This is an optimization exercise on Yosys and OpenROAD, whose aim is small area, not a production implementation.
RTL that was checked went through simulation tests only; none was proved equivalent to the original.
Not every run is shown, and edits may drop behaviour that the tests do not exercise.
No functional check of the RTL was part of runs 13 and 14.
Power and IR drop assume default switching activity.

<file path="flow/run.sh">
#!/bin/bash
# synth_recipe.tcl (not shown) runs the flow's synth.tcl, then flattens the netlist and writes it again
# the make line also repeats each setting of config.mk as NAME=value (left out here)
make -C /OpenROAD-flow-scripts/flow DESIGN_CONFIG=/design/flow/config.mk WORK_HOME=/design/flow/orfs CLKGATE_MAP_FILE= SYNTH_SCRIPT=/design/flow/synth_recipe.tcl finish
</file>
<file path="flow/config.mk">
export PLATFORM = sky130hd
export DESIGN_NAME = pipeline
export DESIGN_NICKNAME = pipeline
export VERILOG_FILES = /design/flow/design.v
export SDC_FILE = /design/flow/constraint.sdc
export NUM_CORES = 4
export LEC_CHECK = 0
export CAP_MARGIN = 20
export CORE_MARGIN = 2
export CORE_UTILIZATION = 40
export PLACE_DENSITY = 0.6
export SLEW_MARGIN = 20
</file>
<file path="flow/constraint.sdc">
create_clock -name core_clock -period 12.0 [get_ports {clk}]
set_input_delay 2.4000 -clock core_clock [delete_from_list [all_inputs] [get_ports {clk}]]
set_output_delay 2.4000 -clock core_clock [all_outputs]
set_load 0.01 [all_outputs]
</file>
<file path="flow/design.v">
module pipeline(
    input           clk,
    input           reset,
    input           stall,
    output[15:0]    iaddr,
    input[15:0]     idata,
    output[15:0]    daddr,
    output[15:0]    ddata_out,
    input[15:0]     ddata_in,
    output          dwrite_en,
    output          dread_en);
    localparam LINK_REGISTER = 3'd7;
    localparam IT_ARITH = 3'b000;
    localparam IT_LOAD = 3'b001;
    localparam IT_STORE = 3'b010;
    localparam IT_ADDI = 3'b011;
    localparam IT_LUI = 3'b100;
    localparam IT_CONDBR = 3'b101;
    localparam IT_UNCONDBR = 3'b110;
    localparam IT_BRANCHREG = 3'b111;
    localparam OP_AND = 3'b000;
    localparam OP_OR = 3'b001;
    localparam OP_SHL = 3'b010;
    localparam OP_SHR = 3'b011;
    localparam OP_ADD = 3'b100;
    localparam OP_SUB = 3'b101;
    localparam OP_XOR = 3'b110;
    localparam OP_NOT = 3'b111;
    localparam CC_Z = 2'd0;
    localparam CC_N = 2'd1;
    localparam CC_C = 2'd2;
    localparam CC_O = 2'd3;
    reg[15:0] pc;
    reg[127:0] registers;    
    reg[3:0] condition_codes;
    reg[15:0] if_id_pc;
    wire[15:0] if_id_instruction;
    reg[15:0] id_ex_instruction;    
    reg[15:0] id_ex_rega;
    reg[15:0] id_ex_regb;
    reg id_ex_has_writeback;
    reg[15:0] id_ex_immediate;
    reg[15:0] id_ex_pc;
    reg[15:0] ex_wb_instruction;
    reg ex_wb_has_writeback;
    reg[15:0] ex_alu_result;
    reg[15:0] ex_wb_result;
    wire[16:0] ex_add_sub_result;    
    wire ex_ignore;
    wire[3:0] ex_instruction_type;
    wire[3:0] ex_arith_op;
    reg[15:0] ex_wb_pc;
    reg[15:0] ex_regb_bypassed;
    reg[15:0] ex_operand1;
    reg[15:0] ex_operand2;
    wire ex_carry_in;
    reg ex_carry_out;
    wire use_cc;
    wire ex_do_subtract;
    wire ex_is_branch;
    wire ex_overflow;
    reg ex_branch_flag;
    reg ex_if_branch_en;
    wire[15:0] ex_if_branch_target;
    wire[2:0] wb_writeback_reg;
    reg[15:0] wb_writeback_value;
    wire wb_is_call;
    wire[2:0] wb_instruction_type;
    wire wb_link;
    reg[15:0] id_immediate;
    reg[2:0] wb_ex_bypass_reg;
    reg[15:0] wb_ex_bypass_value;
    reg wb_ex_has_bypass;
    wire wb_save_link;
    reg[15:0] pc_nxt;
    always @*
    begin
        if (ex_if_branch_en)
            pc_nxt = ex_if_branch_target;
        else if (stall)
            pc_nxt = pc;
        else 
            pc_nxt = pc + 16'd1;
    end
    assign iaddr = pc_nxt;
    assign if_id_instruction = idata;    
    always @(posedge clk, posedge reset)
    begin
        if (reset)
        begin
            if_id_pc <= 0;
            pc <= 16'hffff;
        end
        else if (!stall)
        begin
            pc <= pc_nxt;
            if_id_pc <= iaddr + 16'd1;
        end
    end
    always @*
    begin
        case (if_id_instruction[15:13])
            IT_LOAD,
            IT_ADDI: id_immediate = { {9{if_id_instruction[12]}}, 
                if_id_instruction[12:6] };
            IT_STORE: id_immediate = { {9{if_id_instruction[12]}}, 
                if_id_instruction[12:9], if_id_instruction[2:0] };
            IT_LUI: id_immediate = { if_id_instruction[12:3], 6'd0 };
            IT_CONDBR: id_immediate = { {6{if_id_instruction[9]}}, 
                if_id_instruction[9:0] };
            IT_UNCONDBR: id_immediate = { {4{if_id_instruction[11]}}, 
                if_id_instruction[11:0] };
            default: id_immediate = 0;
        endcase 
    end
    always @(posedge clk, posedge reset)
    begin
        if (reset)
        begin
            id_ex_instruction <= 0;
            id_ex_rega <= 0;
            id_ex_regb <= 0;
            id_ex_has_writeback <= 0;
            id_ex_immediate <= 0;
            id_ex_pc <= 0;
        end
        else if (!stall)
        begin
            id_ex_instruction <= if_id_instruction;
            id_ex_rega <= registers[if_id_instruction[5:3] * 16 +: 16];
            id_ex_regb <= registers[if_id_instruction[8:6] * 16 +: 16];
            id_ex_pc <= if_id_pc;
            id_ex_immediate <= id_immediate;
            case (if_id_instruction[15:13])
                IT_ARITH,
                IT_LOAD,
                IT_ADDI,
                IT_LUI: id_ex_has_writeback <= 1;
                default: id_ex_has_writeback <= 0;
            endcase
        end
    end 
    assign ex_instruction_type = id_ex_instruction[15:13];
    assign ex_arith_op = id_ex_instruction[11:9];
    assign ex_is_branch = ex_instruction_type == IT_CONDBR
        || ex_instruction_type == IT_UNCONDBR
        || ex_instruction_type == IT_BRANCHREG;
    always @*
    begin
        if (ex_is_branch)
            ex_operand1 = id_ex_pc;
        else if (ex_wb_has_writeback && ex_wb_instruction[2:0] == id_ex_instruction[5:3])
            ex_operand1 = ex_wb_result; 
        else if (wb_ex_has_bypass && wb_ex_bypass_reg == id_ex_instruction[5:3])
            ex_operand1 = wb_ex_bypass_value;
        else
            ex_operand1 = id_ex_rega;
    end
    always @*
    begin
        if (ex_wb_has_writeback && ex_wb_instruction[2:0] == id_ex_instruction[8:6])
            ex_regb_bypassed = ex_wb_result; 
        else if (wb_ex_has_bypass && wb_ex_bypass_reg == id_ex_instruction[8:6])
            ex_regb_bypassed = wb_ex_bypass_value;
        else
            ex_regb_bypassed = id_ex_regb;
    end
    always @*
    begin
        if (ex_instruction_type == IT_ARITH)
            ex_operand2 = ex_regb_bypassed;
        else 
            ex_operand2 = id_ex_immediate;
    end
    assign use_cc = ex_arith_op[3];
    assign ex_do_subtract = ex_instruction_type == IT_ARITH && ex_arith_op == OP_SUB;
    assign ex_carry_in = (ex_do_subtract ^ (condition_codes[CC_C] && use_cc));
    assign { ex_add_sub_result, ex_ignore } = { 1'b0, ex_operand1, ex_carry_in } 
        + { ex_do_subtract, {16{ex_do_subtract}} ^ ex_operand2, ex_carry_in };
    assign ex_overflow = ex_operand2[15] == ex_add_sub_result[15] 
        && ex_operand1[15] != ex_operand2[15];
    always @*
    begin
        ex_carry_out = 0;
        if (ex_instruction_type == IT_LUI)
            ex_alu_result = id_ex_immediate;
        else if (ex_instruction_type == IT_ARITH)
        begin
            case (ex_arith_op[2:0])
                OP_AND: ex_alu_result = ex_operand1 & ex_operand2;
                OP_OR: ex_alu_result = ex_operand1 | ex_operand2; 
                OP_XOR: ex_alu_result = ex_operand1 ^ ex_operand2;
                OP_ADD,
                OP_SUB: { ex_carry_out, ex_alu_result } = ex_add_sub_result;
                OP_SHL: { ex_carry_out, ex_alu_result } = { ex_operand1, condition_codes[CC_C] && use_cc };
                OP_SHR: { ex_alu_result, ex_carry_out } = { use_cc && condition_codes[CC_C], ex_operand1 };
                OP_NOT: ex_alu_result = ~ex_operand1;
            endcase
        end
        else
            ex_alu_result = ex_add_sub_result[15:0];
    end
    always @*
    begin
        case (id_ex_instruction[11:10])
            CC_Z: ex_branch_flag = condition_codes[CC_Z];
            CC_N: ex_branch_flag = condition_codes[CC_N];
            CC_C: ex_branch_flag = condition_codes[CC_C];
            CC_O: ex_branch_flag = condition_codes[CC_O];
        endcase
    end
    assign ex_if_branch_target = ex_instruction_type == IT_BRANCHREG
        ? ex_regb_bypassed
        : ex_alu_result; 
    always @*
    begin
        if (ex_instruction_type == IT_UNCONDBR || ex_instruction_type == IT_BRANCHREG)
            ex_if_branch_en = 1;
        else if (ex_instruction_type == IT_CONDBR)
            ex_if_branch_en = ex_branch_flag ^ id_ex_instruction[12];
        else
            ex_if_branch_en = 0;
    end
    assign daddr = ex_alu_result;
    assign dwrite_en = ex_instruction_type == IT_STORE;
    assign dread_en = ex_instruction_type == IT_LOAD;
    assign ddata_out = ex_regb_bypassed;
    always @(posedge clk, posedge reset)
    begin
        if (reset)
        begin
            ex_wb_instruction <= 0;
            ex_wb_has_writeback <= 0;
            ex_wb_result <= 0;
            ex_wb_pc <= 0;
            condition_codes <= 0;
        end
        else if (!stall)
        begin
            ex_wb_instruction <= id_ex_instruction;
            ex_wb_has_writeback <= id_ex_has_writeback;
            ex_wb_result <= ex_alu_result;
            ex_wb_pc <= id_ex_pc;
            if (ex_instruction_type == IT_ARITH || ex_instruction_type == IT_ADDI)
            begin
                condition_codes <= { ex_overflow, ex_carry_out, ex_alu_result[15], 
                    ex_alu_result == 0 };  
            end
        end
    end     
    assign wb_save_link = (wb_instruction_type == IT_UNCONDBR 
        || wb_instruction_type == IT_BRANCHREG) && ex_wb_instruction[12];
    assign wb_writeback_reg = wb_save_link ? LINK_REGISTER : ex_wb_instruction[2:0];
    assign wb_instruction_type = ex_wb_instruction[15:13];
    always @*
    begin
        if (wb_save_link)
            wb_writeback_value = ex_wb_pc;
        else if (wb_instruction_type == IT_LOAD)
            wb_writeback_value = ddata_in;
        else
            wb_writeback_value = ex_wb_result;
    end
    always @(posedge clk, posedge reset)
    begin
        if (reset)
        begin
            wb_ex_bypass_reg <= 0;
            wb_ex_bypass_value <= 0;
            wb_ex_has_bypass <= 0;
            registers <= 0;
        end
        else if (!stall)
        begin
            wb_ex_has_bypass <= ex_wb_has_writeback;
            if (ex_wb_has_writeback)
            begin
                registers[wb_writeback_reg * 16 +: 16] <= wb_writeback_value;
                wb_ex_bypass_reg <= wb_writeback_reg;
                wb_ex_bypass_value <= wb_writeback_value;
            end
        end
    end
endmodule
</file>
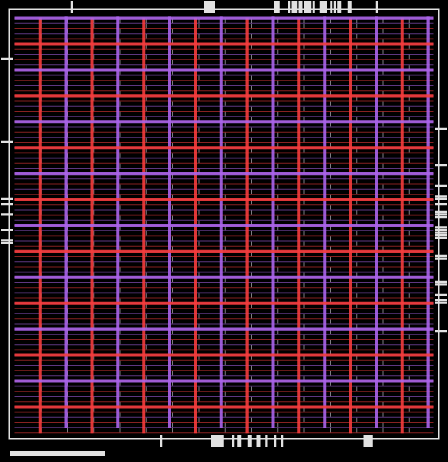
(run_1/floorplan.png)
Scale bar: 50 um. Pins as bars on the die edge. Tap cells in gray.
VSS: marked red. VDD: marked purple.
615 tap cells. 81 met1 rails follow the rows. 16 straps on met4. 85 signal pins sit on the boundary. 16 straps on met5.

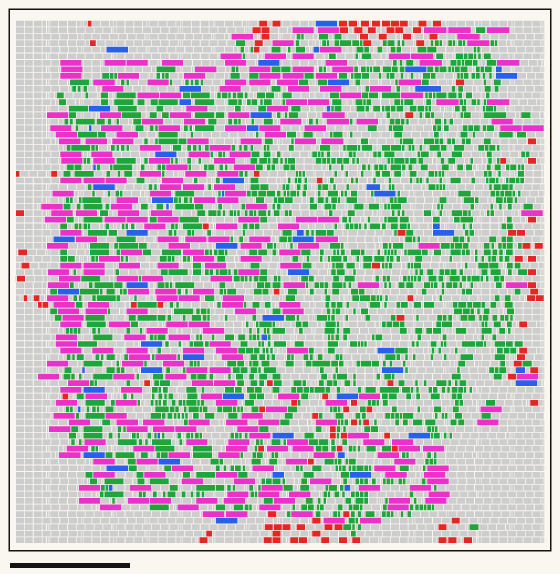
(run_1/class_map.png)
Scale bar: 50 um. Fill, decap, tap and diode cells in gray.
remaining logic cells: marked green, cells 1616, share of their area 53%. remaining buffers and delay cells: marked red, cells 120, share of their area 5.1%. registers: marked magenta, cells 305, share of their area 36%. clock drivers and dummy loads: marked blue, cells 61, share of their area 5.5%.

==> results.sh, run 1 <==
export IMPL_ys_ff_latch=305
export IMPL_synth_top_area_share_pct=37.15
export IMPL_hp_class="flop to flop"
export IMPL_multi_input_area_um2=11040
export IMPL_dp_slack_ns=3.143
export IMPL_crit_type="flop to output pin"
export IMPL_areaGrowthSynthToFinish_pct=13.04
export IMPL_worstSetupEndpoint="iaddr[12]"
export IMPL_layout_nets=2169
export IMPL_syn_cell_area_um2=19460
export IMPL_synth_commonest_cells="nand2_1, dfrtp_1, o21ai_0"
export IMPL_crit_top_cell="nor2_1"
export IMPL_cts_buffers=37
export IMPL_drv_cap=0
export IMPL_clk_pin_slew_ns=0.06
export IMPL_timing_hold_ws_ns=0.4808
export IMPL_fmax_mhz=105.4
export IMPL_grt_start_max_net_pins=113
export IMPL_drt_total_wl_um=71260
export IMPL_cts_root_buf="clkbuf_16"
export IMPL_routabilityCongestion=1.003
export IMPL_wire_per_inst_um=26.22
export IMPL_period_minus_slack_ns=9.485
export IMPL_critPathLaunch="wb_ex_has_bypass"
export IMPL_synth_compound_area_share_pct=20.54
export IMPL_synth_simple_area_share_pct=14.17
export IMPL_outcome="finished clean"
export IMPL_path_cells="inv_2 -> or4_1 -> a221o_1 -> mux2i_1 -> or2_2 -> ha_1 -> nor2_1 -> o211ai_1 -> mux2_1 -> a211o_1 -> o2bb2ai_2 -> o221ai_1 -> a311oi_2 -> nor2_1 -> a211oi_1 -> a21boi_1 -> clkdlybuf4s50_1"
export IMPL_cp_max_fo=19
export IMPL_crit_path_end_kind="output pin"
export IMPL_met1_length_um=31090
export IMPL_start_util_pct=40.68
export IMPL_placedCellCount=2656
export IMPL_hpwl_um=51160
export IMPL_grt_pass1_wl_um=106800
export IMPL_setup_viol=0
export IMPL_p_int_mw=3.035
export IMPL_clk_latency_ns=0.57
export IMPL_synthAdderAreaFrac_pct=3.471
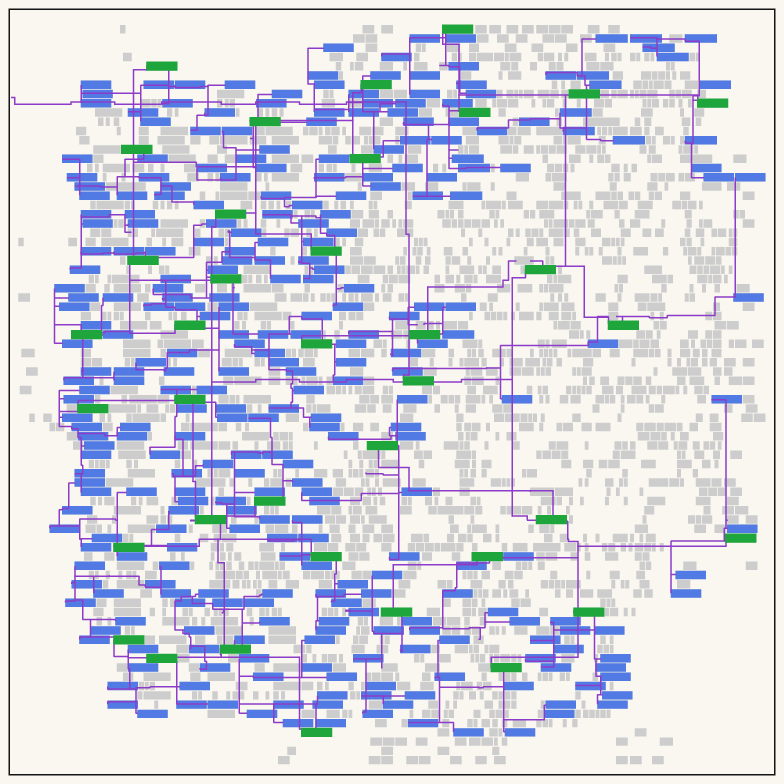
(run_1/clock_wires.png)
flip-flops: marked blue, count 305. clock wires: marked purple, length 4580 um. clock-net drivers: marked green, count 37.
There are 38 routed clock nets. Position of the flops: all over the die.

run 1: cells by family after synthesis:
| family | Yosys count |
|---|---|
| muxes | 218 |
| DFF | 305 |
| buffers and inverters | 212 |
| adders and majority gates | 54 |
| xor gates and xnor gates | 53 |
| and+or+nand+nor | 615 |
| AOI/OAI and AO/OA | 603 |
run 1: power groups by stage:
| stage | sequential, mW | clock [mW] | combinational, mW |
|---|---|---|---|
| final | 1.80 | 1.11 | 2.39 |
| after detailed placement | 1.80 | 0 | 2.34 |
| after CTS | 1.79 | 1.12 | 2.35 |
| after global placement | 1.78 | 0 | 2.32 |
| after global routing | 1.84 | 1.16 | 2.57 |
| after floorplan | 1.63 | 0 | 1.54 |
run 1: final cells by class:
cell class | count | share of cell area (%)
diodes | 1 | 0.01137
clock buffers | 48 | 4.629
clock inverters | 13 | 0.6539
inverters | 73 | 1.279
multi-input cells | 1543 | 50.19
flip-flops and latches | 305 | 34.78
well taps | 615 | 3.497
repair buffers | 120 | 4.964
run 1: routing by layer:
metal / vias to the layer above / GRT usage (%)
li1: 7560 / -
met1: 8346 / 40.41
met2: 772 / 42.72
met3: 161 / 3.854
met4: 0 / 13.93
met5: - / 0
## Run 2: files that changed since run 1, shown whole
==> flow/design.v <==
module pipeline(
    input           clk,
    input           reset,
    input           stall,
    output[15:0]    iaddr,
    input[15:0]     idata,
    output[15:0]    daddr,
    output[15:0]    ddata_out,
    input[15:0]     ddata_in,
    output          dwrite_en,
    output          dread_en);
    localparam IT_ARITH = 3'b000;
    localparam IT_LOAD = 3'b001;
    localparam IT_STORE = 3'b010;
    localparam IT_ADDI = 3'b011;
    localparam IT_LUI = 3'b100;
    localparam IT_CONDBR = 3'b101;
    localparam IT_UNCONDBR = 3'b110;
    localparam IT_BRANCHREG = 3'b111;
    localparam OP_AND = 3'b000;
    localparam OP_OR = 3'b001;
    localparam OP_SHL = 3'b010;
    localparam OP_SHR = 3'b011;
    localparam OP_ADD = 3'b100;
    localparam OP_SUB = 3'b101;
    localparam OP_XOR = 3'b110;
    localparam OP_NOT = 3'b111;
    reg[15:0] pc;                
    reg[127:0] registers;        
    reg[3:0] condition_codes;    
    reg[15:0] id_ex_instruction;
    reg[15:0] id_ex_pc;          
    reg ex_wb_has_writeback;
    reg ex_wb_is_load;
    reg[2:0] ex_wb_reg;
    reg[15:0] ex_wb_result;
    wire[15:0] inst = id_ex_instruction;
    wire[2:0] ex_type = inst[15:13];
    wire[2:0] ex_op = inst[11:9];
    wire[2:0] ex_ra = inst[5:3];
    wire[2:0] ex_rb = inst[8:6];
    wire ex_is_arith = ex_type == IT_ARITH;
    wire ex_is_branch = ex_type == IT_CONDBR || ex_type == IT_UNCONDBR
        || ex_type == IT_BRANCHREG;
    reg[15:0] ex_immediate;
    always @*
    begin
        case (ex_type)
            IT_STORE: ex_immediate = { {9{inst[12]}}, inst[12:9], inst[2:0] };
            IT_LUI: ex_immediate = { inst[12:3], 6'd0 };
            IT_CONDBR: ex_immediate = { {6{inst[9]}}, inst[9:0] };
            IT_UNCONDBR: ex_immediate = { {4{inst[11]}}, inst[11:0] };
            default: ex_immediate = { {9{inst[12]}}, inst[12:6] };
        endcase
    end
    wire[15:0] ex_rega = registers[ex_ra * 16 +: 16];
    wire[15:0] ex_regb = registers[ex_rb * 16 +: 16];
    wire[15:0] ex_rega_bypassed = (ex_wb_has_writeback && ex_wb_reg == ex_ra)
        ? ex_wb_result : ex_rega;
    wire[15:0] ex_regb_bypassed = (ex_wb_has_writeback && ex_wb_reg == ex_rb)
        ? ex_wb_result : ex_regb;
    wire[15:0] ex_operand1 = ex_is_branch ? id_ex_pc
        : (ex_type == IT_LUI ? 16'd0 : ex_rega_bypassed);
    wire[15:0] ex_operand2 = ex_is_arith ? ex_regb_bypassed : ex_immediate;
    wire ex_do_subtract = ex_is_arith && ex_op == OP_SUB;
    wire[16:0] ex_sum = { 1'b0, ex_operand1 }
        + { 1'b0, {16{ex_do_subtract}} ^ ex_operand2 } + { 16'd0, ex_do_subtract };
    wire ex_overflow = ex_operand2[15] == ex_sum[15]
        && ex_operand1[15] != ex_operand2[15];
    reg[15:0] ex_alu_result;
    reg ex_carry_out;
    always @*
    begin
        ex_carry_out = 0;
        if (ex_is_arith)
        begin
            case (ex_op)
                OP_AND: ex_alu_result = ex_operand1 & ex_operand2;
                OP_OR: ex_alu_result = ex_operand1 | ex_operand2;
                OP_XOR: ex_alu_result = ex_operand1 ^ ex_operand2;
                OP_ADD,
                OP_SUB: { ex_carry_out, ex_alu_result } = { ex_sum[16] ^ ex_do_subtract, ex_sum[15:0] };
                OP_SHL: { ex_carry_out, ex_alu_result } = { ex_operand1, 1'b0 };
                OP_SHR: { ex_alu_result, ex_carry_out } = { 1'b0, ex_operand1 };
                default: ex_alu_result = ~ex_operand1;
            endcase
        end
        else
            ex_alu_result = ex_sum[15:0];
    end
    wire ex_branch_flag = condition_codes[inst[11:10]];
    wire ex_branch_en = ex_type == IT_UNCONDBR || ex_type == IT_BRANCHREG
        || (ex_type == IT_CONDBR && (ex_branch_flag ^ inst[12]));
    wire[15:0] ex_branch_target = ex_type == IT_BRANCHREG
        ? ex_regb_bypassed : ex_alu_result;
    assign daddr = ex_alu_result;
    assign dwrite_en = ex_type == IT_STORE;
    assign dread_en = ex_type == IT_LOAD;
    assign ddata_out = ex_regb_bypassed;
    wire[15:0] pc_inc = pc + { 15'd0, !stall };
    assign iaddr = ex_branch_en ? ex_branch_target : pc_inc;
    always @(posedge clk, posedge reset)
    begin
        if (reset)
            pc <= 16'hffff;
        else
            pc <= iaddr;
    end
    always @(posedge clk)
        id_ex_pc <= pc_inc;
    always @(posedge clk, posedge reset)
    begin
        if (reset)
            id_ex_instruction <= 0;
        else if (!stall)
            id_ex_instruction <= idata;
    end
    always @(posedge clk, posedge reset)
    begin
        if (reset)
        begin
            ex_wb_has_writeback <= 0;
            condition_codes <= 0;
        end
        else if (!stall)
        begin
            ex_wb_has_writeback <= ex_is_arith || ex_type == IT_LOAD
                || ex_type == IT_ADDI || ex_type == IT_LUI;
            if (ex_is_arith || ex_type == IT_ADDI)
                condition_codes <= { ex_overflow, ex_carry_out, ex_alu_result[15],
                    ex_alu_result == 16'd0 };
        end
    end
    always @(posedge clk)
    begin
        if (!stall)
        begin
            ex_wb_is_load <= ex_type == IT_LOAD;
            ex_wb_reg <= inst[2:0];
            ex_wb_result <= ex_alu_result;
        end
    end
    wire[15:0] wb_value = ex_wb_is_load ? ddata_in : ex_wb_result;
    always @(posedge clk, posedge reset)
    begin
        if (reset)
            registers <= 0;
        else if (ex_wb_has_writeback)
            registers[ex_wb_reg * 16 +: 16] <= wb_value;
    end
endmodule
==> run 2 against run 1 <==
  * Largest power group unchanged
  * Worst hold slack improved by 0.028 ns
  * Sequential cell count fell by 104
  * Critical path depth rose by 1
  * Global-route usage fell by 0.65 points
  * Wire length fell by 31%
  * Via count fell by 31%
  * Die area fell by 31%
  * Still clean
  * Combinational power fell by 16%
  * Sequential share of layout area fell by 1.9 points
  * Clock-buffer cell count fell by 16
==> results.sh, run 2 <==
export IMPL_fmax_mhz=109.1
export IMPL_crit_path_end_kind="output pin"
export IMPL_maxPowerGroup="combinational cells"
export IMPL_period_minus_slack_ns=9.165
export IMPL_io_pins=85
export IMPL_areaGrowthSynthToFinish_pct=15.73
export IMPL_ys_ff_latch=201
export IMPL_grt_pass1_wl_um=73470
export IMPL_grt_start_max_net_pins=105
export IMPL_synth_top_area_share_pct=27.95
export IMPL_crit_type="flop to output pin"
export IMPL_timing_hold_ws_ns=0.5092
export IMPL_start_util_pct=40.79
export IMPL_clk_latency_ns=0.56
export IMPL_critPathRequiredTime_ns=9.60
export IMPL_setup_viol=0
export IMPL_drv_cap=0
export IMPL_hp_class="flop to flop"
export IMPL_p_seq_mw=1.26
export IMPL_syn_cell_area_um2=13340
export IMPL_routabilityCongestion=0.9437
export IMPL_layout_nets=1422
export IMPL_synth_compound_area_share_pct=20.38
export IMPL_cp_max_fo=27
export IMPL_cts_root_buf="clkbuf_16"
export IMPL_critPathLaunch="id_ex_instruction[6]"
export IMPL_dp_slack_ns=3.586
export IMPL_synthAdderAreaFrac_pct=5.402
export IMPL_instances_no_fill=1791
export IMPL_wire_per_inst_um=27.43
export IMPL_clk_power_uw=766
export IMPL_hpwl_um=33450
export IMPL_antennaDiodeCount=0
export IMPL_synth_commonest_cells="dfrtp_1, a22o_1, nand2_1"
export IMPL_outcome="finished clean"
## run 2: final cells by class
class | count | area [um^2]
Fill cell | 3064 | 17260
Clock buffer | 32 | 693.2
Timing Repair Buffer | 115 | 1074
Inverter | 62 | 237.7
Tap cell | 442 | 553.0
Clock inverter | 15 | 147.6
Multi-Input combinational cell | 924 | 7657
Sequential cell | 201 | 5076
## run 2: per-layer routing
metal / wire length (um) / share of wire [%] / up-vias / track usage (%)
li1: - / - / 4952 / -
met1: 19010 / 39 / 5809 / 36.08
met2: 22710 / 46 / 691 / 44.22
met3: 5002 / 10 / 131 / 6.432
met4: 2403 / 4.9 / 0 / 12.55
met5: 0 / 0 / - / 0
## run 2: critical path, stage by stage, from the launching register on
cell and delay (ns):
dfrtp_2 0.60, buf_4 0.51, mux4_2 0.56, mux2i_1 0.29, a21o_1 0.28, inv_1 0.09
a221oi_1 0.24, a31o_2 0.17, o21ai_0 0.09, ha_1 0.36, nand2_1 0.11, or3_1 0.35
a311oi_1 0.35, a21oi_1 0.22, or4_1 0.44, nand4b_1 0.39, o21ai_0 0.22, o21ai_0 0.30
clkdlybuf4s50_1 0.62
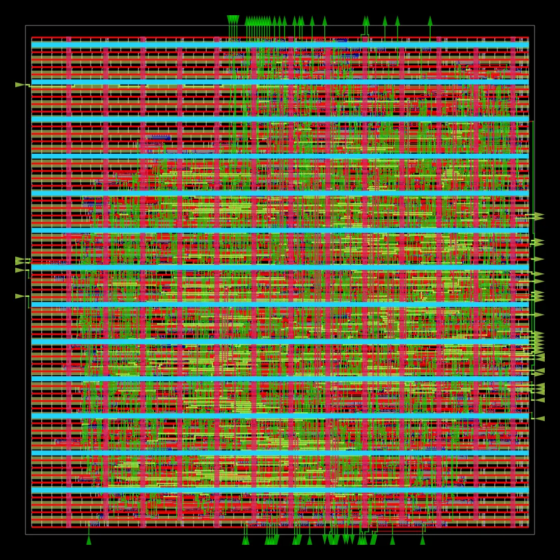
(run_2/top_view.png)
cell area after layout: 15440 um^2
# rows: 66
Die X: 186.6 um
total wire length: 49130 um
die height: 186.6 um

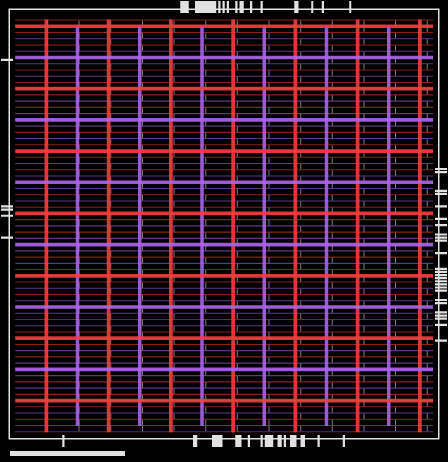
(run_2/floorplan.png)
Scale bar: 50 um. Pins as bars on the die edge. Tap cells in gray.
VDD: marked purple. VSS: marked red.
13 straps on met4. 13 straps on met5. 67 met1 rails follow the rows. 85 signal pins sit on the boundary. 442 tap cells.

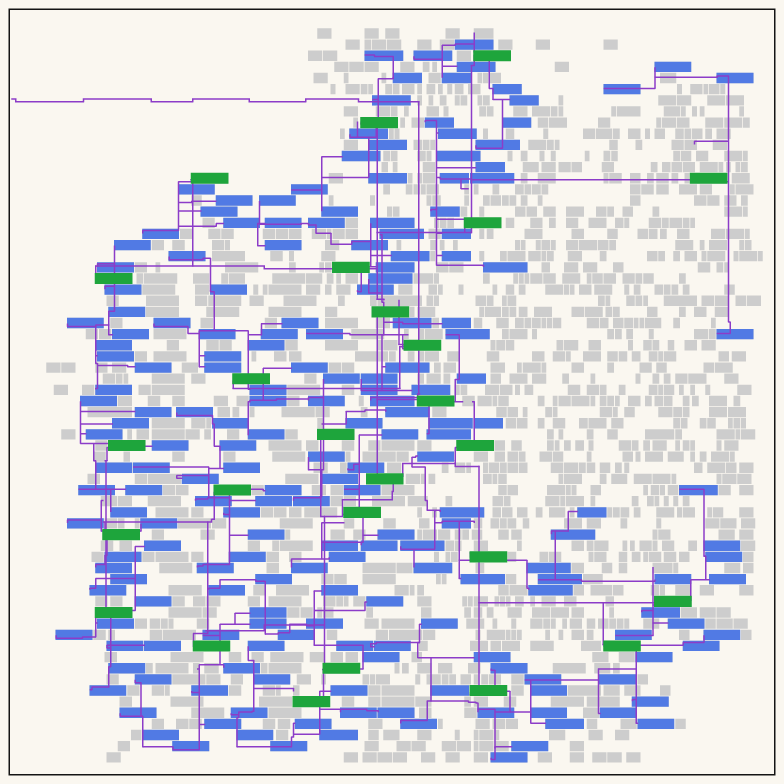
(run_2/clock_wires.png)
clock wires: marked purple, length 3040 um. flip-flops: marked blue, count 201. clock-net drivers: marked green, count 26.
There are 27 routed clock nets.

==> run 3: a larger rewrite; changed files in full <==
removed: flow/run.sh
==> flow/design.v <==
module pipeline(
    input           clk,
    input           reset,
    input           stall,
    output[15:0]    iaddr,
    input[15:0]     idata,
    output[15:0]    daddr,
    output[15:0]    ddata_out,
    input[15:0]     ddata_in,
    output          dwrite_en,
    output          dread_en);
    localparam IT_ARITH = 3'b000;
    localparam IT_LOAD = 3'b001;
    localparam IT_STORE = 3'b010;
    localparam IT_ADDI = 3'b011;
    localparam IT_LUI = 3'b100;
    localparam IT_CONDBR = 3'b101;
    localparam IT_UNCONDBR = 3'b110;
    localparam IT_BRANCHREG = 3'b111;
    localparam OP_AND = 3'b000;
    localparam OP_OR = 3'b001;
    localparam OP_SHL = 3'b010;
    localparam OP_SHR = 3'b011;
    localparam OP_ADD = 3'b100;
    localparam OP_SUB = 3'b101;
    localparam OP_XOR = 3'b110;
    localparam OP_NOT = 3'b111;
    reg[15:0] pc;                
    reg[127:0] registers;        
    reg[7:0] reg_valid;          
    reg[3:0] condition_codes;    
    reg[15:0] id_ex_instruction;
    reg[15:0] id_ex_pc;          
    reg ex_wb_has_writeback;
    reg ex_wb_is_load;
    reg[2:0] ex_wb_reg;
    reg[15:0] ex_wb_result;
    wire[15:0] inst = id_ex_instruction;
    wire[2:0] ex_type = inst[15:13];
    wire[2:0] ex_op = inst[11:9];
    wire[2:0] ex_ra = inst[5:3];
    wire[2:0] ex_rb = inst[8:6];
    wire ex_is_arith = ex_type == IT_ARITH;
    wire ex_is_pc_relative = ex_type == IT_CONDBR || ex_type == IT_UNCONDBR;
    reg[15:0] ex_immediate;
    always @*
    begin
        case (ex_type)
            IT_STORE: ex_immediate = { {9{inst[12]}}, inst[12:9], inst[2:0] };
            IT_LUI: ex_immediate = { inst[12:3], 6'd0 };
            IT_CONDBR: ex_immediate = { {6{inst[9]}}, inst[9:0] };
            IT_UNCONDBR: ex_immediate = { {4{inst[11]}}, inst[11:0] };
            default: ex_immediate = { {9{inst[12]}}, inst[12:6] };
        endcase
    end
    wire ex_bypass_a = ex_wb_has_writeback && ex_wb_reg == ex_ra;
    wire ex_bypass_b = ex_wb_has_writeback && ex_wb_reg == ex_rb;
    wire ex_a_is_reg = !ex_type[2];
    reg[15:0] ex_operand1;
    reg[15:0] ex_regb_bypassed;
    integer k;
    always @*
    begin
        ex_operand1 = ({16{ex_is_pc_relative}} & id_ex_pc)
            | ({16{ex_a_is_reg && ex_bypass_a}} & ex_wb_result);
        ex_regb_bypassed = {16{ex_bypass_b}} & ex_wb_result;
        for (k = 0; k < 8; k = k + 1)
        begin
            ex_operand1 = ex_operand1 | ({16{ex_a_is_reg && !ex_bypass_a
                && ex_ra == k && reg_valid[k]}} & registers[k * 16 +: 16]);
            ex_regb_bypassed = ex_regb_bypassed | ({16{!ex_bypass_b
                && ex_rb == k && reg_valid[k]}} & registers[k * 16 +: 16]);
        end
    end
    wire[15:0] ex_operand2 = (ex_is_arith || ex_type == IT_BRANCHREG)
        ? ex_regb_bypassed : ex_immediate;
    wire ex_do_subtract = ex_is_arith && ex_op == OP_SUB;
    wire[15:0] ex_addend = {16{ex_do_subtract}} ^ ex_operand2;
    wire[15:0] ex_g = ex_operand1 & ex_addend;
    wire[15:0] ex_p = ex_operand1 ^ ex_addend;
    wire[16:0] ex_carry;
    wire[16:0] ex_sum;
    wire[4:0] ex_block_carry;
    assign ex_block_carry[0] = ex_do_subtract;
    genvar i;
    generate
        for (i = 0; i < 4; i = i + 1)
        begin : cla
            wire[3:0] g = ex_g[4 * i +: 4];
            wire[3:0] p = ex_p[4 * i +: 4];
            wire block_g = g[3] | (p[3] & g[2]) | (p[3] & p[2] & g[1])
                | (p[3] & p[2] & p[1] & g[0]);
            wire block_p = &p;
            assign ex_block_carry[i + 1] = block_g | (block_p & ex_block_carry[i]);
            assign ex_carry[4 * i] = ex_block_carry[i];
            assign ex_carry[4 * i + 1] = g[0] | (p[0] & ex_carry[4 * i]);
            assign ex_carry[4 * i + 2] = g[1] | (p[1] & ex_carry[4 * i + 1]);
            assign ex_carry[4 * i + 3] = g[2] | (p[2] & ex_carry[4 * i + 2]);
        end
    endgenerate
    assign ex_carry[16] = ex_block_carry[4];
    assign ex_sum[15:0] = ex_p ^ ex_carry[15:0];
    assign ex_sum[16] = ex_carry[16];
    wire ex_overflow = ex_operand2[15] == ex_sum[15]
        && ex_operand1[15] != ex_operand2[15];
    wire ex_sel_sum = !ex_is_arith || ex_op == OP_ADD || ex_op == OP_SUB;
    wire ex_sel_and = ex_is_arith && ex_op == OP_AND;
    wire ex_sel_or = ex_is_arith && ex_op == OP_OR;
    wire ex_sel_xor = ex_is_arith && ex_op == OP_XOR;
    wire ex_sel_not = ex_is_arith && ex_op == OP_NOT;
    wire ex_sel_shl = ex_is_arith && ex_op == OP_SHL;
    wire ex_sel_shr = ex_is_arith && ex_op == OP_SHR;
    wire[15:0] ex_alu_result = ({16{ex_sel_sum}} & ex_sum[15:0])
        | ({16{ex_sel_and}} & (ex_operand1 & ex_operand2))
        | ({16{ex_sel_or}} & (ex_operand1 | ex_operand2))
        | ({16{ex_sel_xor}} & (ex_operand1 ^ ex_operand2))
        | ({16{ex_sel_not}} & ~ex_operand1)
        | ({16{ex_sel_shl}} & { ex_operand1[14:0], 1'b0 })
        | ({16{ex_sel_shr}} & { 1'b0, ex_operand1[15:1] });
    wire ex_carry_out = (ex_is_arith && (ex_op == OP_ADD || ex_op == OP_SUB)
            && (ex_sum[16] ^ ex_do_subtract))
        | (ex_sel_shl & ex_operand1[15])
        | (ex_sel_shr & ex_operand1[0]);
    wire ex_branch_flag = condition_codes[inst[11:10]];
    wire ex_branch_en = ex_type == IT_UNCONDBR || ex_type == IT_BRANCHREG
        || (ex_type == IT_CONDBR && (ex_branch_flag ^ inst[12]));
    wire[15:0] ex_branch_target = ex_alu_result;
    assign daddr = ex_alu_result;
    assign dwrite_en = ex_type == IT_STORE;
    assign dread_en = ex_type == IT_LOAD;
    assign ddata_out = ex_regb_bypassed;
    wire[15:0] pc_inc = pc + { 15'd0, !stall };
    assign iaddr = ex_branch_en ? ex_branch_target : pc_inc;
    always @(posedge clk, posedge reset)
    begin
        if (reset)
            pc <= 16'hffff;
        else
            pc <= iaddr;
    end
    always @(posedge clk)
        id_ex_pc <= pc_inc;
    always @(posedge clk, posedge reset)
    begin
        if (reset)
            id_ex_instruction <= 0;
        else if (!stall)
            id_ex_instruction <= idata;
    end
    always @(posedge clk, posedge reset)
    begin
        if (reset)
        begin
            ex_wb_has_writeback <= 0;
            condition_codes <= 0;
        end
        else if (!stall)
        begin
            ex_wb_has_writeback <= ex_is_arith || ex_type == IT_LOAD
                || ex_type == IT_ADDI || ex_type == IT_LUI;
            if (ex_is_arith || ex_type == IT_ADDI)
                condition_codes <= { ex_overflow, ex_carry_out, ex_alu_result[15],
                    ex_alu_result == 16'd0 };
        end
    end
    always @(posedge clk)
    begin
        if (!stall)
        begin
            ex_wb_is_load <= ex_type == IT_LOAD;
            ex_wb_reg <= inst[2:0];
            ex_wb_result <= ex_alu_result;
        end
    end
    wire[15:0] wb_value = ex_wb_is_load ? ddata_in : ex_wb_result;
    always @(posedge clk, posedge reset)
    begin
        if (reset)
            reg_valid <= 0;
        else if (ex_wb_has_writeback)
            reg_valid[ex_wb_reg] <= 1'b1;
    end
    genvar r;
    generate
        for (r = 0; r < 8; r = r + 1)
        begin : regfile
            always @(posedge clk)
            begin
                if (ex_wb_has_writeback && ex_wb_reg == r)
                    registers[r * 16 +: 16] <= wb_value;
            end
        end
    endgenerate
endmodule
==> flow/flow/run.sh <==
#!/bin/bash
# Own layout flow: the standard flow (standard.sh) with one change in
# synthesis: ABC maps the logic with an area-oriented script
# (flow/abc_area.script) instead of ORFS's delay-oriented one. Everything
# before ABC (including flip-flop mapping) is the standard synthesis, so the
# registers, their names and their cells are the standard synthesis's.
set -euo pipefail
W=$(pwd)
HERE=$(cd "$(dirname "${BASH_SOURCE[0]}")" && pwd)

# ORFS's synth.tcl with the ABC script swapped right after its preamble.
awk -v abc="$HERE/abc_area.script" '
  { print }
  /^source \$::env\(SCRIPTS_DIR\)\/synth_preamble.tcl/ {
    print "lset abc_args 1 {" abc "}"
    print "puts \"Own flow: ABC script [lindex $abc_args 1]\""
  }' "$FLOW_HOME/scripts/synth.tcl" > "$W/own_synth.tcl"
grep -q "^lset abc_args 1" "$W/own_synth.tcl"

# synth_recipe.tcl (the standard synthesis wrapper), sourcing the copy above.
sed "s#source \$::env(SCRIPTS_DIR)/synth.tcl#source {$W/own_synth.tcl}#" \
  synth_recipe.tcl > "$W/own_synth_recipe.tcl"
grep -q "own_synth.tcl" "$W/own_synth_recipe.tcl"

# standard.sh, with the synthesis script replaced.
sed -E "s#SYNTH_SCRIPT=[^ ]+#SYNTH_SCRIPT=$W/own_synth_recipe.tcl#" standard.sh > "$W/own_standard.sh"
grep -q "own_synth_recipe.tcl" "$W/own_standard.sh"

bash "$W/own_standard.sh" finish > "$W/flow_make.log" 2>&1
test -s "$W/out/final.def"
==> flow/flow/abc_area.script <==
strash
ifraig
scorr
dc2
strash
&get -n
&st
&dch -f
&nf -a -R 1000
&put
==> flow/standard.sh <==
#!/bin/bash
# synth_recipe.tcl (not shown) runs the flow's synth.tcl, then flattens the netlist and writes it again
# the make line also repeats each setting of config.mk as NAME=value (left out here)
make -C /OpenROAD-flow-scripts/flow DESIGN_CONFIG=/design/flow/config.mk WORK_HOME=/design/flow/orfs CLKGATE_MAP_FILE= SYNTH_SCRIPT=/design/flow/synth_recipe.tcl "${@:-finish}"
==> run 3 against run 2 <==
  * Critical endpoint is now iaddr[15]
  * Sequential power decreased by 12%
  * Still clean
  * Clock-buffer cell count decreased by 4
  * Synthesized area is 19% lower
==> results.sh, run 3 <==
export IMPL_outcome="finished clean"
export IMPL_timing_hold_ws_ns=0.4933
export IMPL_io_pins=85
export IMPL_wl_met2_um=16930
export IMPL_crit_path_end_kind="output pin"
export IMPL_syn_cell_area_um2=10870
export IMPL_drt_total_wl_um=37350
export IMPL_top_layer_used="met4"
export IMPL_antennaDiodeCount=0
export IMPL_cp_slowest_cell="a211oi_4"
export IMPL_fin_area_um2=13090
export IMPL_ys_ff_latch=209
export IMPL_clk_pin_slew_ns=0.06
export IMPL_met1_length_um=15130
export IMPL_wire_per_inst_um=27.51
export IMPL_dp_slack_ns=1.164
export IMPL_die_w_um=168.9
export IMPL_cp_max_fo=16
export IMPL_hp_class="flop to flop"
export IMPL_met3_length_um=3908
export IMPL_setup_viol=0
export IMPL_slowest_delay_ns=0.57
export IMPL_grt_pass1_wl_um=54560
export IMPL_std_cell_rows=60
export IMPL_grt_busiest_layer="met2"
export IMPL_routabilityCongestion=0.9073
export IMPL_crit_type="flop to output pin"
export IMPL_hpwl_um=25280
export IMPL_fmax_mhz=88.49
export IMPL_synthAdderAreaFrac_pct=8.402
export IMPL_p_int_mw=1.858
export IMPL_gr_usage_met1_pct=34.33
## run 3: worst max-delay path: cells and delay by family (launching register included)
| kind | cells | cell delay (ns) |
|---|---|---|
| simple gates | 5 | 0.90 |
| fa+ha+maj | 4 | 1.24 |
| compound gates | 14 | 4.23 |
| mux | 1 | 0.35 |
| buf+inv | 2 | 0.57 |
| xor+xnor | 3 | 0.53 |
| flops | 1 | 0.53 |
## run 3: repair_timing
action                                  in CTS  in global routing
hold buffers                                 0                  0
endpoints found under the setup margin       0                  2
resized for setup                            0                  1
## run 3: worst max-delay path by stage
stage	slack, ns	endpoint	cells past startpoint
2_1_floorplan	1.80	iaddr[15]	27
3_3_place_gp	1.33	iaddr[15]	30
4_1_cts	0.56	iaddr[15]	29
3_5_place_dp	1.16	iaddr[15]	29
5_1_grt	0.08	iaddr[15]	28
6_report	0.70	iaddr[15]	29
## run 3: final cells by class
cell class,count,area (um^2)
fillers,2376,13710
well taps,341,426.7
flip-flops and latches,209,5911
inverters,54,202.7
multi-input cells,604,4798
clock inverters,14,102.6
repair buffers,108,1021
clock buffers,28,624.3
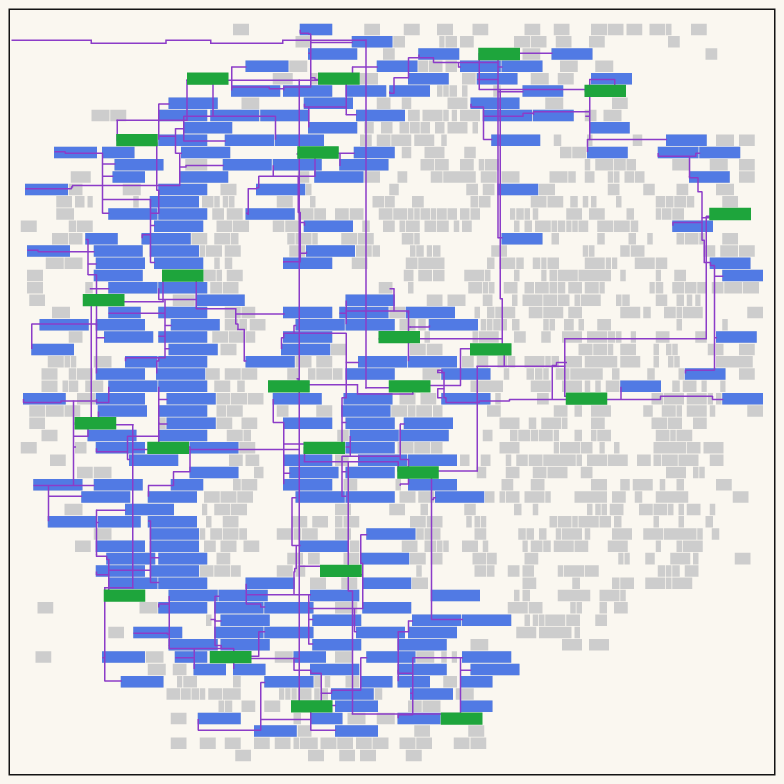
(run_3/clock_wires.png)
clock-net drivers: marked green, count 23. flip-flops: marked blue, count 209. clock wires: marked purple, length 2610 um.
There are 24 routed clock nets.

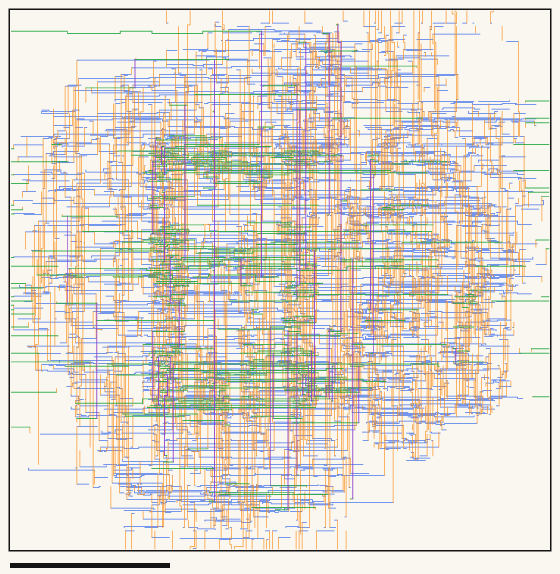
(run_3/layers.png)
Scale bar: 50 um.
M4: marked purple, wire length 1390 um. M2: marked orange, wire length 16900 um. M1: marked blue, wire length 15100 um. M3: marked green, wire length 3910 um.

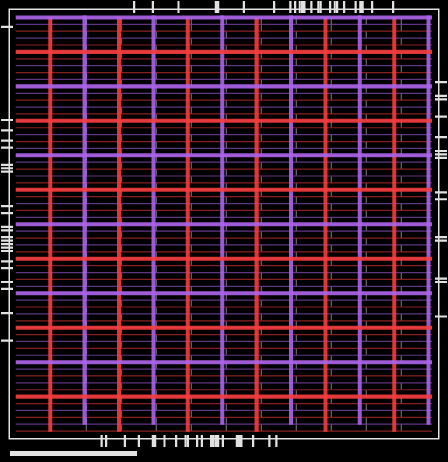
(run_3/floorplan.png)
Scale bar: 50 um. Pins as bars on the die edge. Tap cells in gray.
VDD: marked purple. VSS: marked red.
341 tap cells. 12 straps on met5. The core has 60 rows. 61 met1 rails follow the rows.
worst IR drop on VDD: 129.3 uV
die height: 168.9 um

==> inputs of run 4 (changes only) <==
--- a/flow/flow/run.sh
+++ b/flow/flow/run.sh
@@ -1,8 +1,11 @@
 #!/bin/bash
-# Own layout flow: the standard flow (standard.sh) with one change in
-# synthesis: ABC maps the logic with an area-oriented script
-# (flow/abc_area.script) instead of ORFS's delay-oriented one. Everything
-# before ABC (including flip-flop mapping) is the standard synthesis, so the
-# registers, their names and their cells are the standard synthesis's.
+# Own layout flow: the standard flow (standard.sh) with these changes:
+#  - synthesis: ABC maps the logic with an area-oriented script
+#    (flow/abc_area.script) instead of ORFS's delay-oriented one. Everything
+#    before ABC (including flip-flop mapping) is the standard synthesis, so
+#    the registers, their names and their cells are the standard synthesis's.
+#  - placement: every input and output port still gets a buffer, but the
+#    smallest buffer cell (buf_1) rather than a delay buffer.
+#  - clock tree: larger sink clusters and no dummy loads.
 set -euo pipefail
 W=$(pwd)
@@ -27,4 +30,7 @@
 grep -q "own_synth_recipe.tcl" "$W/own_standard.sh"
 
+export BUFFER_PORTS_ARGS="-buffer_cell sky130_fd_sc_hd__buf_1"
+export CTS_ARGS="-sink_clustering_enable -repair_clock_nets -dont_use_dummy_load -sink_clustering_size 20 -sink_clustering_max_diameter 100"
+
 bash "$W/own_standard.sh" finish > "$W/flow_make.log" 2>&1
 test -s "$W/out/final.def"
==> run 4 against run 3 <==
  * Clock-buffer cell count down 13
  * Final cell count down 2.2%
  * First-iteration DRC count up 4.6%
  * Via count down 2.3%
  * Core utilization down 3.4 points
  * Maximum frequency up 5.0%
  * Synthesized area unchanged
==> results.sh, run 4 <==
export IMPL_p_seq_mw=1.10
export IMPL_critPathLaunch="ex_wb_reg[2]"
export IMPL_clk_power_uw=458
export IMPL_wire_per_inst_um=27.63
export IMPL_ys_ff_latch=209
export IMPL_cp_max_fo=21
export IMPL_cts_root_buf="clkbuf_16"
export IMPL_synth_commonest_cells="edfxtp_1, a222oi_1, nand2_1"
export IMPL_path_buf_inv=4
export IMPL_drv_cap=0
export IMPL_clk_pin_slew_ns=0.09
export IMPL_critPathRequiredTime_ns=9.60
export IMPL_worst_path_dominant_cell_family="compound AO/OA/AOI/OAI gates"
export IMPL_dieHeight_um=168.9
export IMPL_fmax_mhz=92.90
export IMPL_clk_latency_ns=0.50
export IMPL_period_minus_slack_ns=10.76
export IMPL_slowest_delay_ns=1.03
export IMPL_maxPowerGroup="sequential cells"
export IMPL_cp_slowest_cell="nor4bb_4"
export IMPL_outcome="finished clean"
export IMPL_dp_slack_ns=1.852
export IMPL_cts_buffers=15
export IMPL_setup_viol=0
export IMPL_synth_top_area_share_pct=40.88
run 4: cell counts after synthesis:
No cell type changed its count.
run 4: final cells by class:
cell class              instances  area [um^2]
clock buffers                  15        375.4
repair buffers                105        473.0
fillers                      2440        14620
well taps                     341        426.7
multi-input cells             604         4797
flip-flops and latches        209         5911
inverters                      54        202.7
run 4: metrics by stage:
step / total power [mW] / instance area (um^2) / util, % / instances / hold WS [ns]
floorplan: 1.692 / 10870 / - / 867 / 0.4332
global placement: 2.126 / 11810 / 44.07 / 1313 / 0.4867
detailed placement: 2.140 / 11810 / 44.07 / 1313 / 0.4881
CTS: 2.600 / 12190 / 45.47 / 1328 / 0.4982
global route: 2.744 / 12190 / 45.47 / 1328 / 0.5146
finish: 2.605 / 12190 / 45.47 / 1328 / 0.4976
run 4: kinds of logic after synthesis:
kind of cell,after synthesis,share of synthesized area [%]
simple gates,212,9.392
flops,209,54.37
buf+inv,54,1.865
xor+xnor,38,3.062
compound gates,240,17.93
mux,47,4.972
fa+ha+maj,67,8.402
run 4: metal layers:
layer	GRT usage [%]	vias to the layer above	routed length, um
met1	35.13	4229	14670
met3	5.284	103	3908
met2	39.47	558	16610
met4	9.033	0	1496
met5	0	-	0
li1	-	3764	-
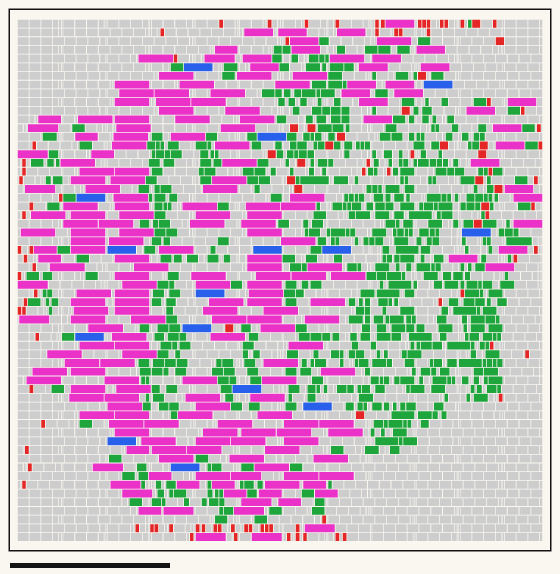
(run_4/class_map.png)
Scale bar: 50 um. Fill, decap, tap and diode cells in gray.
remaining logic cells: marked green, cells 658, share of their area 43%. clock-net drivers: marked blue, cells 15, share of their area 3.2%. remaining buffers and delay cells: marked red, cells 105, share of their area 4.0%. registers: marked magenta, cells 209, share of their area 50%.

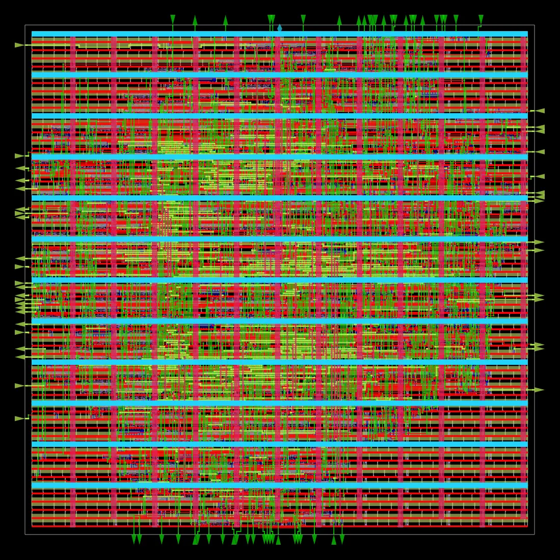
(run_4/top_view.png)
I/O pin cnt: 85
Die ar.: 28510 um^2
cell area after layout: 12190 um^2
# rows: 60

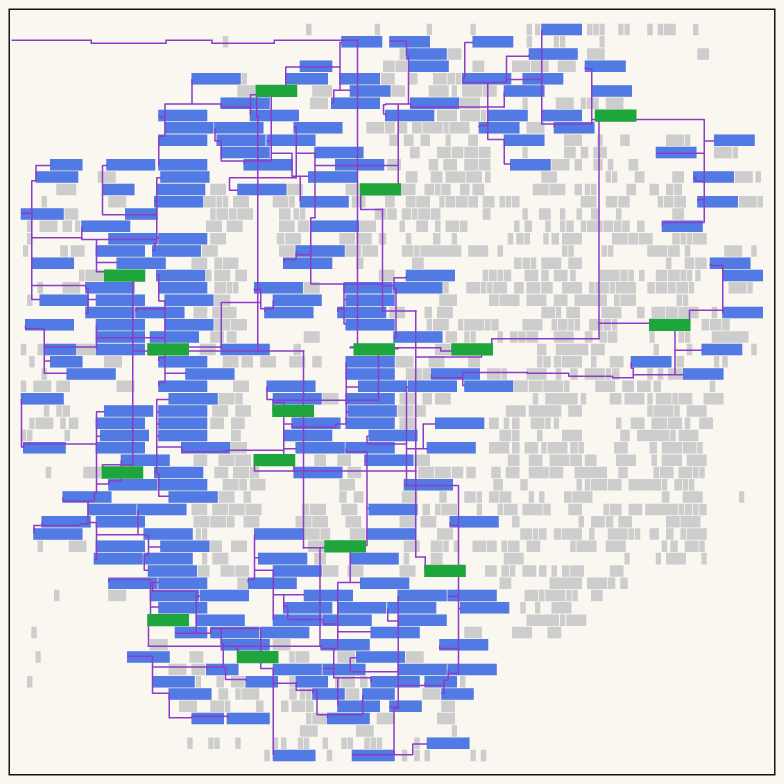
(run_4/clock_wires.png)
clock wires: marked purple, length 2450 um. flip-flops: marked blue, count 209. clock-net drivers: marked green, count 15.
There are 16 routed clock nets.

==> inputs of run 5 (changes only) <==
--- a/flow/design.v
+++ b/flow/design.v
@@ -32,4 +32,6 @@
     reg[15:0] id_ex_instruction;
     reg[15:0] id_ex_pc;          
+    reg id_ex_bypass_a;          
+    reg id_ex_bypass_b;          
     reg ex_wb_has_writeback;
     reg ex_wb_is_load;
@@ -54,6 +56,6 @@
         endcase
     end
-    wire ex_bypass_a = ex_wb_has_writeback && ex_wb_reg == ex_ra;
-    wire ex_bypass_b = ex_wb_has_writeback && ex_wb_reg == ex_rb;
+    wire ex_bypass_a = id_ex_bypass_a;
+    wire ex_bypass_b = id_ex_bypass_b;
     wire ex_a_is_reg = !ex_type[2];
     reg[15:0] ex_operand1;
@@ -81,23 +83,12 @@
     wire[16:0] ex_carry;
     wire[16:0] ex_sum;
-    wire[4:0] ex_block_carry;
-    assign ex_block_carry[0] = ex_do_subtract;
+    assign ex_carry[0] = ex_do_subtract;
     genvar i;
     generate
-        for (i = 0; i < 4; i = i + 1)
-        begin : cla
-            wire[3:0] g = ex_g[4 * i +: 4];
-            wire[3:0] p = ex_p[4 * i +: 4];
-            wire block_g = g[3] | (p[3] & g[2]) | (p[3] & p[2] & g[1])
-                | (p[3] & p[2] & p[1] & g[0]);
-            wire block_p = &p;
-            assign ex_block_carry[i + 1] = block_g | (block_p & ex_block_carry[i]);
-            assign ex_carry[4 * i] = ex_block_carry[i];
-            assign ex_carry[4 * i + 1] = g[0] | (p[0] & ex_carry[4 * i]);
-            assign ex_carry[4 * i + 2] = g[1] | (p[1] & ex_carry[4 * i + 1]);
-            assign ex_carry[4 * i + 3] = g[2] | (p[2] & ex_carry[4 * i + 2]);
+        for (i = 0; i < 16; i = i + 1)
+        begin : rca
+            assign ex_carry[i + 1] = ex_g[i] | (ex_p[i] & ex_carry[i]);
         end
     endgenerate
-    assign ex_carry[16] = ex_block_carry[4];
     assign ex_sum[15:0] = ex_p ^ ex_carry[15:0];
     assign ex_sum[16] = ex_carry[16];
@@ -112,7 +103,7 @@
     wire ex_sel_shr = ex_is_arith && ex_op == OP_SHR;
     wire[15:0] ex_alu_result = ({16{ex_sel_sum}} & ex_sum[15:0])
-        | ({16{ex_sel_and}} & (ex_operand1 & ex_operand2))
-        | ({16{ex_sel_or}} & (ex_operand1 | ex_operand2))
-        | ({16{ex_sel_xor}} & (ex_operand1 ^ ex_operand2))
+        | ({16{ex_sel_and}} & ex_g)
+        | ({16{ex_sel_or}} & (ex_g | ex_p))
+        | ({16{ex_sel_xor}} & ex_p)
         | ({16{ex_sel_not}} & ~ex_operand1)
         | ({16{ex_sel_shl}} & { ex_operand1[14:0], 1'b0 })
@@ -141,10 +132,20 @@
     always @(posedge clk)
         id_ex_pc <= pc_inc;
+    wire ex_has_writeback = ex_is_arith || ex_type == IT_LOAD
+        || ex_type == IT_ADDI || ex_type == IT_LUI;
     always @(posedge clk, posedge reset)
     begin
         if (reset)
+        begin
             id_ex_instruction <= 0;
+            id_ex_bypass_a <= 0;
+            id_ex_bypass_b <= 0;
+        end
         else if (!stall)
+        begin
             id_ex_instruction <= idata;
+            id_ex_bypass_a <= ex_has_writeback && inst[2:0] == idata[5:3];
+            id_ex_bypass_b <= ex_has_writeback && inst[2:0] == idata[8:6];
+        end
     end
     always @(posedge clk, posedge reset)
@@ -157,6 +158,5 @@
         else if (!stall)
         begin
-            ex_wb_has_writeback <= ex_is_arith || ex_type == IT_LOAD
-                || ex_type == IT_ADDI || ex_type == IT_LUI;
+            ex_wb_has_writeback <= ex_has_writeback;
             if (ex_is_arith || ex_type == IT_ADDI)
                 condition_codes <= { ex_overflow, ex_carry_out, ex_alu_result[15],
--- a/flow/flow/run.sh
+++ b/flow/flow/run.sh
@@ -2,7 +2,9 @@
 # Own layout flow: the standard flow (standard.sh) with these changes:
 #  - synthesis: ABC maps the logic with an area-oriented script
-#    (flow/abc_area.script) instead of ORFS's delay-oriented one. Everything
-#    before ABC (including flip-flop mapping) is the standard synthesis, so
-#    the registers, their names and their cells are the standard synthesis's.
+#    (flow/abc_area.script) instead of ORFS's delay-oriented one, and the
+#    adder step (extract_fa to full/half adder cells) is skipped so that ABC
+#    maps that logic too. The flip-flop mapping and everything else is the
+#    standard synthesis, so the registers, their names and their cells are
+#    the standard synthesis's.
 #  - placement: every input and output port still gets a buffer, but the
 #    smallest buffer cell (buf_1) rather than a delay buffer.
@@ -18,6 +20,10 @@
     print "lset abc_args 1 {" abc "}"
     print "puts \"Own flow: ABC script [lindex $abc_args 1]\""
+  }
+  /^# Technology mapping of adders/ {
+    print "set ::env(ADDER_MAP_FILE) {}"
   }' "$FLOW_HOME/scripts/synth.tcl" > "$W/own_synth.tcl"
 grep -q "^lset abc_args 1" "$W/own_synth.tcl"
+grep -q "^set ::env(ADDER_MAP_FILE) {}" "$W/own_synth.tcl"
 
 # synth_recipe.tcl (the standard synthesis wrapper), sourcing the copy above.
--- a/flow/config.mk
+++ b/flow/config.mk
@@ -8,5 +8,5 @@
 export CAP_MARGIN = 20
 export CORE_MARGIN = 2
-export CORE_UTILIZATION = 40
-export PLACE_DENSITY = 0.6
+export CORE_UTILIZATION = 30
+export PLACE_DENSITY = 0.45
 export SLEW_MARGIN = 20
==> run 5 against run 4 <==
  * Critical endpoint is now daddr[15]
  * Wire length is 4.8% higher
  * Non-clock buffer count is 12 higher
  * Combinational power is about 20% lower
  * Sequential share of layout area is 2.3 points higher
  * Worst setup slack improved by 0.76 ns
  * Clock power barely moved
  * Clock skew shrank 0.0025 ns
  * Synthesized cell count shrank 6.3%
==> results.sh, run 5 <==
export IMPL_outcome="finished clean"
export IMPL_nFillCells=3295
export IMPL_clk_latency_ns=0.50
export IMPL_critPathRequiredTime_ns=9.60
export IMPL_cts_buffers=15
export IMPL_clk_pin_slew_ns=0.07
export IMPL_critPathLaunch="id_ex_bypass_b"
export IMPL_io_pins=85
export IMPL_synth_top_area_share_pct=43.70
export IMPL_p_int_mw=1.467
export IMPL_placedCellCount=1377
export IMPL_worstSetupEndpoint="daddr[15]"
export IMPL_period_minus_slack_ns=10.01
export IMPL_regArea_um2=5961
export IMPL_fmax_mhz=99.91
export IMPL_wire_per_inst_um=27.62
export IMPL_cts_resized=0
export IMPL_routabilityCongestion=0.8571
export IMPL_timing_hold_ws_ns=0.4955
export IMPL_path_buf_inv=3
export IMPL_grt_pass1_wl_um=55160
export IMPL_place_area_um2=11350
export IMPL_multi_input_area_um2=4187
export IMPL_cp_depth=29
export IMPL_cp_slowest_cell="dfrtp_1"
export IMPL_start_util_pct=30.41
export IMPL_antennaDiodeCount=0
export IMPL_leakagePower_nw=3.783
export IMPL_fin_area_um2=11730
export IMPL_crit_type="flop to output pin"
export IMPL_areaGrowthSynthToFinish_pct=15.32
export IMPL_hpwl_um=25450
export IMPL_hp_class="flop to flop"
export IMPL_dp_slack_ns=2.612
export IMPL_setup_viol=0
export IMPL_synth_commonest_cells="edfxtp_1, a222oi_1, nor2_1"
export IMPL_syn_cell_area_um2=10170
export IMPL_layout_nets=981
export IMPL_cp_max_fo=20
export IMPL_worst_path_dominant_cell_family="compound AO/OA/AOI/OAI gates"
export IMPL_holdBufCountCts=0
export IMPL_crit_top_cell="o21a_1"
export IMPL_drive_gt1_share_pct=8.369
export IMPL_crit_path_end_kind="output pin"
export IMPL_maxSlewViolCount=0
export IMPL_finalPower_mw=2.382
export IMPL_slowest_delay_ns=0.94
run 5: routing by layer:
metal,wire length (um),GRT usage (%),vias to the layer above,part of all wire (%)
met5,0,0,-,0
met4,1033,5.784,0,2.7
met3,3428,4.716,73,8.9
met2,17270,32.70,452,45
met1,16720,29.68,4080,43
li1,-,-,3642,-
run 5: cells by family after synthesis:
logic type,Yosys count,share of synthesized area (%)
multiplexers,41,4.625
AND/OR/NAND/NOR,241,11.88
buffers and inverters,22,0.8119
AO/OA/AOI/OAI,242,19.33
XOR/XNOR,54,4.650
adder cells (fa/ha/maj),1,0.09842
flip-flops,211,58.60
run 5: power groups by stage:
stage / clock network, mW / registers [mW] / logic, mW
2_1_floorplan: 0 / 1.04 / 0.502
3_3_place_gp: 0 / 1.11 / 0.828
3_5_place_dp: 0 / 1.10 / 0.827
4_1_cts: 0.472 / 1.09 / 0.832
6_report: 0.461 / 1.09 / 0.832
5_1_grt: 0.499 / 1.10 / 0.907
run 5: cell type report:
type | instances | share of cell area [%]
Sequential cell | 211 | 50.82
Multi-Input combinational cell | 579 | 35.69
Timing Repair Buffer | 117 | 4.801
Tap cell | 448 | 4.779
Clock buffer | 15 | 3.200
Inverter | 22 | 0.7041
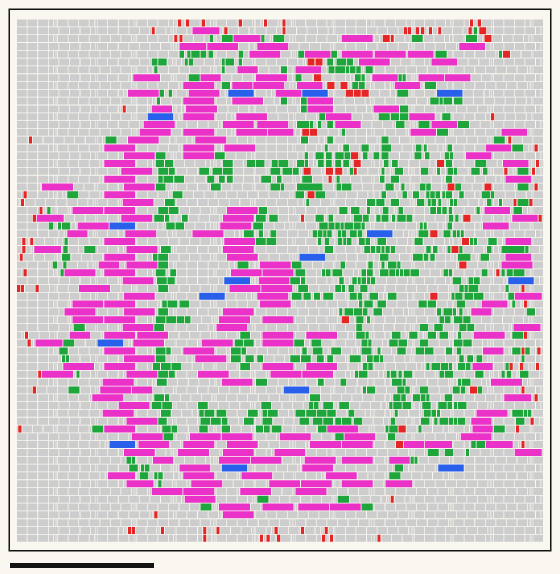
(run_5/class_map.png)
Scale bar: 50 um. Fill, decap, tap and diode cells in gray.
clock-net drivers: marked blue, cells 15, share of their area 3.4%. remaining logic cells: marked green, cells 601, share of their area 38%. registers: marked magenta, cells 211, share of their area 53%. remaining buffers and delay cells: marked red, cells 117, share of their area 5.0%.
Final Util: 35.07%
core area: 33450 um^2
# rows: 67

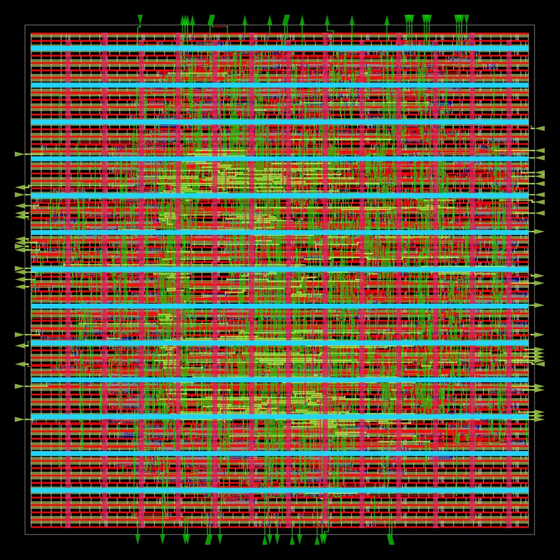
(run_5/top_view.png)
Die ar.: 35390 um^2
fin cells: 1392
total wire length: 38450 um
die height: 188.1 um

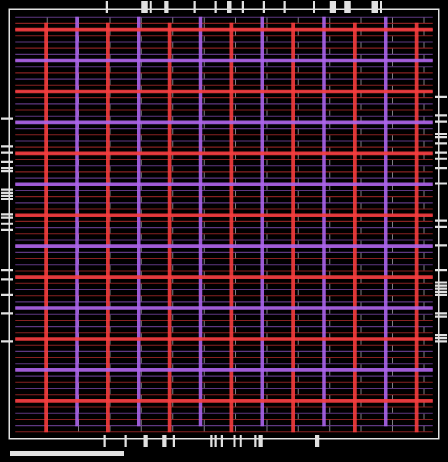
(run_5/floorplan.png)
Scale bar: 50 um. Pins as bars on the die edge. Tap cells in gray.
VDD: marked purple. VSS: marked red.
The core has 67 rows. 85 signal pins sit on the boundary.
worst IR drop on VDD: 105.5 uV
Die X: 188.1 um

==> inputs of run 6 (changes only) <==
--- a/flow/flow/run.sh
+++ b/flow/flow/run.sh
@@ -37,5 +37,5 @@
 
 export BUFFER_PORTS_ARGS="-buffer_cell sky130_fd_sc_hd__buf_1"
-export CTS_ARGS="-sink_clustering_enable -repair_clock_nets -dont_use_dummy_load -sink_clustering_size 20 -sink_clustering_max_diameter 100"
+export CTS_ARGS="-sink_clustering_enable -repair_clock_nets -dont_use_dummy_load -sink_clustering_size 25 -sink_clustering_max_diameter 100"
 
 bash "$W/own_standard.sh" finish > "$W/flow_make.log" 2>&1
--- a/flow/config.mk
+++ b/flow/config.mk
@@ -6,7 +6,8 @@
 export NUM_CORES = 4
 export LEC_CHECK = 0
-export CAP_MARGIN = 20
+export CAP_MARGIN = 10
 export CORE_MARGIN = 2
 export CORE_UTILIZATION = 30
+export GPL_TIMING_DRIVEN = 0
 export PLACE_DENSITY = 0.45
-export SLEW_MARGIN = 20
+export SLEW_MARGIN = 10
==> run 6 against run 5 <==
  * Clock power decreased by 11%
  * Sequential share of layout area barely moved
  * Critical endpoint is now iaddr[15]
  * Still clean on timing, DRC and antenna
  * Synthesized cell count unchanged
  * Worst hold slack improved by 0.00060 ns
  * Final cell count fell by 1.4%
  * Clock skew is 0.0068 ns higher
  * Combinational power shrank 0.8%
  * Non-clock buffer count shrank 16
==> results.sh, run 6 <==
export IMPL_period_minus_slack_ns=10.71
export IMPL_synth_avg_cell_area_um2=12.53
export IMPL_synth_async_reset_ratio_pct=22.27
export IMPL_core_um2=33450
export IMPL_crit_top_cell="o21a_1"
export IMPL_wire_per_inst_um=28.33
export IMPL_p_seq_mw=1.08
export IMPL_hold_path_end="condition_codes[1]"
export IMPL_clk_pin_slew_ns=0.08
export IMPL_crit_type="flop to output pin"
export IMPL_hpwl_um=26120
export IMPL_critPathLaunch="id_ex_bypass_b"
export IMPL_p_comb_uw=825
export IMPL_critPathRequiredTime_ns=9.60
export IMPL_areaGrowthSynthToFinish_pct=15.23
export IMPL_die_w_um=188.1
export IMPL_synth_commonest_cells="edfxtp_1, a222oi_1, nor2_1"
export IMPL_cts_resized=0
export IMPL_timing_hold_ws_ns=0.4961
export IMPL_synth_top_area_share_pct=43.70
export IMPL_ys_ff_latch=211
export IMPL_cts_buffers=12
export IMPL_setup_viol=0
export IMPL_p_int_mw=1.420
export IMPL_dp_slack_ns=1.989
export IMPL_seq_power_share_pct=46.6
export IMPL_leakagePower_nw=3.717
export IMPL_dieHeight_um=188.1
export IMPL_rsz0062_at_grt="no"
export IMPL_dieArea_um2=35390
export IMPL_grt_pass1_wl_um=55920
export IMPL_cts_root_buf="clkbuf_16"
export IMPL_crit_path_end_kind="output pin"
export IMPL_start_util_pct=30.41
export IMPL_ant_nets=0
export IMPL_holdBufCountCts=0
export IMPL_layout_nets=962
export IMPL_yosys_area_top_type="edfxtp_1"
export IMPL_clk_power_uw=411
export IMPL_slowest_delay_ns=1.07
export IMPL_io_pins=85
export IMPL_std_cell_rows=67
export IMPL_nFillCells=3295
export IMPL_placedCellCount=1361
export IMPL_hp_class="flop to flop"
export IMPL_maxPowerGroup="sequential cells"
export IMPL_fmax_mhz=93.38
export IMPL_outcome="finished clean"
export IMPL_multi_input_area_um2=4243
export IMPL_place_area_um2=11420
export IMPL_worstPathArrival_ns=8.31
export IMPL_maxSlewViolCount=0
export IMPL_finalPower_mw=2.315
export IMPL_regArea_um2=5961
export IMPL_worstSetupEndpoint="iaddr[15]"
==> run 6: cell type report <==
class | instances | share of cell area [%]
multi-input combinational | 579 | 36.20
clock buffer | 12 | 2.562
timing repair buffer | 101 | 4.879
inverter | 22 | 0.7153
tap | 448 | 4.783
sequential | 211 | 50.86
==> run 6: layer usage <==
metal / wire length (um) / vias up / GRT usage (%)
met4: 1735 / 0 / 8.692
met1: 16680 / 4110 / 31.03
met2: 16700 / 531 / 32.23
met5: 0 / - / 0
met3: 3781 / 81 / 3.313
li1: - / 3602 / -
==> run 6: kinds of logic after synthesis <==
group / after synthesis / synth area share (%)
buffers and inverters: 22 / 0.8119
adders and majority gates: 1 / 0.09842
AOI/OAI and AO/OA: 242 / 19.33
DFF: 211 / 58.60
muxes: 41 / 4.625
and+or+nand+nor: 241 / 11.88
xor gates and xnor gates: 54 / 4.650
==> run 6: worst max-delay path: cells and delay by family (launching register included) <==
family	cells	cell delay (ns)
xor+xnor	3	0.58
flops	1	0.87
compound gates	15	3.44
buf+inv	2	0.22
simple gates	9	2.75
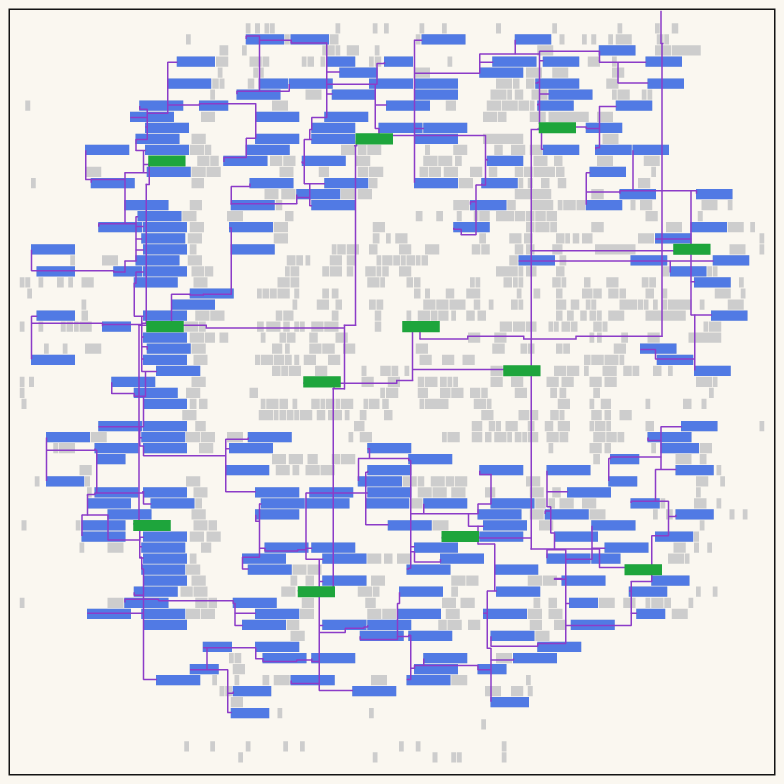
(run_6/clock_wires.png)
clock-net drivers: marked green, count 12. clock wires: marked purple, length 2540 um. flip-flops: marked blue, count 211.
Position of the flops: all over the die.
clock latency on the worst-skew pair: 0.50 ns
clock network fraction of total power: 17.8%
Clock Skew: 0.05041 ns

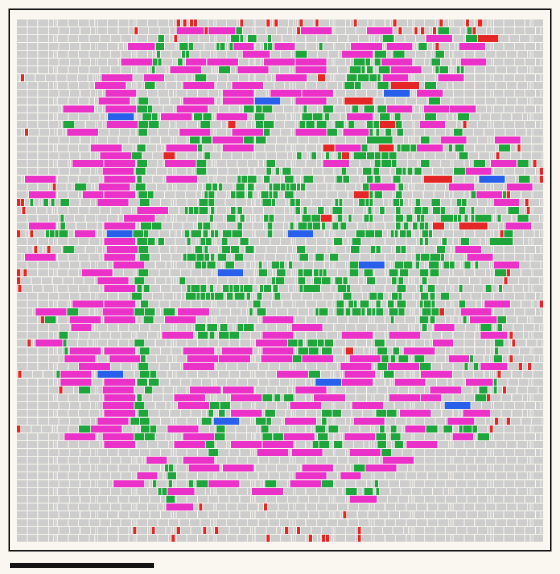
(run_6/class_map.png)
Scale bar: 50 um. Fill, decap, tap and diode cells in gray.
remaining buffers and delay cells: marked red, cells 101, share of their area 5.1%. registers: marked magenta, cells 211, share of their area 53%. remaining logic cells: marked green, cells 601, share of their area 39%. clock-net drivers: marked blue, cells 12, share of their area 2.7%.

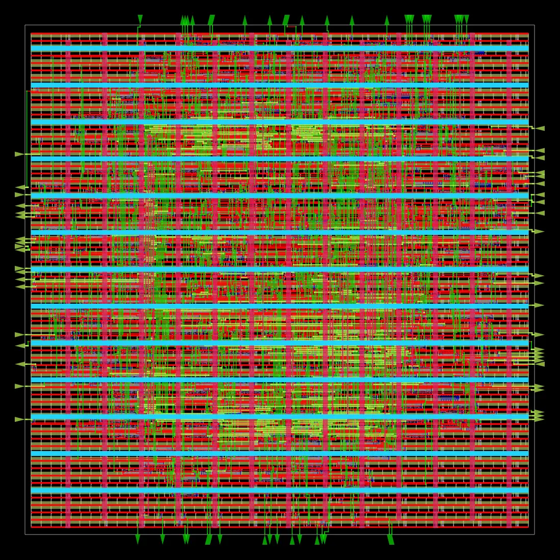
(run_6/top_view.png)
fin cells: 1373
total wire length: 38900 um
cell area after layout: 11720 um^2
Final Util: 35.04%

==> inputs of run 7 (changes only) <==
--- a/flow/config.mk
+++ b/flow/config.mk
@@ -9,5 +9,4 @@
 export CORE_MARGIN = 2
 export CORE_UTILIZATION = 30
-export GPL_TIMING_DRIVEN = 0
 export PLACE_DENSITY = 0.45
 export SLEW_MARGIN = 10
==> run 7 against run 6 <==
  * Wire length down 1.5%
  * Combinational power up 0.8%
  * Non-clock buffer count up 16
  * Sequential share of layout area up 0.17 points
  * Design area down 0.33%
  * Maximum frequency up 6.5%
  * Die area unchanged
  * Critical endpoint is now daddr[15]
  * Largest cell class unchanged
  * Largest power group unchanged
  * Highest routed layer unchanged
==> results.sh, run 7 <==
export IMPL_hp_class="flop to flop"
export IMPL_syn_cell_area_um2=10170
export IMPL_cp_max_fo=20
export IMPL_top_layer_used="met4"
export IMPL_outcome="finished clean"
export IMPL_grt_busiest_layer="met2"
export IMPL_dp_slack_ns=2.612
export IMPL_setup_viol=0
export IMPL_met3_length_um=3495
export IMPL_synth_top_family_by_area="compound AO/OA/AOI/OAI gates"
export IMPL_dieHeight_um=188.1
export IMPL_nFillCells=3298
export IMPL_wire_per_inst_um=27.55
export IMPL_p_int_mw=1.439
export IMPL_cts_resized=0
export IMPL_placedCellCount=1377
export IMPL_cts_root_buf="clkbuf_16"
export IMPL_hpwl_um=25450
export IMPL_finalPower_mw=2.346
export IMPL_maxSlewViolCount=0
export IMPL_layout_nets=979
export IMPL_muxShareOfSynthArea_pct=4.625
export IMPL_grt_pass1_wl_um=54970
export IMPL_crit_type="flop to output pin"
export IMPL_grt_use_met3_pct=4.810
export IMPL_io_pins=85
export IMPL_period_minus_slack_ns=10.05
export IMPL_die_w_um=188.1
export IMPL_seq_power_share_pct=46.4
export IMPL_synth_compound_area_share_pct=19.33
export IMPL_instances_no_fill=1391
export IMPL_drv_cap=0
export IMPL_slowest_delay_ns=0.96
[run 7: cell types whose count changed in the layout (fill, tap and decap cells not counted), sizes merged]
cell	delta
inv	+1
clkinv	-1
buf	+16
diode	+1
clkbuf	+1
[run 7: final cells by class]
cell class	instances	share of cell area [%]
sequential	211	51.03
clock buffer	13	2.785
inverter	22	0.7069
antenna	1	0.02142
timing repair buffer	117	4.820
multi-input combinational	579	35.84
tap	448	4.799
[run 7: worst max path at each step]
stage	from	end	cells past startpoint
after floorplan	id_ex_bypass_b	iaddr[15]	28
after detailed placement	id_ex_bypass_b	daddr[15]	29
final	id_ex_bypass_b	daddr[15]	29
after global placement	id_ex_bypass_b	iaddr[15]	29
after CTS	id_ex_bypass_b	daddr[15]	29
after global routing	id_ex_bypass_b	daddr[15]	29
[run 7: power by group through the flow]
stage / clock (mW) / combinational (mW) / sequential, mW
6_report: 0.427 / 0.832 / 1.09
2_1_floorplan: 0 / 0.502 / 1.04
3_5_place_dp: 0 / 0.827 / 1.10
4_1_cts: 0.438 / 0.832 / 1.09
3_3_place_gp: 0 / 0.828 / 1.11
5_1_grt: 0.462 / 0.906 / 1.10
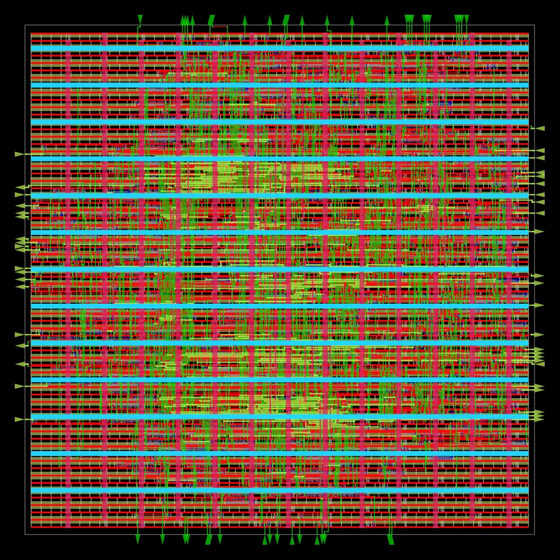
(run_7/top_view.png)
total wire length: 38330 um
cell area after layout: 11680 um^2
Final Util: 34.92%

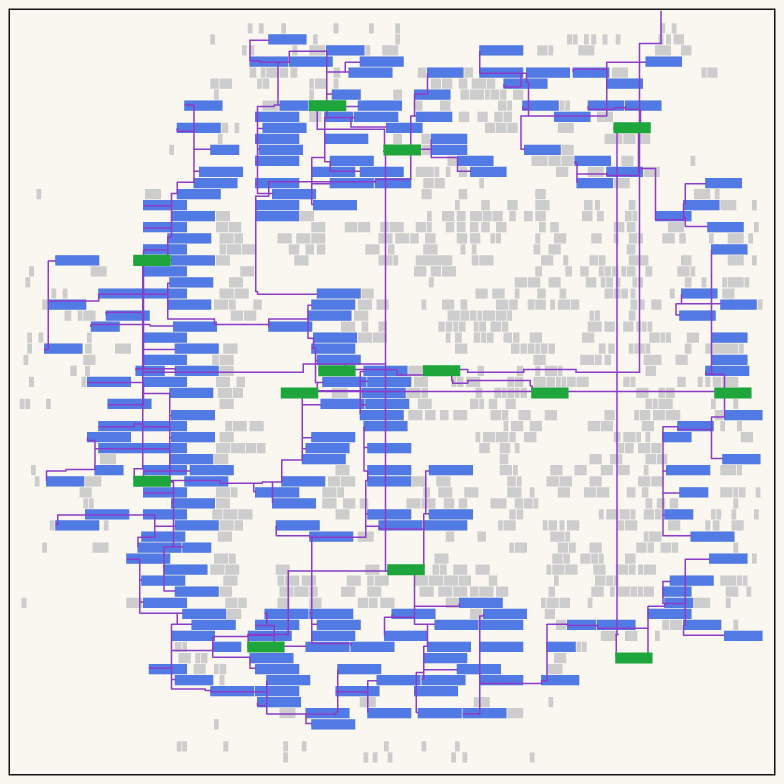
(run_7/clock_wires.png)
clock-net drivers: marked green, count 13. flip-flops: marked blue, count 211. clock wires: marked purple, length 2580 um.
There are 14 routed clock nets. Position of the flops: all over the die.
Clock Skew: 0.05908 ns
clock latency on the worst-skew pair: 0.51 ns
P_clk: 427 uW
clock network fraction of total power: 18.2%

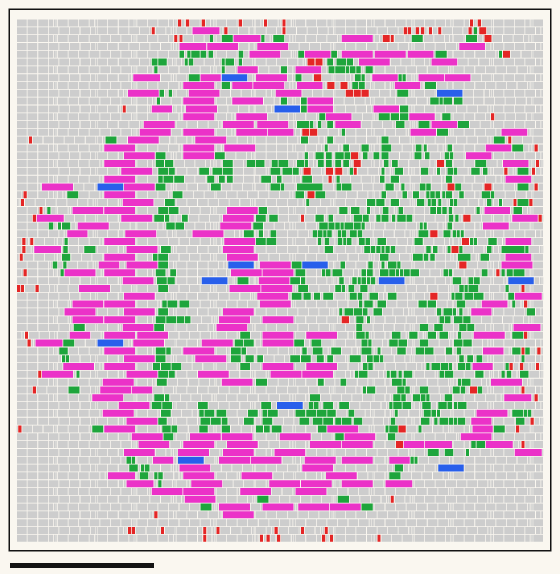
(run_7/class_map.png)
Scale bar: 50 um. Fill, decap, tap and diode cells in gray.
remaining logic cells: marked green, cells 601, share of their area 38%. clock-net drivers: marked blue, cells 13, share of their area 2.9%. remaining buffers and delay cells: marked red, cells 117, share of their area 5.1%. registers: marked magenta, cells 211, share of their area 54%.
fraction of area in registers: 51.03%

==> inputs of run 8 (changes only) <==
--- a/flow/flow/run.sh
+++ b/flow/flow/run.sh
@@ -37,5 +37,5 @@
 
 export BUFFER_PORTS_ARGS="-buffer_cell sky130_fd_sc_hd__buf_1"
-export CTS_ARGS="-sink_clustering_enable -repair_clock_nets -dont_use_dummy_load -sink_clustering_size 25 -sink_clustering_max_diameter 100"
+export CTS_ARGS="-sink_clustering_enable -repair_clock_nets -dont_use_dummy_load -sink_clustering_size 32 -sink_clustering_max_diameter 120"
 
 bash "$W/own_standard.sh" finish > "$W/flow_make.log" 2>&1
==> run 8 against run 7 <==
  * Still clean
  * Sequential cell count unchanged
  * Die area unchanged
  * Clock skew increased by 0.019 ns
  * Register-to-register slack about the same
  * Critical path depth unchanged
  * Total power decreased by 2.5%
  * Global-route usage decreased by 0.13 points
  * Design area decreased by 0.66%
  * Worst hold slack improved by 0.0083 ns
  * Wire length decreased by 0.30%
  * Core utilization decreased by 0.23 points
==> results.sh, run 8 <==
export IMPL_use_met2_pct=32.33
export IMPL_maxSlewViolCount=0
export IMPL_dieArea_um2=35390
export IMPL_routabilityCongestion=0.8571
export IMPL_antennaDiodeCount=0
export IMPL_synth_commonest_cells="edfxtp_1, a222oi_1, nor2_1"
export IMPL_worstPathArrival_ns=7.63
export IMPL_grt_pass1_wl_um=54680
export IMPL_regArea_um2=5961
export IMPL_rsz0062_at_grt="no"
export IMPL_die_w_um=188.1
export IMPL_dieHeight_um=188.1
export IMPL_dp_slack_ns=2.612
export IMPL_maxPowerGroup="sequential cells"
export IMPL_std_cell_rows=67
export IMPL_hpwl_um=25450
export IMPL_ant_nets=0
export IMPL_cp_max_fo=20
export IMPL_grt_start_max_net_pins=48
export IMPL_crit_path_end_kind="output pin"
export IMPL_ys_ff_latch=211
export IMPL_slowest_delay_ns=0.94
export IMPL_hp_class="flop to flop"
export IMPL_wire_per_inst_um=27.55
export IMPL_peakVddDrop_uv=119.9
export IMPL_seq_power_share_pct=47.6
export IMPL_place_area_um2=11350
export IMPL_fmax_mhz=99.65
export IMPL_cp_slowest_cell="dfrtp_1"
export IMPL_cts_buffers=10
export IMPL_p_comb_uw=831
export IMPL_start_util_pct=30.41
export IMPL_timing_hold_ws_ns=0.5035
export IMPL_core_um2=33450
export IMPL_gr_usage_met1_pct=29.89
export IMPL_top_layer_used="met4"
export IMPL_drv_cap=0
export IMPL_placedCellCount=1377
export IMPL_cts_root_buf="clkbuf_16"
export IMPL_clk_power_uw=367
export IMPL_areaGrowthSynthToFinish_pct=14.09
export IMPL_drive_gt1_share_pct=7.881
export IMPL_yosys_area_top_type="edfxtp_1"
export IMPL_cts_resized=0
export IMPL_io_pins=85
export IMPL_p_int_mw=1.396
export IMPL_outcome="finished clean"
export IMPL_clk_pin_slew_ns=0.11
export IMPL_layout_nets=976
export IMPL_nFillCells=3305
==> run 8: cell counts after synthesis <==
Identical to the previous run, type by type.
==> run 8: layout make-up <==
type	instances	share of cell area, %
timing repair buffer	117	4.852
multi-input combinational	579	36.08
inverter	22	0.7117
sequential	211	51.37
tap	448	4.831
clock buffer	10	2.157
==> run 8: cell families (layout without fill, tap and decap cells) <==
family | Yosys count | in the layout | share of synthesized area (%)
adder cells (fa/ha/maj) | 1 | 1 | 0.09842
multiplexers | 41 | 41 | 4.625
flip-flops | 211 | 211 | 58.60
AO/OA/AOI/OAI | 242 | 242 | 19.33
buffers and inverters | 22 | 149 | 0.8119
AND/OR/NAND/NOR | 241 | 241 | 11.88
XOR/XNOR | 54 | 54 | 4.650
==> run 8: worst paths after layout <==
kind                                       to  slack, ns  cells past startpoint
setup / recovery                    daddr[15]       1.97                     29
hold / removal             condition_codes[1]       0.50                      1
setup reg to reg           condition_codes[1]       4.53                     29
hold reg to reg            condition_codes[1]       0.50                      1
max in group asynchronous  condition_codes[3]       9.39                      3
min in group asynchronous        reg_valid[6]       2.07                      3
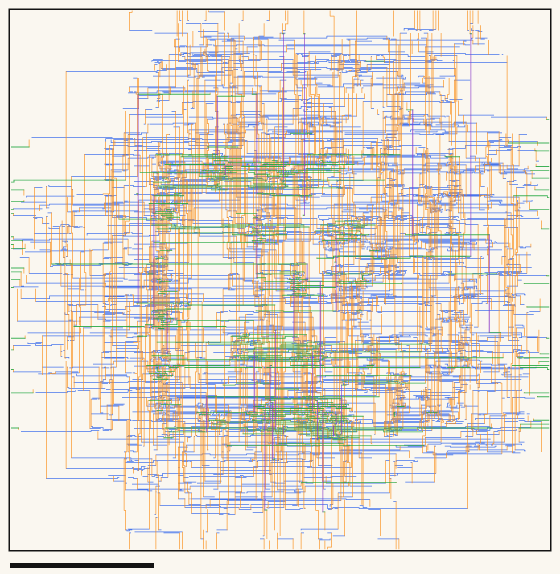
(run_8/layers.png)
Scale bar: 50 um.
M1: marked blue, wire length 16800 um. M4: marked purple, wire length 809 um. M2: marked orange, wire length 17200 um. M3: marked green, wire length 3370 um.

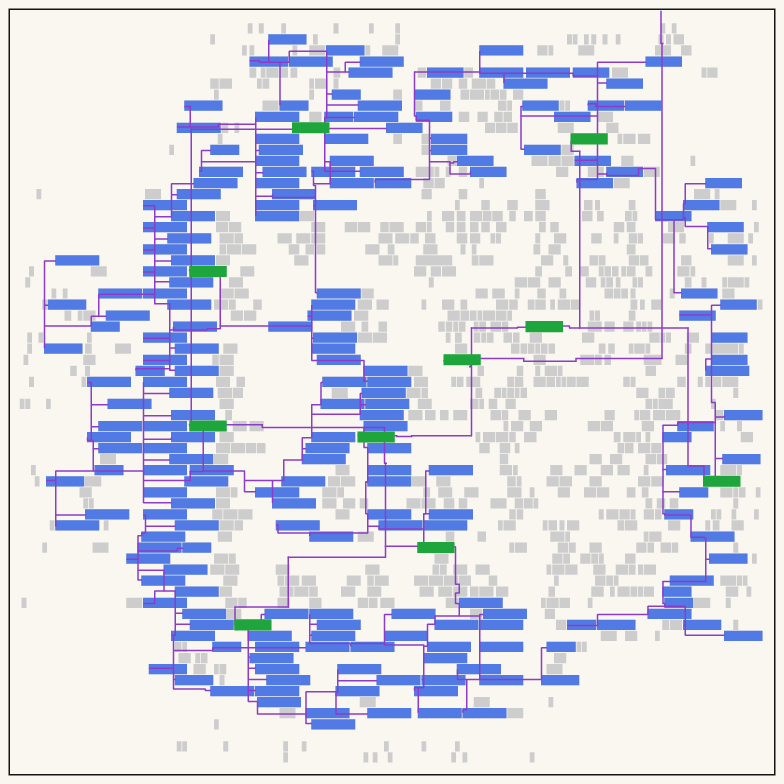
(run_8/clock_wires.png)
flip-flops: marked blue, count 211. clock-net drivers: marked green, count 10. clock wires: marked purple, length 2340 um.
There are 11 routed clock nets. Position of the flops: all over the die.
Clock Skew: 0.07850 ns
clock network fraction of total power: 16.0%

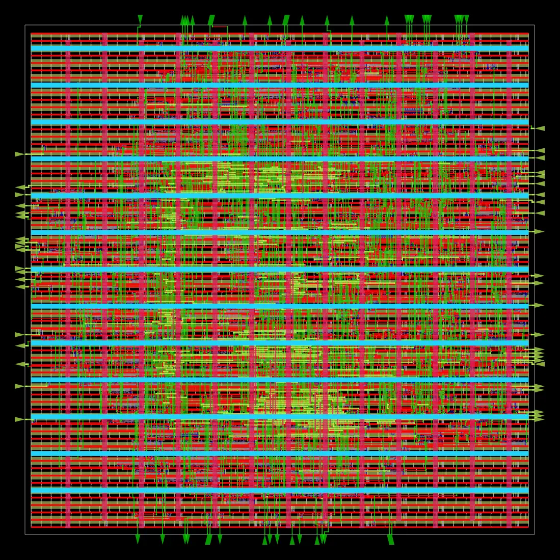
(run_8/top_view.png)
Final Util: 34.69%
fin cells: 1387
cell area after layout: 11600 um^2
total wire length: 38210 um

==> inputs of run 9 (changes only) <==
--- a/flow/flow/run.sh
+++ b/flow/flow/run.sh
@@ -37,5 +37,5 @@
 
 export BUFFER_PORTS_ARGS="-buffer_cell sky130_fd_sc_hd__buf_1"
-export CTS_ARGS="-sink_clustering_enable -repair_clock_nets -dont_use_dummy_load -sink_clustering_size 32 -sink_clustering_max_diameter 120"
+export CTS_ARGS="-sink_clustering_enable -repair_clock_nets -dont_use_dummy_load -sink_clustering_size 28 -sink_clustering_max_diameter 110"
 
 bash "$W/own_standard.sh" finish > "$W/flow_make.log" 2>&1
==> run 9 against run 8 <==
  * Highest routed layer unchanged
  * Critical path depth unchanged
  * Largest cell class unchanged
  * Clock-buffer cell count up 1
  * Synthesized area unchanged
  * Largest power group unchanged
  * Via count about the same
  * Sequential cell count unchanged
  * Critical path type unchanged
  * Register-to-register slack better by 0.02 ns
  * Clock skew down 0.048 ns
  * Final cell count about the same
==> results.sh, run 9 <==
export IMPL_outcome="finished clean"
export IMPL_wire_per_inst_um=27.55
export IMPL_crit_top_cell="o21a_1"
export IMPL_areaGrowthSynthToFinish_pct=14.33
export IMPL_synth_commonest_cells="edfxtp_1, a222oi_1, nor2_1"
export IMPL_period_minus_slack_ns=10.05
export IMPL_rsz0062_at_grt="no"
export IMPL_drive_gt1_share_pct=7.979
export IMPL_hpwl_um=25450
export IMPL_cts_resized=0
export IMPL_layout_nets=977
export IMPL_synth_compound_area_share_pct=19.33
export IMPL_path_buf_inv=3
export IMPL_met1_length_um=16660
export IMPL_synth_top_family_by_area="compound AO/OA/AOI/OAI gates"
export IMPL_peakVddDrop_uv=115.0
export IMPL_cts_root_buf="clkbuf_16"
export IMPL_clk_pin_slew_ns=0.11
export IMPL_gr_usage_met1_pct=29.72
export IMPL_placedCellCount=1377
export IMPL_grt_busiest_layer="met2"
export IMPL_synth_avg_cell_area_um2=12.53
export IMPL_synth_simple_area_share_pct=11.88
export IMPL_finalPower_mw=2.308
export IMPL_cp_max_fo=20
-- run 9: changes by cell type in the layout (fill, tap and decap cells not counted), sizes merged --
cell	previous run	this run
clkbuf	10	11
-- run 9: final cells by class --
class	count	area [um^2]	share of cell area [%]
clock buffers	11	275.3	2.367
inverters	22	82.58	0.7101
multi-input cells	579	4187	36.00
flip-flops and latches	211	5961	51.26
well taps	448	560.5	4.820
repair buffers	117	563.0	4.842
-- run 9: report_power, final --
part | internal [mW] | leakage (nW) | switching (mW) | total, mW
combinational | 0.271 | 1.58 | 0.562 | 0.834
clock | 0.166 | 0.136 | 0.220 | 0.385
sequential | 0.973 | 2.01 | 0.116 | 1.09
-- run 9: final timing paths --
kind	from	to	slack (ns)	cells past startpoint
min in group asynchronous	reset	id_ex_instruction[2]	2.07	3
max in group asynchronous	reset	condition_codes[3]	9.43	3
max	id_ex_bypass_b	daddr[15]	1.95	29
min	condition_codes[1]	condition_codes[1]	0.50	1
min reg2reg	condition_codes[1]	condition_codes[1]	0.50	1
max reg2reg	id_ex_bypass_b	condition_codes[1]	4.55	29
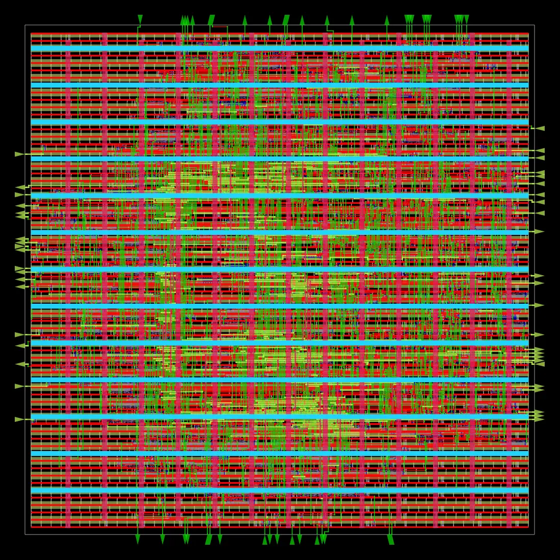
(run_9/top_view.png)
total wire length: 38230 um
fin cells: 1388
cell area after layout: 11630 um^2
Final Util: 34.77%

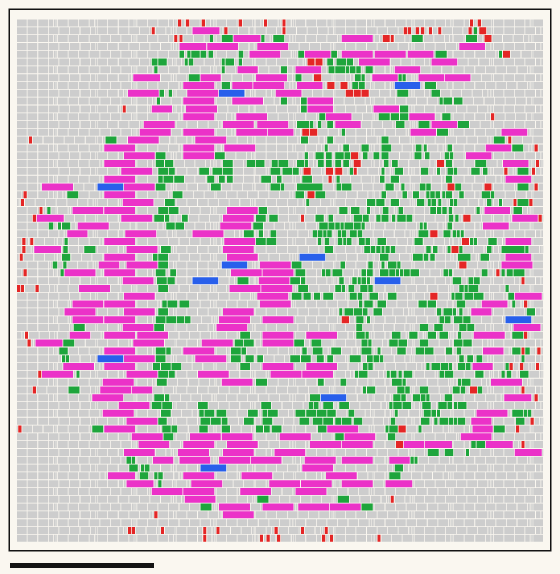
(run_9/class_map.png)
Scale bar: 50 um. Fill, decap, tap and diode cells in gray.
registers: marked magenta, cells 211, share of their area 54%. remaining buffers and delay cells: marked red, cells 117, share of their area 5.1%. clock-net drivers: marked blue, cells 11, share of their area 2.5%. remaining logic cells: marked green, cells 601, share of their area 39%.

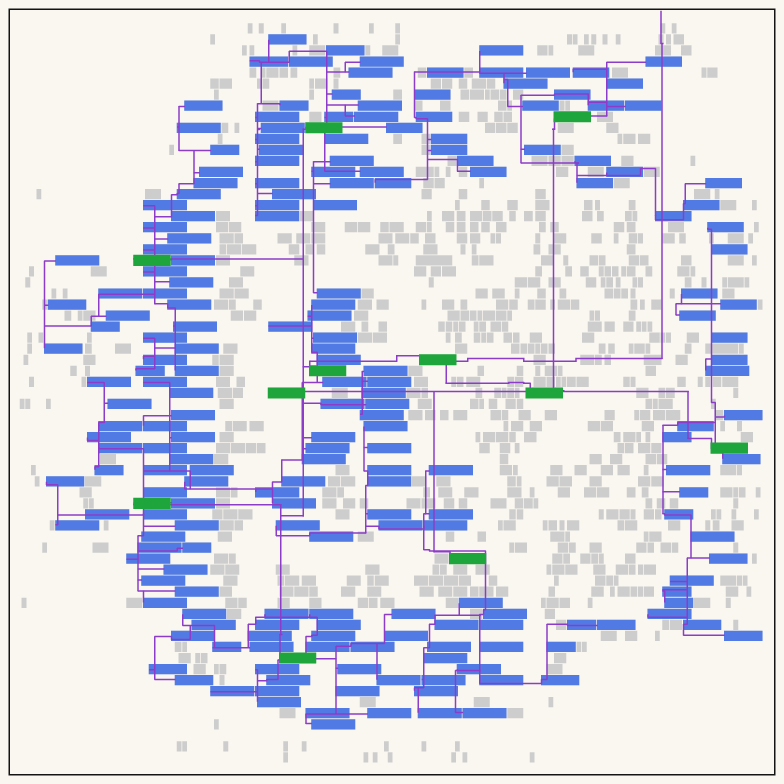
(run_9/clock_wires.png)
clock wires: marked purple, length 2340 um. clock-net drivers: marked green, count 11. flip-flops: marked blue, count 211.
Position of the flops: all over the die. There are 12 routed clock nets.
clock latency on the worst-skew pair: 0.49 ns
clock network fraction of total power: 16.7%
Clock Skew: 0.03030 ns
P_clk: 385 uW

==> inputs of run 10 (changes only) <==
--- a/flow/config.mk
+++ b/flow/config.mk
@@ -6,7 +6,7 @@
 export NUM_CORES = 4
 export LEC_CHECK = 0
-export CAP_MARGIN = 10
+export CAP_MARGIN = 0
 export CORE_MARGIN = 2
 export CORE_UTILIZATION = 30
 export PLACE_DENSITY = 0.45
-export SLEW_MARGIN = 10
+export SLEW_MARGIN = 0
==> run 10 against run 9 <==
  * Still clean on timing, DRC and antenna
  * Worst setup slack unchanged
  * Design area unchanged
  * Critical path depth unchanged
  * Clock skew is the same
  * Via count did not move
  * Clock power hardly changed
  * Synthesized cell count is the same
==> results.sh, run 10 <==
export IMPL_outcome="finished clean"
export IMPL_seq_cells=211
export IMPL_worstPathArrival_ns=7.65
export IMPL_ant_nets=0
export IMPL_routabilityCongestion=0.8571
export IMPL_clk_latency_ns=0.49
export IMPL_fin_util_pct=34.77
export IMPL_multi_input_gates=579
export IMPL_crit_type="flop to output pin"
export IMPL_maxSlewViolCount=0
export IMPL_core_um2=33450
export IMPL_inv_count=22
export IMPL_dieHeight_um=188.1
export IMPL_well_tap_count=448
export IMPL_grt_start_max_net_pins=48
export IMPL_drt_total_wl_um=38230
export IMPL_cts_resized=0
export IMPL_place_area_um2=11350
export IMPL_rsz0062_at_grt="no"
export IMPL_crit_path_end_kind="output pin"
export IMPL_yosys_area_top_type="edfxtp_1"
export IMPL_dp_slack_ns=2.612
export IMPL_reg2reg_depth=29
export IMPL_r2r_start="id_ex_bypass_b"
export IMPL_cp_max_fo=20
export IMPL_path_buf_inv=3
export IMPL_reg2reg_slack_ns=4.55
export IMPL_placedCellCount=1377
export IMPL_slowest_delay_ns=0.96
export IMPL_synth_commonest_cells="edfxtp_1, a222oi_1, nor2_1"
export IMPL_antennaDiodeCount=0
export IMPL_finalPower_mw=2.308
export IMPL_start_util_pct=30.41
export IMPL_nFillCells=3300
export IMPL_leakagePower_nw=3.733
export IMPL_multi_input_area_um2=4187
export IMPL_dieArea_um2=35390
-- run 10: cell families after synthesis --
family	after synthesis	share of synthesized area, %
AO/OA/AOI/OAI	242	19.33
XOR/XNOR	54	4.650
adder cells (fa/ha/maj)	1	0.09842
buffers and inverters	22	0.8119
flip-flops	211	58.60
multiplexers	41	4.625
AND/OR/NAND/NOR	241	11.88
-- run 10: per-layer routing --
metal  GRT usage [%]  vias up  wire length (um)
li1                -     3633                 -
met1           29.72     4157             16660
met2           32.66      486             17160
met3           4.267       65              3457
met4           5.148        0               953
met5               0        -                 0
-- run 10: how the worst min path moves through the flow --
stage	from	to	slack, ns	cells after the start
after global placement	condition_codes[1]	condition_codes[1]	0.50	1
after global routing	condition_codes[1]	condition_codes[1]	0.54	1
after CTS	condition_codes[1]	condition_codes[1]	0.51	1
after floorplan	reg_valid[0]	reg_valid[0]	0.45	1
after detailed placement	condition_codes[1]	condition_codes[1]	0.49	1
final	condition_codes[1]	condition_codes[1]	0.50	1
-- run 10: power breakdown --
group | switching [mW] | internal, mW
registers | 0.116 | 0.973
clock network | 0.220 | 0.166
logic | 0.562 | 0.271
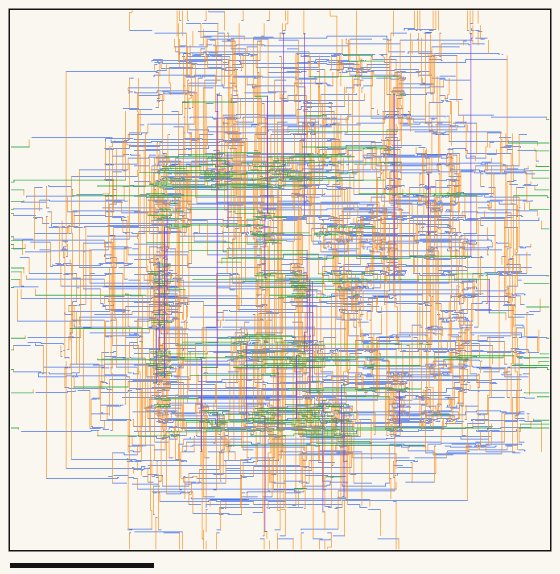
(run_10/layers.png)
Scale bar: 50 um.
M3: marked green, wire length 3460 um. M4: marked purple, wire length 954 um. M2: marked orange, wire length 17200 um. M1: marked blue, wire length 16700 um.
via count: 8341
post-detailed-route wirelength per cell: 27.55 um
Total GRT Usage: 20.92%

==> inputs of run 11 (changes only) <==
--- a/flow/config.mk
+++ b/flow/config.mk
@@ -6,7 +6,7 @@
 export NUM_CORES = 4
 export LEC_CHECK = 0
-export CAP_MARGIN = 0
+export CAP_MARGIN = 10
 export CORE_MARGIN = 2
-export CORE_UTILIZATION = 30
-export PLACE_DENSITY = 0.45
-export SLEW_MARGIN = 0
+export CORE_UTILIZATION = 52
+export PLACE_DENSITY = 0.72
+export SLEW_MARGIN = 10
==> run 11 against run 10 <==
  * Design area down 2.6%
  * Core utilization rose by 24 points
  * Sequential cell count unchanged
  * Register-to-register slack better by 0.18 ns
  * Clock power about the same
  * Non-clock buffer count decreased by 7
  * Wire length decreased by 15%
  * Sequential share of layout area increased by 1.4 points
  * Maximum frequency up 2.0%
  * Die area fell by 42%
  * Final cell count is 14% lower
  * Largest power group unchanged
==> results.sh, run 11 <==
export IMPL_drv_cap=0
export IMPL_grt_busiest_layer="met2"
export IMPL_critPathLaunch="id_ex_bypass_b"
export IMPL_reg2reg_to="condition_codes[1]"
export IMPL_layout_nets=970
export IMPL_hpwl_um=21370
export IMPL_num_vias=8518
export IMPL_areaGrowthSynthToFinish_pct=11.37
export IMPL_top_layer_used="met4"
export IMPL_met3_length_um=4388
export IMPL_grt_usage_pct=30.75
export IMPL_regArea_um2=5961
export IMPL_ys_ff_latch=211
export IMPL_leakagePower_nw=3.698
export IMPL_clk_pin_slew_ns=0.11
export IMPL_reg2reg_slack_ns=4.73
export IMPL_crit_top_cell="o21a_1"
export IMPL_outcome="finished clean"
export IMPL_grt_use_met3_pct=6.664
export IMPL_rsz0062_at_grt="no"
export IMPL_drt_total_wl_um=32570
export IMPL_synth_avg_cell_area_um2=12.53
export IMPL_dp_slack_ns=2.901
export IMPL_crit_type="flop to output pin"
export IMPL_path_buf_inv=3
export IMPL_pwr_share_comb_pct=35.4
export IMPL_switching_share_pct=38.09
export IMPL_synth_commonest_cells="edfxtp_1, a222oi_1, nor2_1"
export IMPL_synth_async_reset_ratio_pct=22.27
export IMPL_use_met2_pct=47.32
export IMPL_seq_power_share_pct=47.8
export IMPL_period_minus_slack_ns=9.861
export IMPL_cts_buffers=11
export IMPL_fmax_mhz=101.4
export IMPL_drive_gt1_share_pct=6.538
export IMPL_finalPower_mw=2.275
export IMPL_io_pins=85
export IMPL_met1_length_um=12660
export IMPL_p_comb_uw=805
export IMPL_start_util_pct=52.60
export IMPL_maxSlewViolCount=0
export IMPL_hold_start="condition_codes[1]"
export IMPL_peakVddDrop_uv=158.7
export IMPL_critPathRequiredTime_ns=9.60
export IMPL_placedCellCount=1187
export IMPL_cp_depth=29
export IMPL_syn_cell_area_um2=10170
export IMPL_p_seq_mw=1.09
export IMPL_antennaDiodeCount=0
export IMPL_hold_path_end="condition_codes[1]"
export IMPL_p_int_mw=1.409
export IMPL_multi_input_area_um2=4167
export IMPL_routabilityCongestion=0.9676
export IMPL_place_area_um2=11050
export IMPL_maxPowerGroup="sequential cells"
export IMPL_cts_root_buf="clkbuf_16"
export IMPL_setup_viol=0
export IMPL_yosys_area_top_type="edfxtp_1"
export IMPL_timing_hold_ws_ns=0.4978
export IMPL_nFillCells=1579
## run 11: cell count changes in the layout (fill, tap and decap cells not counted), sizes merged
cell | previous run | this run
buf | 117 | 110
## run 11: cell type report
| type | count | share of cell area, % |
|---|---|---|
| Sequential cell | 211 | 52.62 |
| Multi-Input combinational cell | 579 | 36.78 |
| Timing Repair Buffer | 110 | 4.507 |
| Tap cell | 265 | 2.927 |
| Clock buffer | 11 | 2.430 |
| Inverter | 22 | 0.7290 |
## run 11: cell families (layout without fill, tap and decap cells)
logic type / Yosys count / count (layout) / synth area share, %
adder cells (fa/ha/maj): 1 / 1 / 0.09842
buffers and inverters: 22 / 143 / 0.8119
AO/OA/AOI/OAI: 242 / 242 / 19.33
XOR/XNOR: 54 / 54 / 4.650
multiplexers: 41 / 41 / 4.625
AND/OR/NAND/NOR: 241 / 241 / 11.88
flip-flops: 211 / 211 / 58.60
## run 11: worst reg2reg max path, delay by kind of cell, from the launching register on
family	cells	cell delay, ns
flip-flops	1	0.87
AND/OR/NAND/NOR	10	2.11
buffers and inverters	2	0.17
multiplexers	2	0.45
AO/OA/AOI/OAI	14	3.40
XOR/XNOR	1	0.13
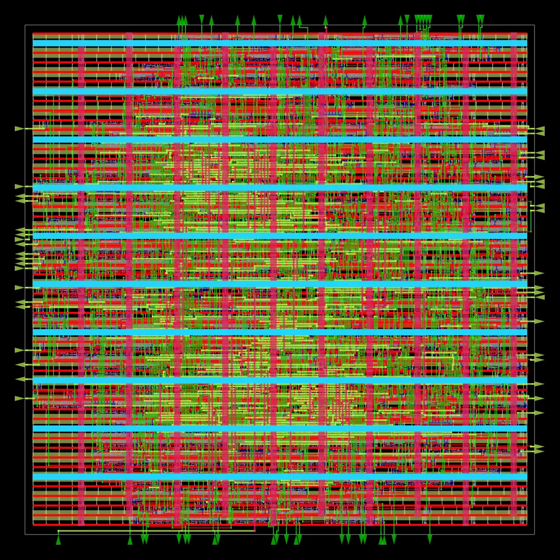
(run_11/top_view.png)
fin cells: 1198
Die X: 143.9 um
Die ar.: 20690 um^2
cell area after layout: 11330 um^2
Final Util: 58.58%

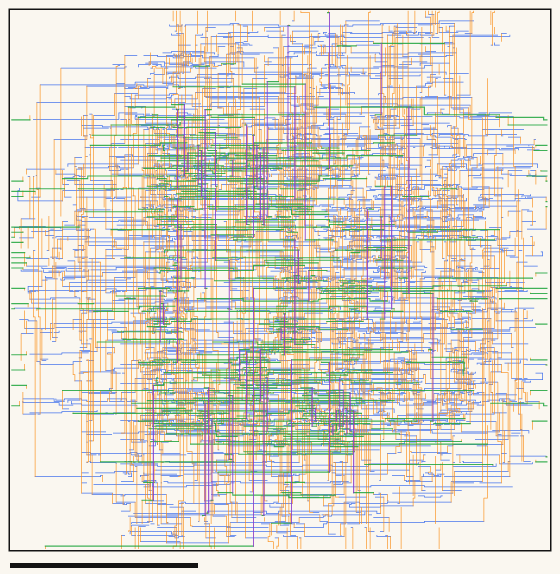
(run_11/layers.png)
Scale bar: 50 um.
M4: marked purple, wire length 1290 um. M2: marked orange, wire length 14200 um. M3: marked green, wire length 4390 um. M1: marked blue, wire length 12700 um.

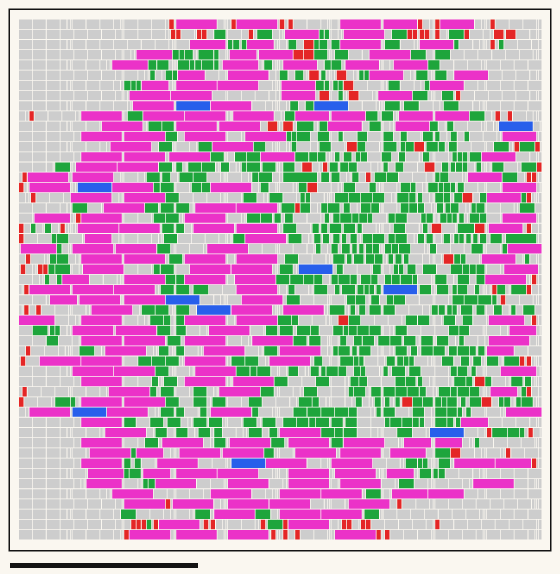
(run_11/class_map.png)
Scale bar: 50 um. Fill, decap, tap and diode cells in gray.
remaining buffers and delay cells: marked red, cells 110, share of their area 4.6%. registers: marked magenta, cells 211, share of their area 54%. clock-net drivers: marked blue, cells 11, share of their area 2.5%. remaining logic cells: marked green, cells 601, share of their area 39%.
fraction of area in registers: 52.62%
core area: 19330 um^2
# rows: 51

==> inputs of run 12 (changes only) <==
--- a/flow/config.mk
+++ b/flow/config.mk
@@ -8,5 +8,5 @@
 export CAP_MARGIN = 10
 export CORE_MARGIN = 2
-export CORE_UTILIZATION = 52
-export PLACE_DENSITY = 0.72
+export CORE_UTILIZATION = 45
+export PLACE_DENSITY = 0.65
 export SLEW_MARGIN = 10
==> run 12 against run 11 <==
  * Sequential power barely moved
  * Design area grew 0.28%
  * Core utilization decreased by 8.0 points
  * Die area grew 15%
  * Clock power about the same
  * Clock skew down 0.013 ns
  * Final cell count increased by 1.8%
==> results.sh, run 12 <==
export IMPL_reg2reg_to="condition_codes[1]"
export IMPL_critPathLaunch="id_ex_bypass_b"
export IMPL_reg2reg_depth=29
export IMPL_slowest_delay_ns=0.92
export IMPL_r2r_start="id_ex_bypass_b"
export IMPL_std_cell_rows=55
export IMPL_hp_class="flop to flop"
export IMPL_crit_top_cell="o21a_1"
export IMPL_synth_top_area_share_pct=43.70
export IMPL_dp_slack_ns=2.790
export IMPL_reg2reg_slack_ns=4.61
export IMPL_drive_gt1_share_pct=6.738
export IMPL_crit_type="flop to output pin"
export IMPL_hold_depth=1
export IMPL_holdBufCountCts=0
export IMPL_cts_buffers=11
export IMPL_hold_path_end="condition_codes[1]"
export IMPL_routabilityCongestion=0.9491
export IMPL_clock_skew_ns=0.02217
export IMPL_worstPathArrival_ns=7.60
export IMPL_maxPowerGroup="sequential cells"
export IMPL_crit_path_end_kind="output pin"
export IMPL_drv_cap=0
export IMPL_clk_pin_slew_ns=0.10
export IMPL_muxShareOfSynthArea_pct=4.625
export IMPL_worstSetupEndpoint="iaddr[15]"
export IMPL_outcome="finished clean"
export IMPL_fin_util_pct=50.63
export IMPL_pwr_share_comb_pct=35.6
export IMPL_setup_viol=0
export IMPL_synth_async_reset_ratio_pct=22.27
export IMPL_cp_max_fo=20
export IMPL_instances_no_fill=1220
export IMPL_cp_slowest_cell="dfrtp_1"
export IMPL_cts_root_buf="clkbuf_16"
export IMPL_antennaDiodeCount=0
[run 12: cell counts after synthesis]
Identical to the previous run, type by type.
[run 12: cells by family (layout without fill, tap and decap cells)]
family	count (synthesis)	after routing
simple gates	241	241
fa+ha+maj	1	1
xor+xnor	54	54
mux	41	41
buf+inv	22	145
flops	211	211
compound gates	242	242
[run 12: worst max-delay path, delay by kind of cell, from the launching register on]
family	cells	cell delay [ns]
buffers and inverters	3	0.32
AOI/OAI and AO/OA	15	3.66
DFF	1	0.92
muxes	1	0.15
and+or+nand+nor	9	1.95
xor gates and xnor gates	1	0.12
[run 12: metal layers]
layer	part of all wire, %	global-route usage [%]	vias to the layer above
li1	-	-	3631
met1	41	39.60	4005
met2	43	41.04	627
met3	12	5.352	115
met4	4.5	10.93	0
met5	0	0	-
[run 12: final cells by class]
| type | instances | area, um^2 |
|---|---|---|
| Multi-Input combinational cell | 579 | 4158 |
| Fill cell | 1968 | 11080 |
| Tap cell | 285 | 356.6 |
| Inverter | 22 | 82.58 |
| Sequential cell | 211 | 5961 |
| Timing Repair Buffer | 112 | 525.5 |
| Clock buffer | 11 | 275.3 |
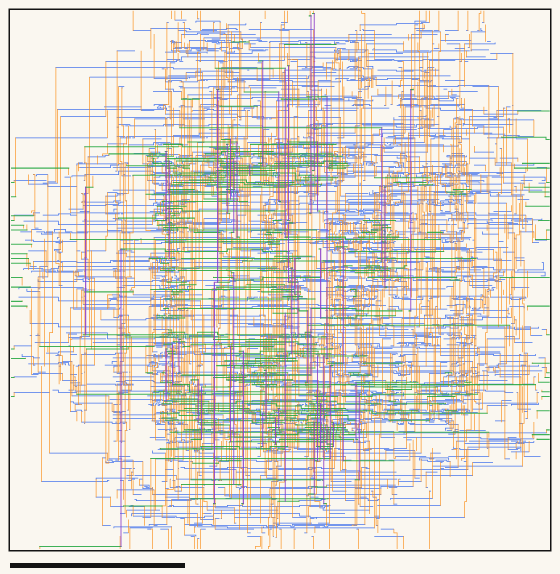
(run_12/layers.png)
Scale bar: 50 um.
M1: marked blue, wire length 13700 um. M4: marked purple, wire length 1500 um. M2: marked orange, wire length 14400 um. M3: marked green, wire length 3890 um.
Total GRT Usage: 27.44%
via count: 8378
total wire length: 33470 um
post-detailed-route wirelength per cell: 27.43 um

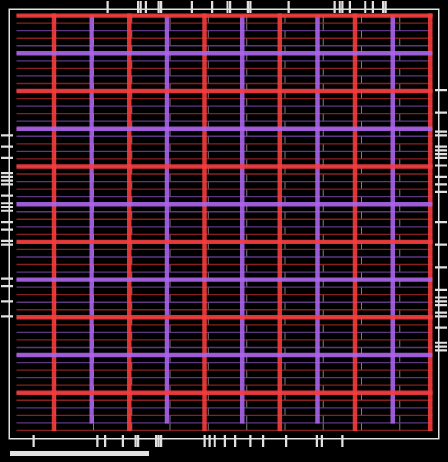
(run_12/floorplan.png)
Scale bar: 50 um. Pins as bars on the die edge. Tap cells in gray.
VSS: marked red. VDD: marked purple.
56 met1 rails follow the rows. The core has 55 rows. 285 tap cells.
worst IR drop on VDD: 111.0 uV
die height: 154.3 um
core area: 22430 um^2

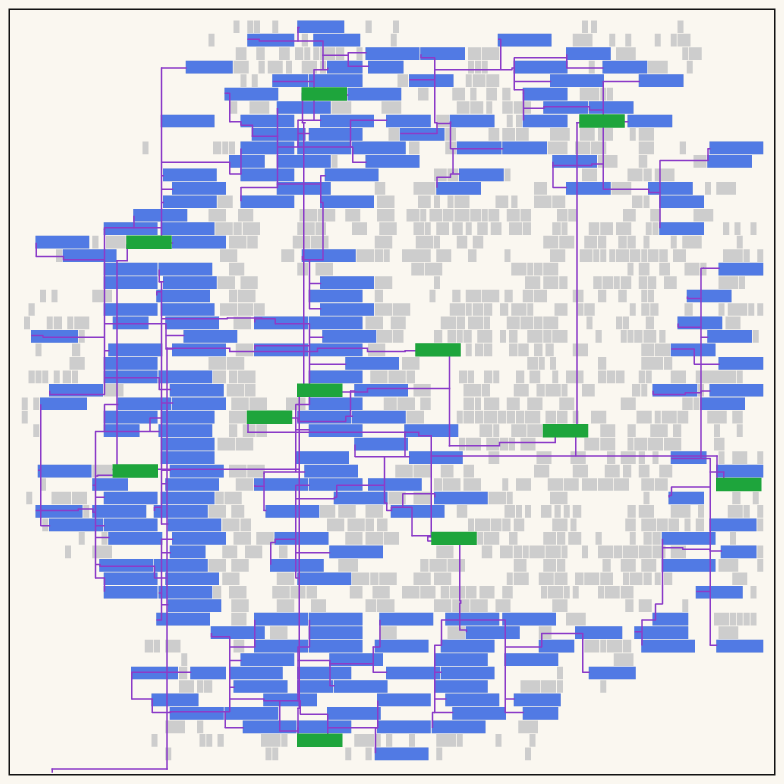
(run_12/clock_wires.png)
clock-net drivers: marked green, count 11. clock wires: marked purple, length 2260 um. flip-flops: marked blue, count 211.
There are 12 routed clock nets. Position of the flops: all over the die.

==> inputs of run 13 (changes only) <==
--- a/flow/design.v
+++ b/flow/design.v
@@ -38,4 +38,5 @@
     reg[2:0] ex_wb_reg;
     reg[15:0] ex_wb_result;
+    reg wb_written;              
     wire[15:0] inst = id_ex_instruction;
     wire[2:0] ex_type = inst[15:13];
@@ -56,6 +57,6 @@
         endcase
     end
-    wire ex_bypass_a = id_ex_bypass_a;
-    wire ex_bypass_b = id_ex_bypass_b;
+    wire ex_bypass_a = id_ex_bypass_a && !wb_written;
+    wire ex_bypass_b = id_ex_bypass_b && !wb_written;
     wire ex_a_is_reg = !ex_type[2];
     reg[15:0] ex_operand1;
@@ -170,13 +171,22 @@
             ex_wb_is_load <= ex_type == IT_LOAD;
             ex_wb_reg <= inst[2:0];
-            ex_wb_result <= ex_alu_result;
-        end
-    end
-    wire[15:0] wb_value = ex_wb_is_load ? ddata_in : ex_wb_result;
+        end
+    end
+    always @(posedge clk)
+        ex_wb_result <= ex_alu_result;
+    always @(posedge clk, posedge reset)
+    begin
+        if (reset)
+            wb_written <= 1'b0;
+        else
+            wb_written <= stall;
+    end
+    wire wb_write = ex_wb_has_writeback && (!wb_written || (!stall && ex_wb_is_load));
+    wire[15:0] wb_value = (ex_wb_is_load && !stall) ? ddata_in : ex_wb_result;
     always @(posedge clk, posedge reset)
     begin
         if (reset)
             reg_valid <= 0;
-        else if (ex_wb_has_writeback)
+        else if (wb_write)
             reg_valid[ex_wb_reg] <= 1'b1;
     end
@@ -187,5 +197,5 @@
             always @(posedge clk)
             begin
-                if (ex_wb_has_writeback && ex_wb_reg == r)
+                if (wb_write && ex_wb_reg == r)
                     registers[r * 16 +: 16] <= wb_value;
             end
--- a/flow/config.mk
+++ b/flow/config.mk
@@ -8,5 +8,5 @@
 export CAP_MARGIN = 10
 export CORE_MARGIN = 2
-export CORE_UTILIZATION = 45
-export PLACE_DENSITY = 0.65
+export CORE_UTILIZATION = 30
+export PLACE_DENSITY = 0.45
 export SLEW_MARGIN = 10
==> run 13 against run 12 <==
  * Still clean
  * Maximum frequency down 4.8%
  * Total power up 0.64%
  * Clock-buffer cell count grew 1
  * Clock power up 6.3%
  * Sequential power barely moved
  * Critical path depth increased by 10
  * Via count hardly changed
  * Worst setup slack got worse by 0.50 ns
  * Core utilization down 16 points
  * Sequential cell count increased by 1
  * Global-route usage decreased by 5.8 points
  * Final cell count grew 17%
  * Critical path type unchanged
==> results.sh, run 13 <==
export IMPL_start_util_pct=30.33
export IMPL_reg2reg_depth=37
export IMPL_hp_class="flop to flop"
export IMPL_period_minus_slack_ns=10.51
export IMPL_grt_busiest_layer="met2"
export IMPL_synth_commonest_cells="edfxtp_1, a222oi_1, nor2_1"
export IMPL_reg2reg_slack_ns=4.33
export IMPL_crit_path_end_kind="output pin"
export IMPL_gr_usage_met1_pct=31.05
export IMPL_ys_ff_latch=212
export IMPL_areaGrowthSynthToFinish_pct=15.48
export IMPL_seq_power_share_pct=48.0
export IMPL_use_met2_pct=33.25
export IMPL_switching_share_pct=38.29
export IMPL_num_vias=8384
export IMPL_cts_root_buf="clkbuf_16"
export IMPL_synth_top_area_share_pct=39.17
export IMPL_met1_length_um=17480
export IMPL_holdBufCountCts=0
export IMPL_syn_cell_area_um2=10120
export IMPL_top_layer_used="met4"
export IMPL_dieArea_um2=35210
export IMPL_clk_latency_ns=0.49
export IMPL_reg2reg_to="condition_codes[2]"
export IMPL_drive_gt1_share_pct=9.333
export IMPL_hold_start="id_ex_bypass_b"
export IMPL_fmax_mhz=95.17
export IMPL_slowest_delay_ns=1.06
export IMPL_switchingPower_uw=875.9
export IMPL_grt_usage_pct=21.67
export IMPL_worstSetupEndpoint="iaddr[15]"
export IMPL_grt_pass1_wl_um=56460
export IMPL_grt_use_met3_pct=4.249
export IMPL_antennaDiodeCount=0
export IMPL_cp_slowest_cell="nor4b_2"
export IMPL_path_buf_inv=4
export IMPL_setup_viol=0
export IMPL_finalPower_mw=2.288
export IMPL_p_int_mw=1.412
export IMPL_cp_max_fo=24
export IMPL_pwr_share_comb_pct=34.2
export IMPL_worstPathArrival_ns=8.11
export IMPL_ant_nets=0
export IMPL_met3_length_um=3431
export IMPL_wire_per_inst_um=27.41
export IMPL_yosys_area_top_type="edfxtp_1"
export IMPL_r2r_start="id_ex_bypass_b"
export IMPL_cts_resized=0
export IMPL_drv_cap=0
export IMPL_maxSlewViolCount=0
export IMPL_rsz0062_at_grt="no"
export IMPL_clk_pin_slew_ns=0.10
export IMPL_synth_async_reset_ratio_pct=22.64
export IMPL_outcome="finished clean"
export IMPL_cp_depth=39
export IMPL_hold_depth=2
export IMPL_timing_hold_ws_ns=0.4963
export IMPL_instances_no_fill=1423
run 13: cell types whose count changed after synthesis, sizes merged, moves of 10 or more:
cell,change
a221oi,-12
edfxtp,-16
a21oi,+14
and3,-10
dfxtp,+16
nor2,+10
run 13: power groups by stage:
| stage | Combinational (mW) | Sequential (mW) | Clock (mW) |
|---|---|---|---|
| 3_5_place_dp | 0.777 | 1.11 | 0 |
| 5_1_grt | 0.853 | 1.11 | 0.443 |
| 4_1_cts | 0.782 | 1.09 | 0.420 |
| 3_3_place_gp | 0.777 | 1.11 | 0 |
| 6_report | 0.783 | 1.10 | 0.407 |
| 2_1_floorplan | 0.476 | 1.05 | 0 |
run 13: area by class of cell:
cell class                 count  area (um^2)
multi-input combinational    602         4288
clock buffer                  12        300.3
timing repair buffer         124        616.8
sequential                   212         5826
tap                          448        560.5
fill                        3399        21680
inverter                      25        93.84
run 13: cell families after synthesis:
kind of cell	after synthesis	synth area share, %
muxes	39	4.439
AOI/OAI and AO/OA	256	20.07
and+or+nand+nor	253	12.30
buffers and inverters	25	0.9274
xor gates and xnor gates	53	4.588
DFF	212	57.57
adders and majority gates	1	0.09893
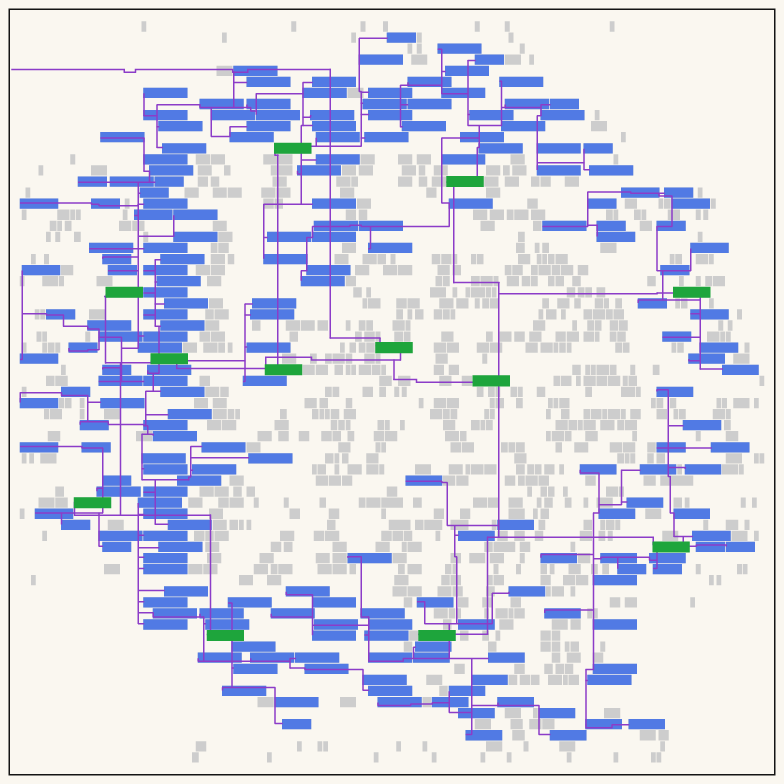
(run_13/clock_wires.png)
clock wires: marked purple, length 2520 um. clock-net drivers: marked green, count 12. flip-flops: marked blue, count 212.
There are 13 routed clock nets.
clock network fraction of total power: 17.8%
Clock Skew: 0.05255 ns
P_clk: 407 uW

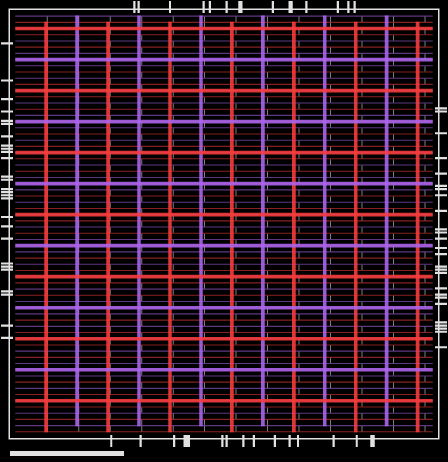
(run_13/floorplan.png)
Scale bar: 50 um. Pins as bars on the die edge. Tap cells in gray.
VSS: marked red. VDD: marked purple.
13 straps on met4. 68 met1 rails follow the rows. 13 straps on met5. The core has 67 rows. 448 tap cells.
core area: 33360 um^2
Die X: 187.7 um
worst IR drop on VDD: 109.7 uV

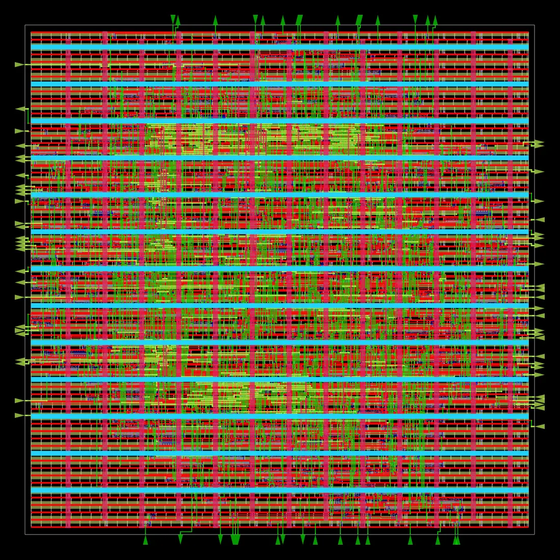
(run_13/top_view.png)
Final Util: 35.02%
cell area after layout: 11690 um^2

--- run 14: outline of the changes from run 13 ---
flow/design.v: 204 -> 183 lines; modules unchanged: 0
  pipeline: edited, 204 -> 183 lines
--- a/flow/flow/run.sh
+++ b/flow/flow/run.sh
@@ -37,5 +37,5 @@
 
 export BUFFER_PORTS_ARGS="-buffer_cell sky130_fd_sc_hd__buf_1"
-export CTS_ARGS="-sink_clustering_enable -repair_clock_nets -dont_use_dummy_load -sink_clustering_size 28 -sink_clustering_max_diameter 110"
+export CTS_ARGS="-sink_clustering_enable -repair_clock_nets -dont_use_dummy_load -sink_clustering_size 25 -sink_clustering_max_diameter 100"
 
 bash "$W/own_standard.sh" finish > "$W/flow_make.log" 2>&1
==> run 14 against run 13 <==
  * Clock power rose by about 10%
  * Synthesized area barely moved
  * Via count rose by 1.7%
  * Register-to-register slack got worse by 0.54 ns
  * Clock skew rose by 0.0093 ns
  * Largest power group unchanged
  * Highest routed layer unchanged
==> results.sh, run 14 <==
export IMPL_hpwl_um=26530
export IMPL_r2r_start="id_ex_instruction[7]"
export IMPL_holdBufCountCts=0
export IMPL_drive_gt1_share_pct=8.598
export IMPL_p_int_mw=1.425
export IMPL_synth_async_reset_ratio_pct=21.53
export IMPL_crit_type="flop to output pin"
export IMPL_peakVddDrop_uv=137.5
export IMPL_cts_buffers=14
export IMPL_place_area_um2=11330
export IMPL_synth_commonest_cells="edfxtp_1, a222oi_1, nor2_1"
export IMPL_ys_ff_latch=209
export IMPL_finalPower_mw=2.337
export IMPL_drv_cap=0
export IMPL_outcome="finished clean"
export IMPL_reg2reg_slack_ns=3.79
export IMPL_fin_util_pct=35.02
export IMPL_crit_path_end_kind="output pin"
export IMPL_worst_path_dominant_cell_family="compound AO/OA/AOI/OAI gates"
export IMPL_wire_per_inst_um=27.81
export IMPL_switchingPower_uw=912.2
export IMPL_leakagePower_nw=3.861
export IMPL_use_met2_pct=35.34
export IMPL_nFillCells=3390
export IMPL_drt_total_wl_um=39650
export IMPL_setup_viol=0
export IMPL_slowest_delay_ns=0.59
export IMPL_instances_no_fill=1426
export IMPL_dieHeight_um=187.6
export IMPL_reg2reg_depth=36
export IMPL_timing_hold_ws_ns=0.4910
export IMPL_rsz0062_at_grt="no"
export IMPL_cts_resized=0
export IMPL_synth_top_area_share_pct=43.95
export IMPL_cp_depth=38
export IMPL_period_minus_slack_ns=10.41
==> run 14: power groups by stage <==
stage                     Combinational (mW)  Clock, mW  Sequential (mW)
after global routing                   0.893      0.481             1.07
after detailed placement               0.826          0             1.08
after global placement                 0.827          0             1.08
after CTS                              0.831      0.461             1.06
final                                  0.827      0.449             1.06
after floorplan                        0.488          0             1.03
==> run 14: area by class of cell <==
| type | instances | area, um^2 | area share [%] |
|---|---|---|---|
| Antenna cell | 1 | 2.502 | 0.02142 |
| Clock buffer | 14 | 350.3 | 2.998 |
| Inverter | 28 | 105.1 | 0.8995 |
| Multi-Input combinational cell | 603 | 4148 | 35.50 |
| Sequential cell | 209 | 5911 | 50.58 |
| Tap cell | 448 | 560.5 | 4.797 |
| Timing Repair Buffer | 123 | 608.1 | 5.204 |
==> run 14: cells by family (layout without fill, tap and decap cells) <==
group / count (synthesis) / in the layout / share of synthesized area, %
DFF: 209 / 209 / 58.45
and+or+nand+nor: 258 / 258 / 12.27
adders and majority gates: 1 / 1 / 0.09899
buffers and inverters: 28 / 165 / 1.039
AOI/OAI and AO/OA: 258 / 258 / 19.75
xor gates and xnor gates: 52 / 52 / 4.504
other: 0 / 1 / 0
muxes: 34 / 34 / 3.885
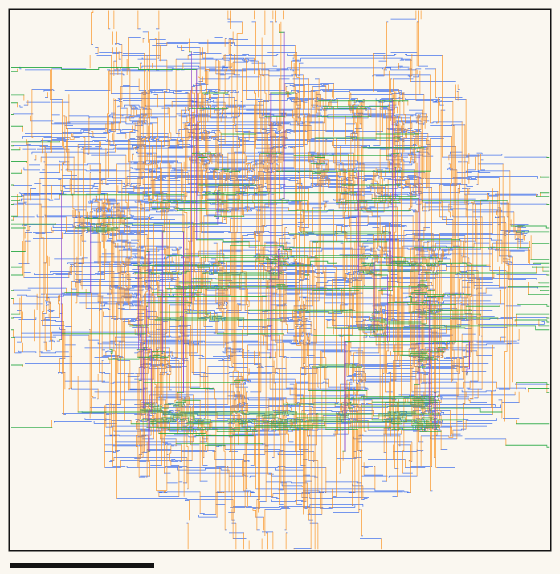
(run_14/layers.png)
Scale bar: 50 um.
M1: marked blue, wire length 16500 um. M4: marked purple, wire length 989 um. M2: marked orange, wire length 18300 um. M3: marked green, wire length 3870 um.
via count: 8523
Total GRT Usage: 22.02%

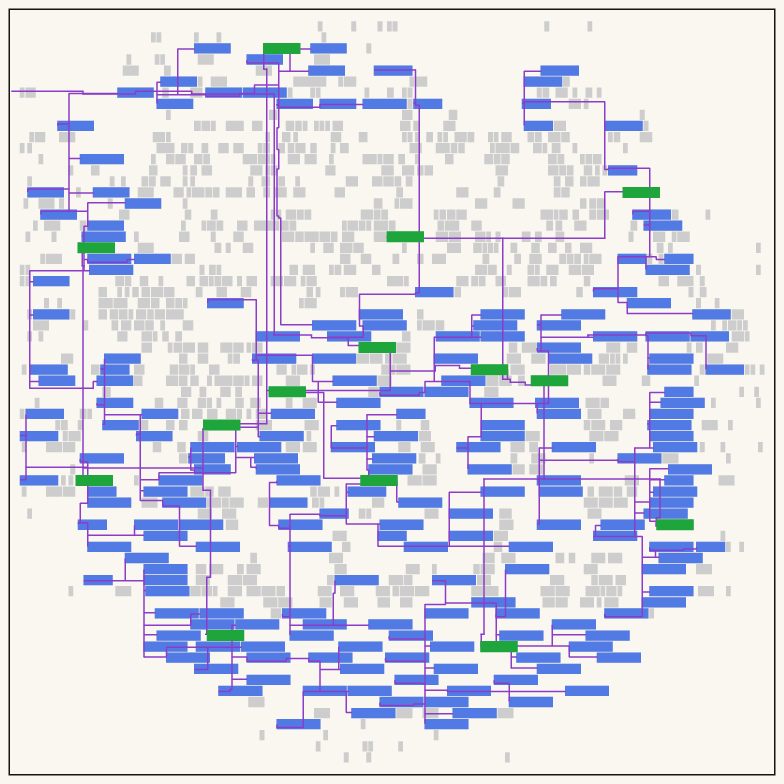
(run_14/clock_wires.png)
clock-net drivers: marked green, count 14. clock wires: marked purple, length 2720 um. flip-flops: marked blue, count 209.
Position of the flops: all over the die.
clock network fraction of total power: 19.2%
P_clk: 449 uW
Clock Skew: 0.06185 ns
clock latency on the worst-skew pair: 0.50 ns

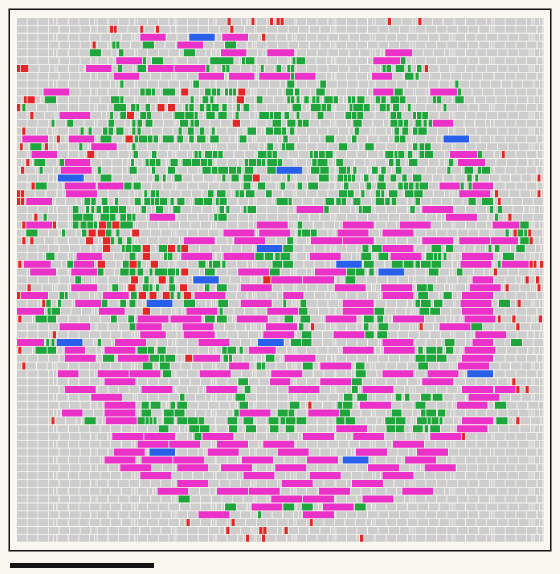
(run_14/class_map.png)
Scale bar: 50 um. Fill, decap, tap and diode cells in gray.
registers: marked magenta, cells 209, share of their area 53%. remaining logic cells: marked green, cells 631, share of their area 38%. clock-net drivers: marked blue, cells 14, share of their area 3.1%. remaining buffers and delay cells: marked red, cells 123, share of their area 5.5%.
fraction of area in registers: 50.58%
# rows: 67

Check on run 14: ideal ports give 1.592 ns setup slack; a clkbuf_16 on the clock port and buf_2 on the inputs give 1.543 ns; moving port delays by the midpoint clock arrival (0.521 ns) as well gives 2.064 ns.
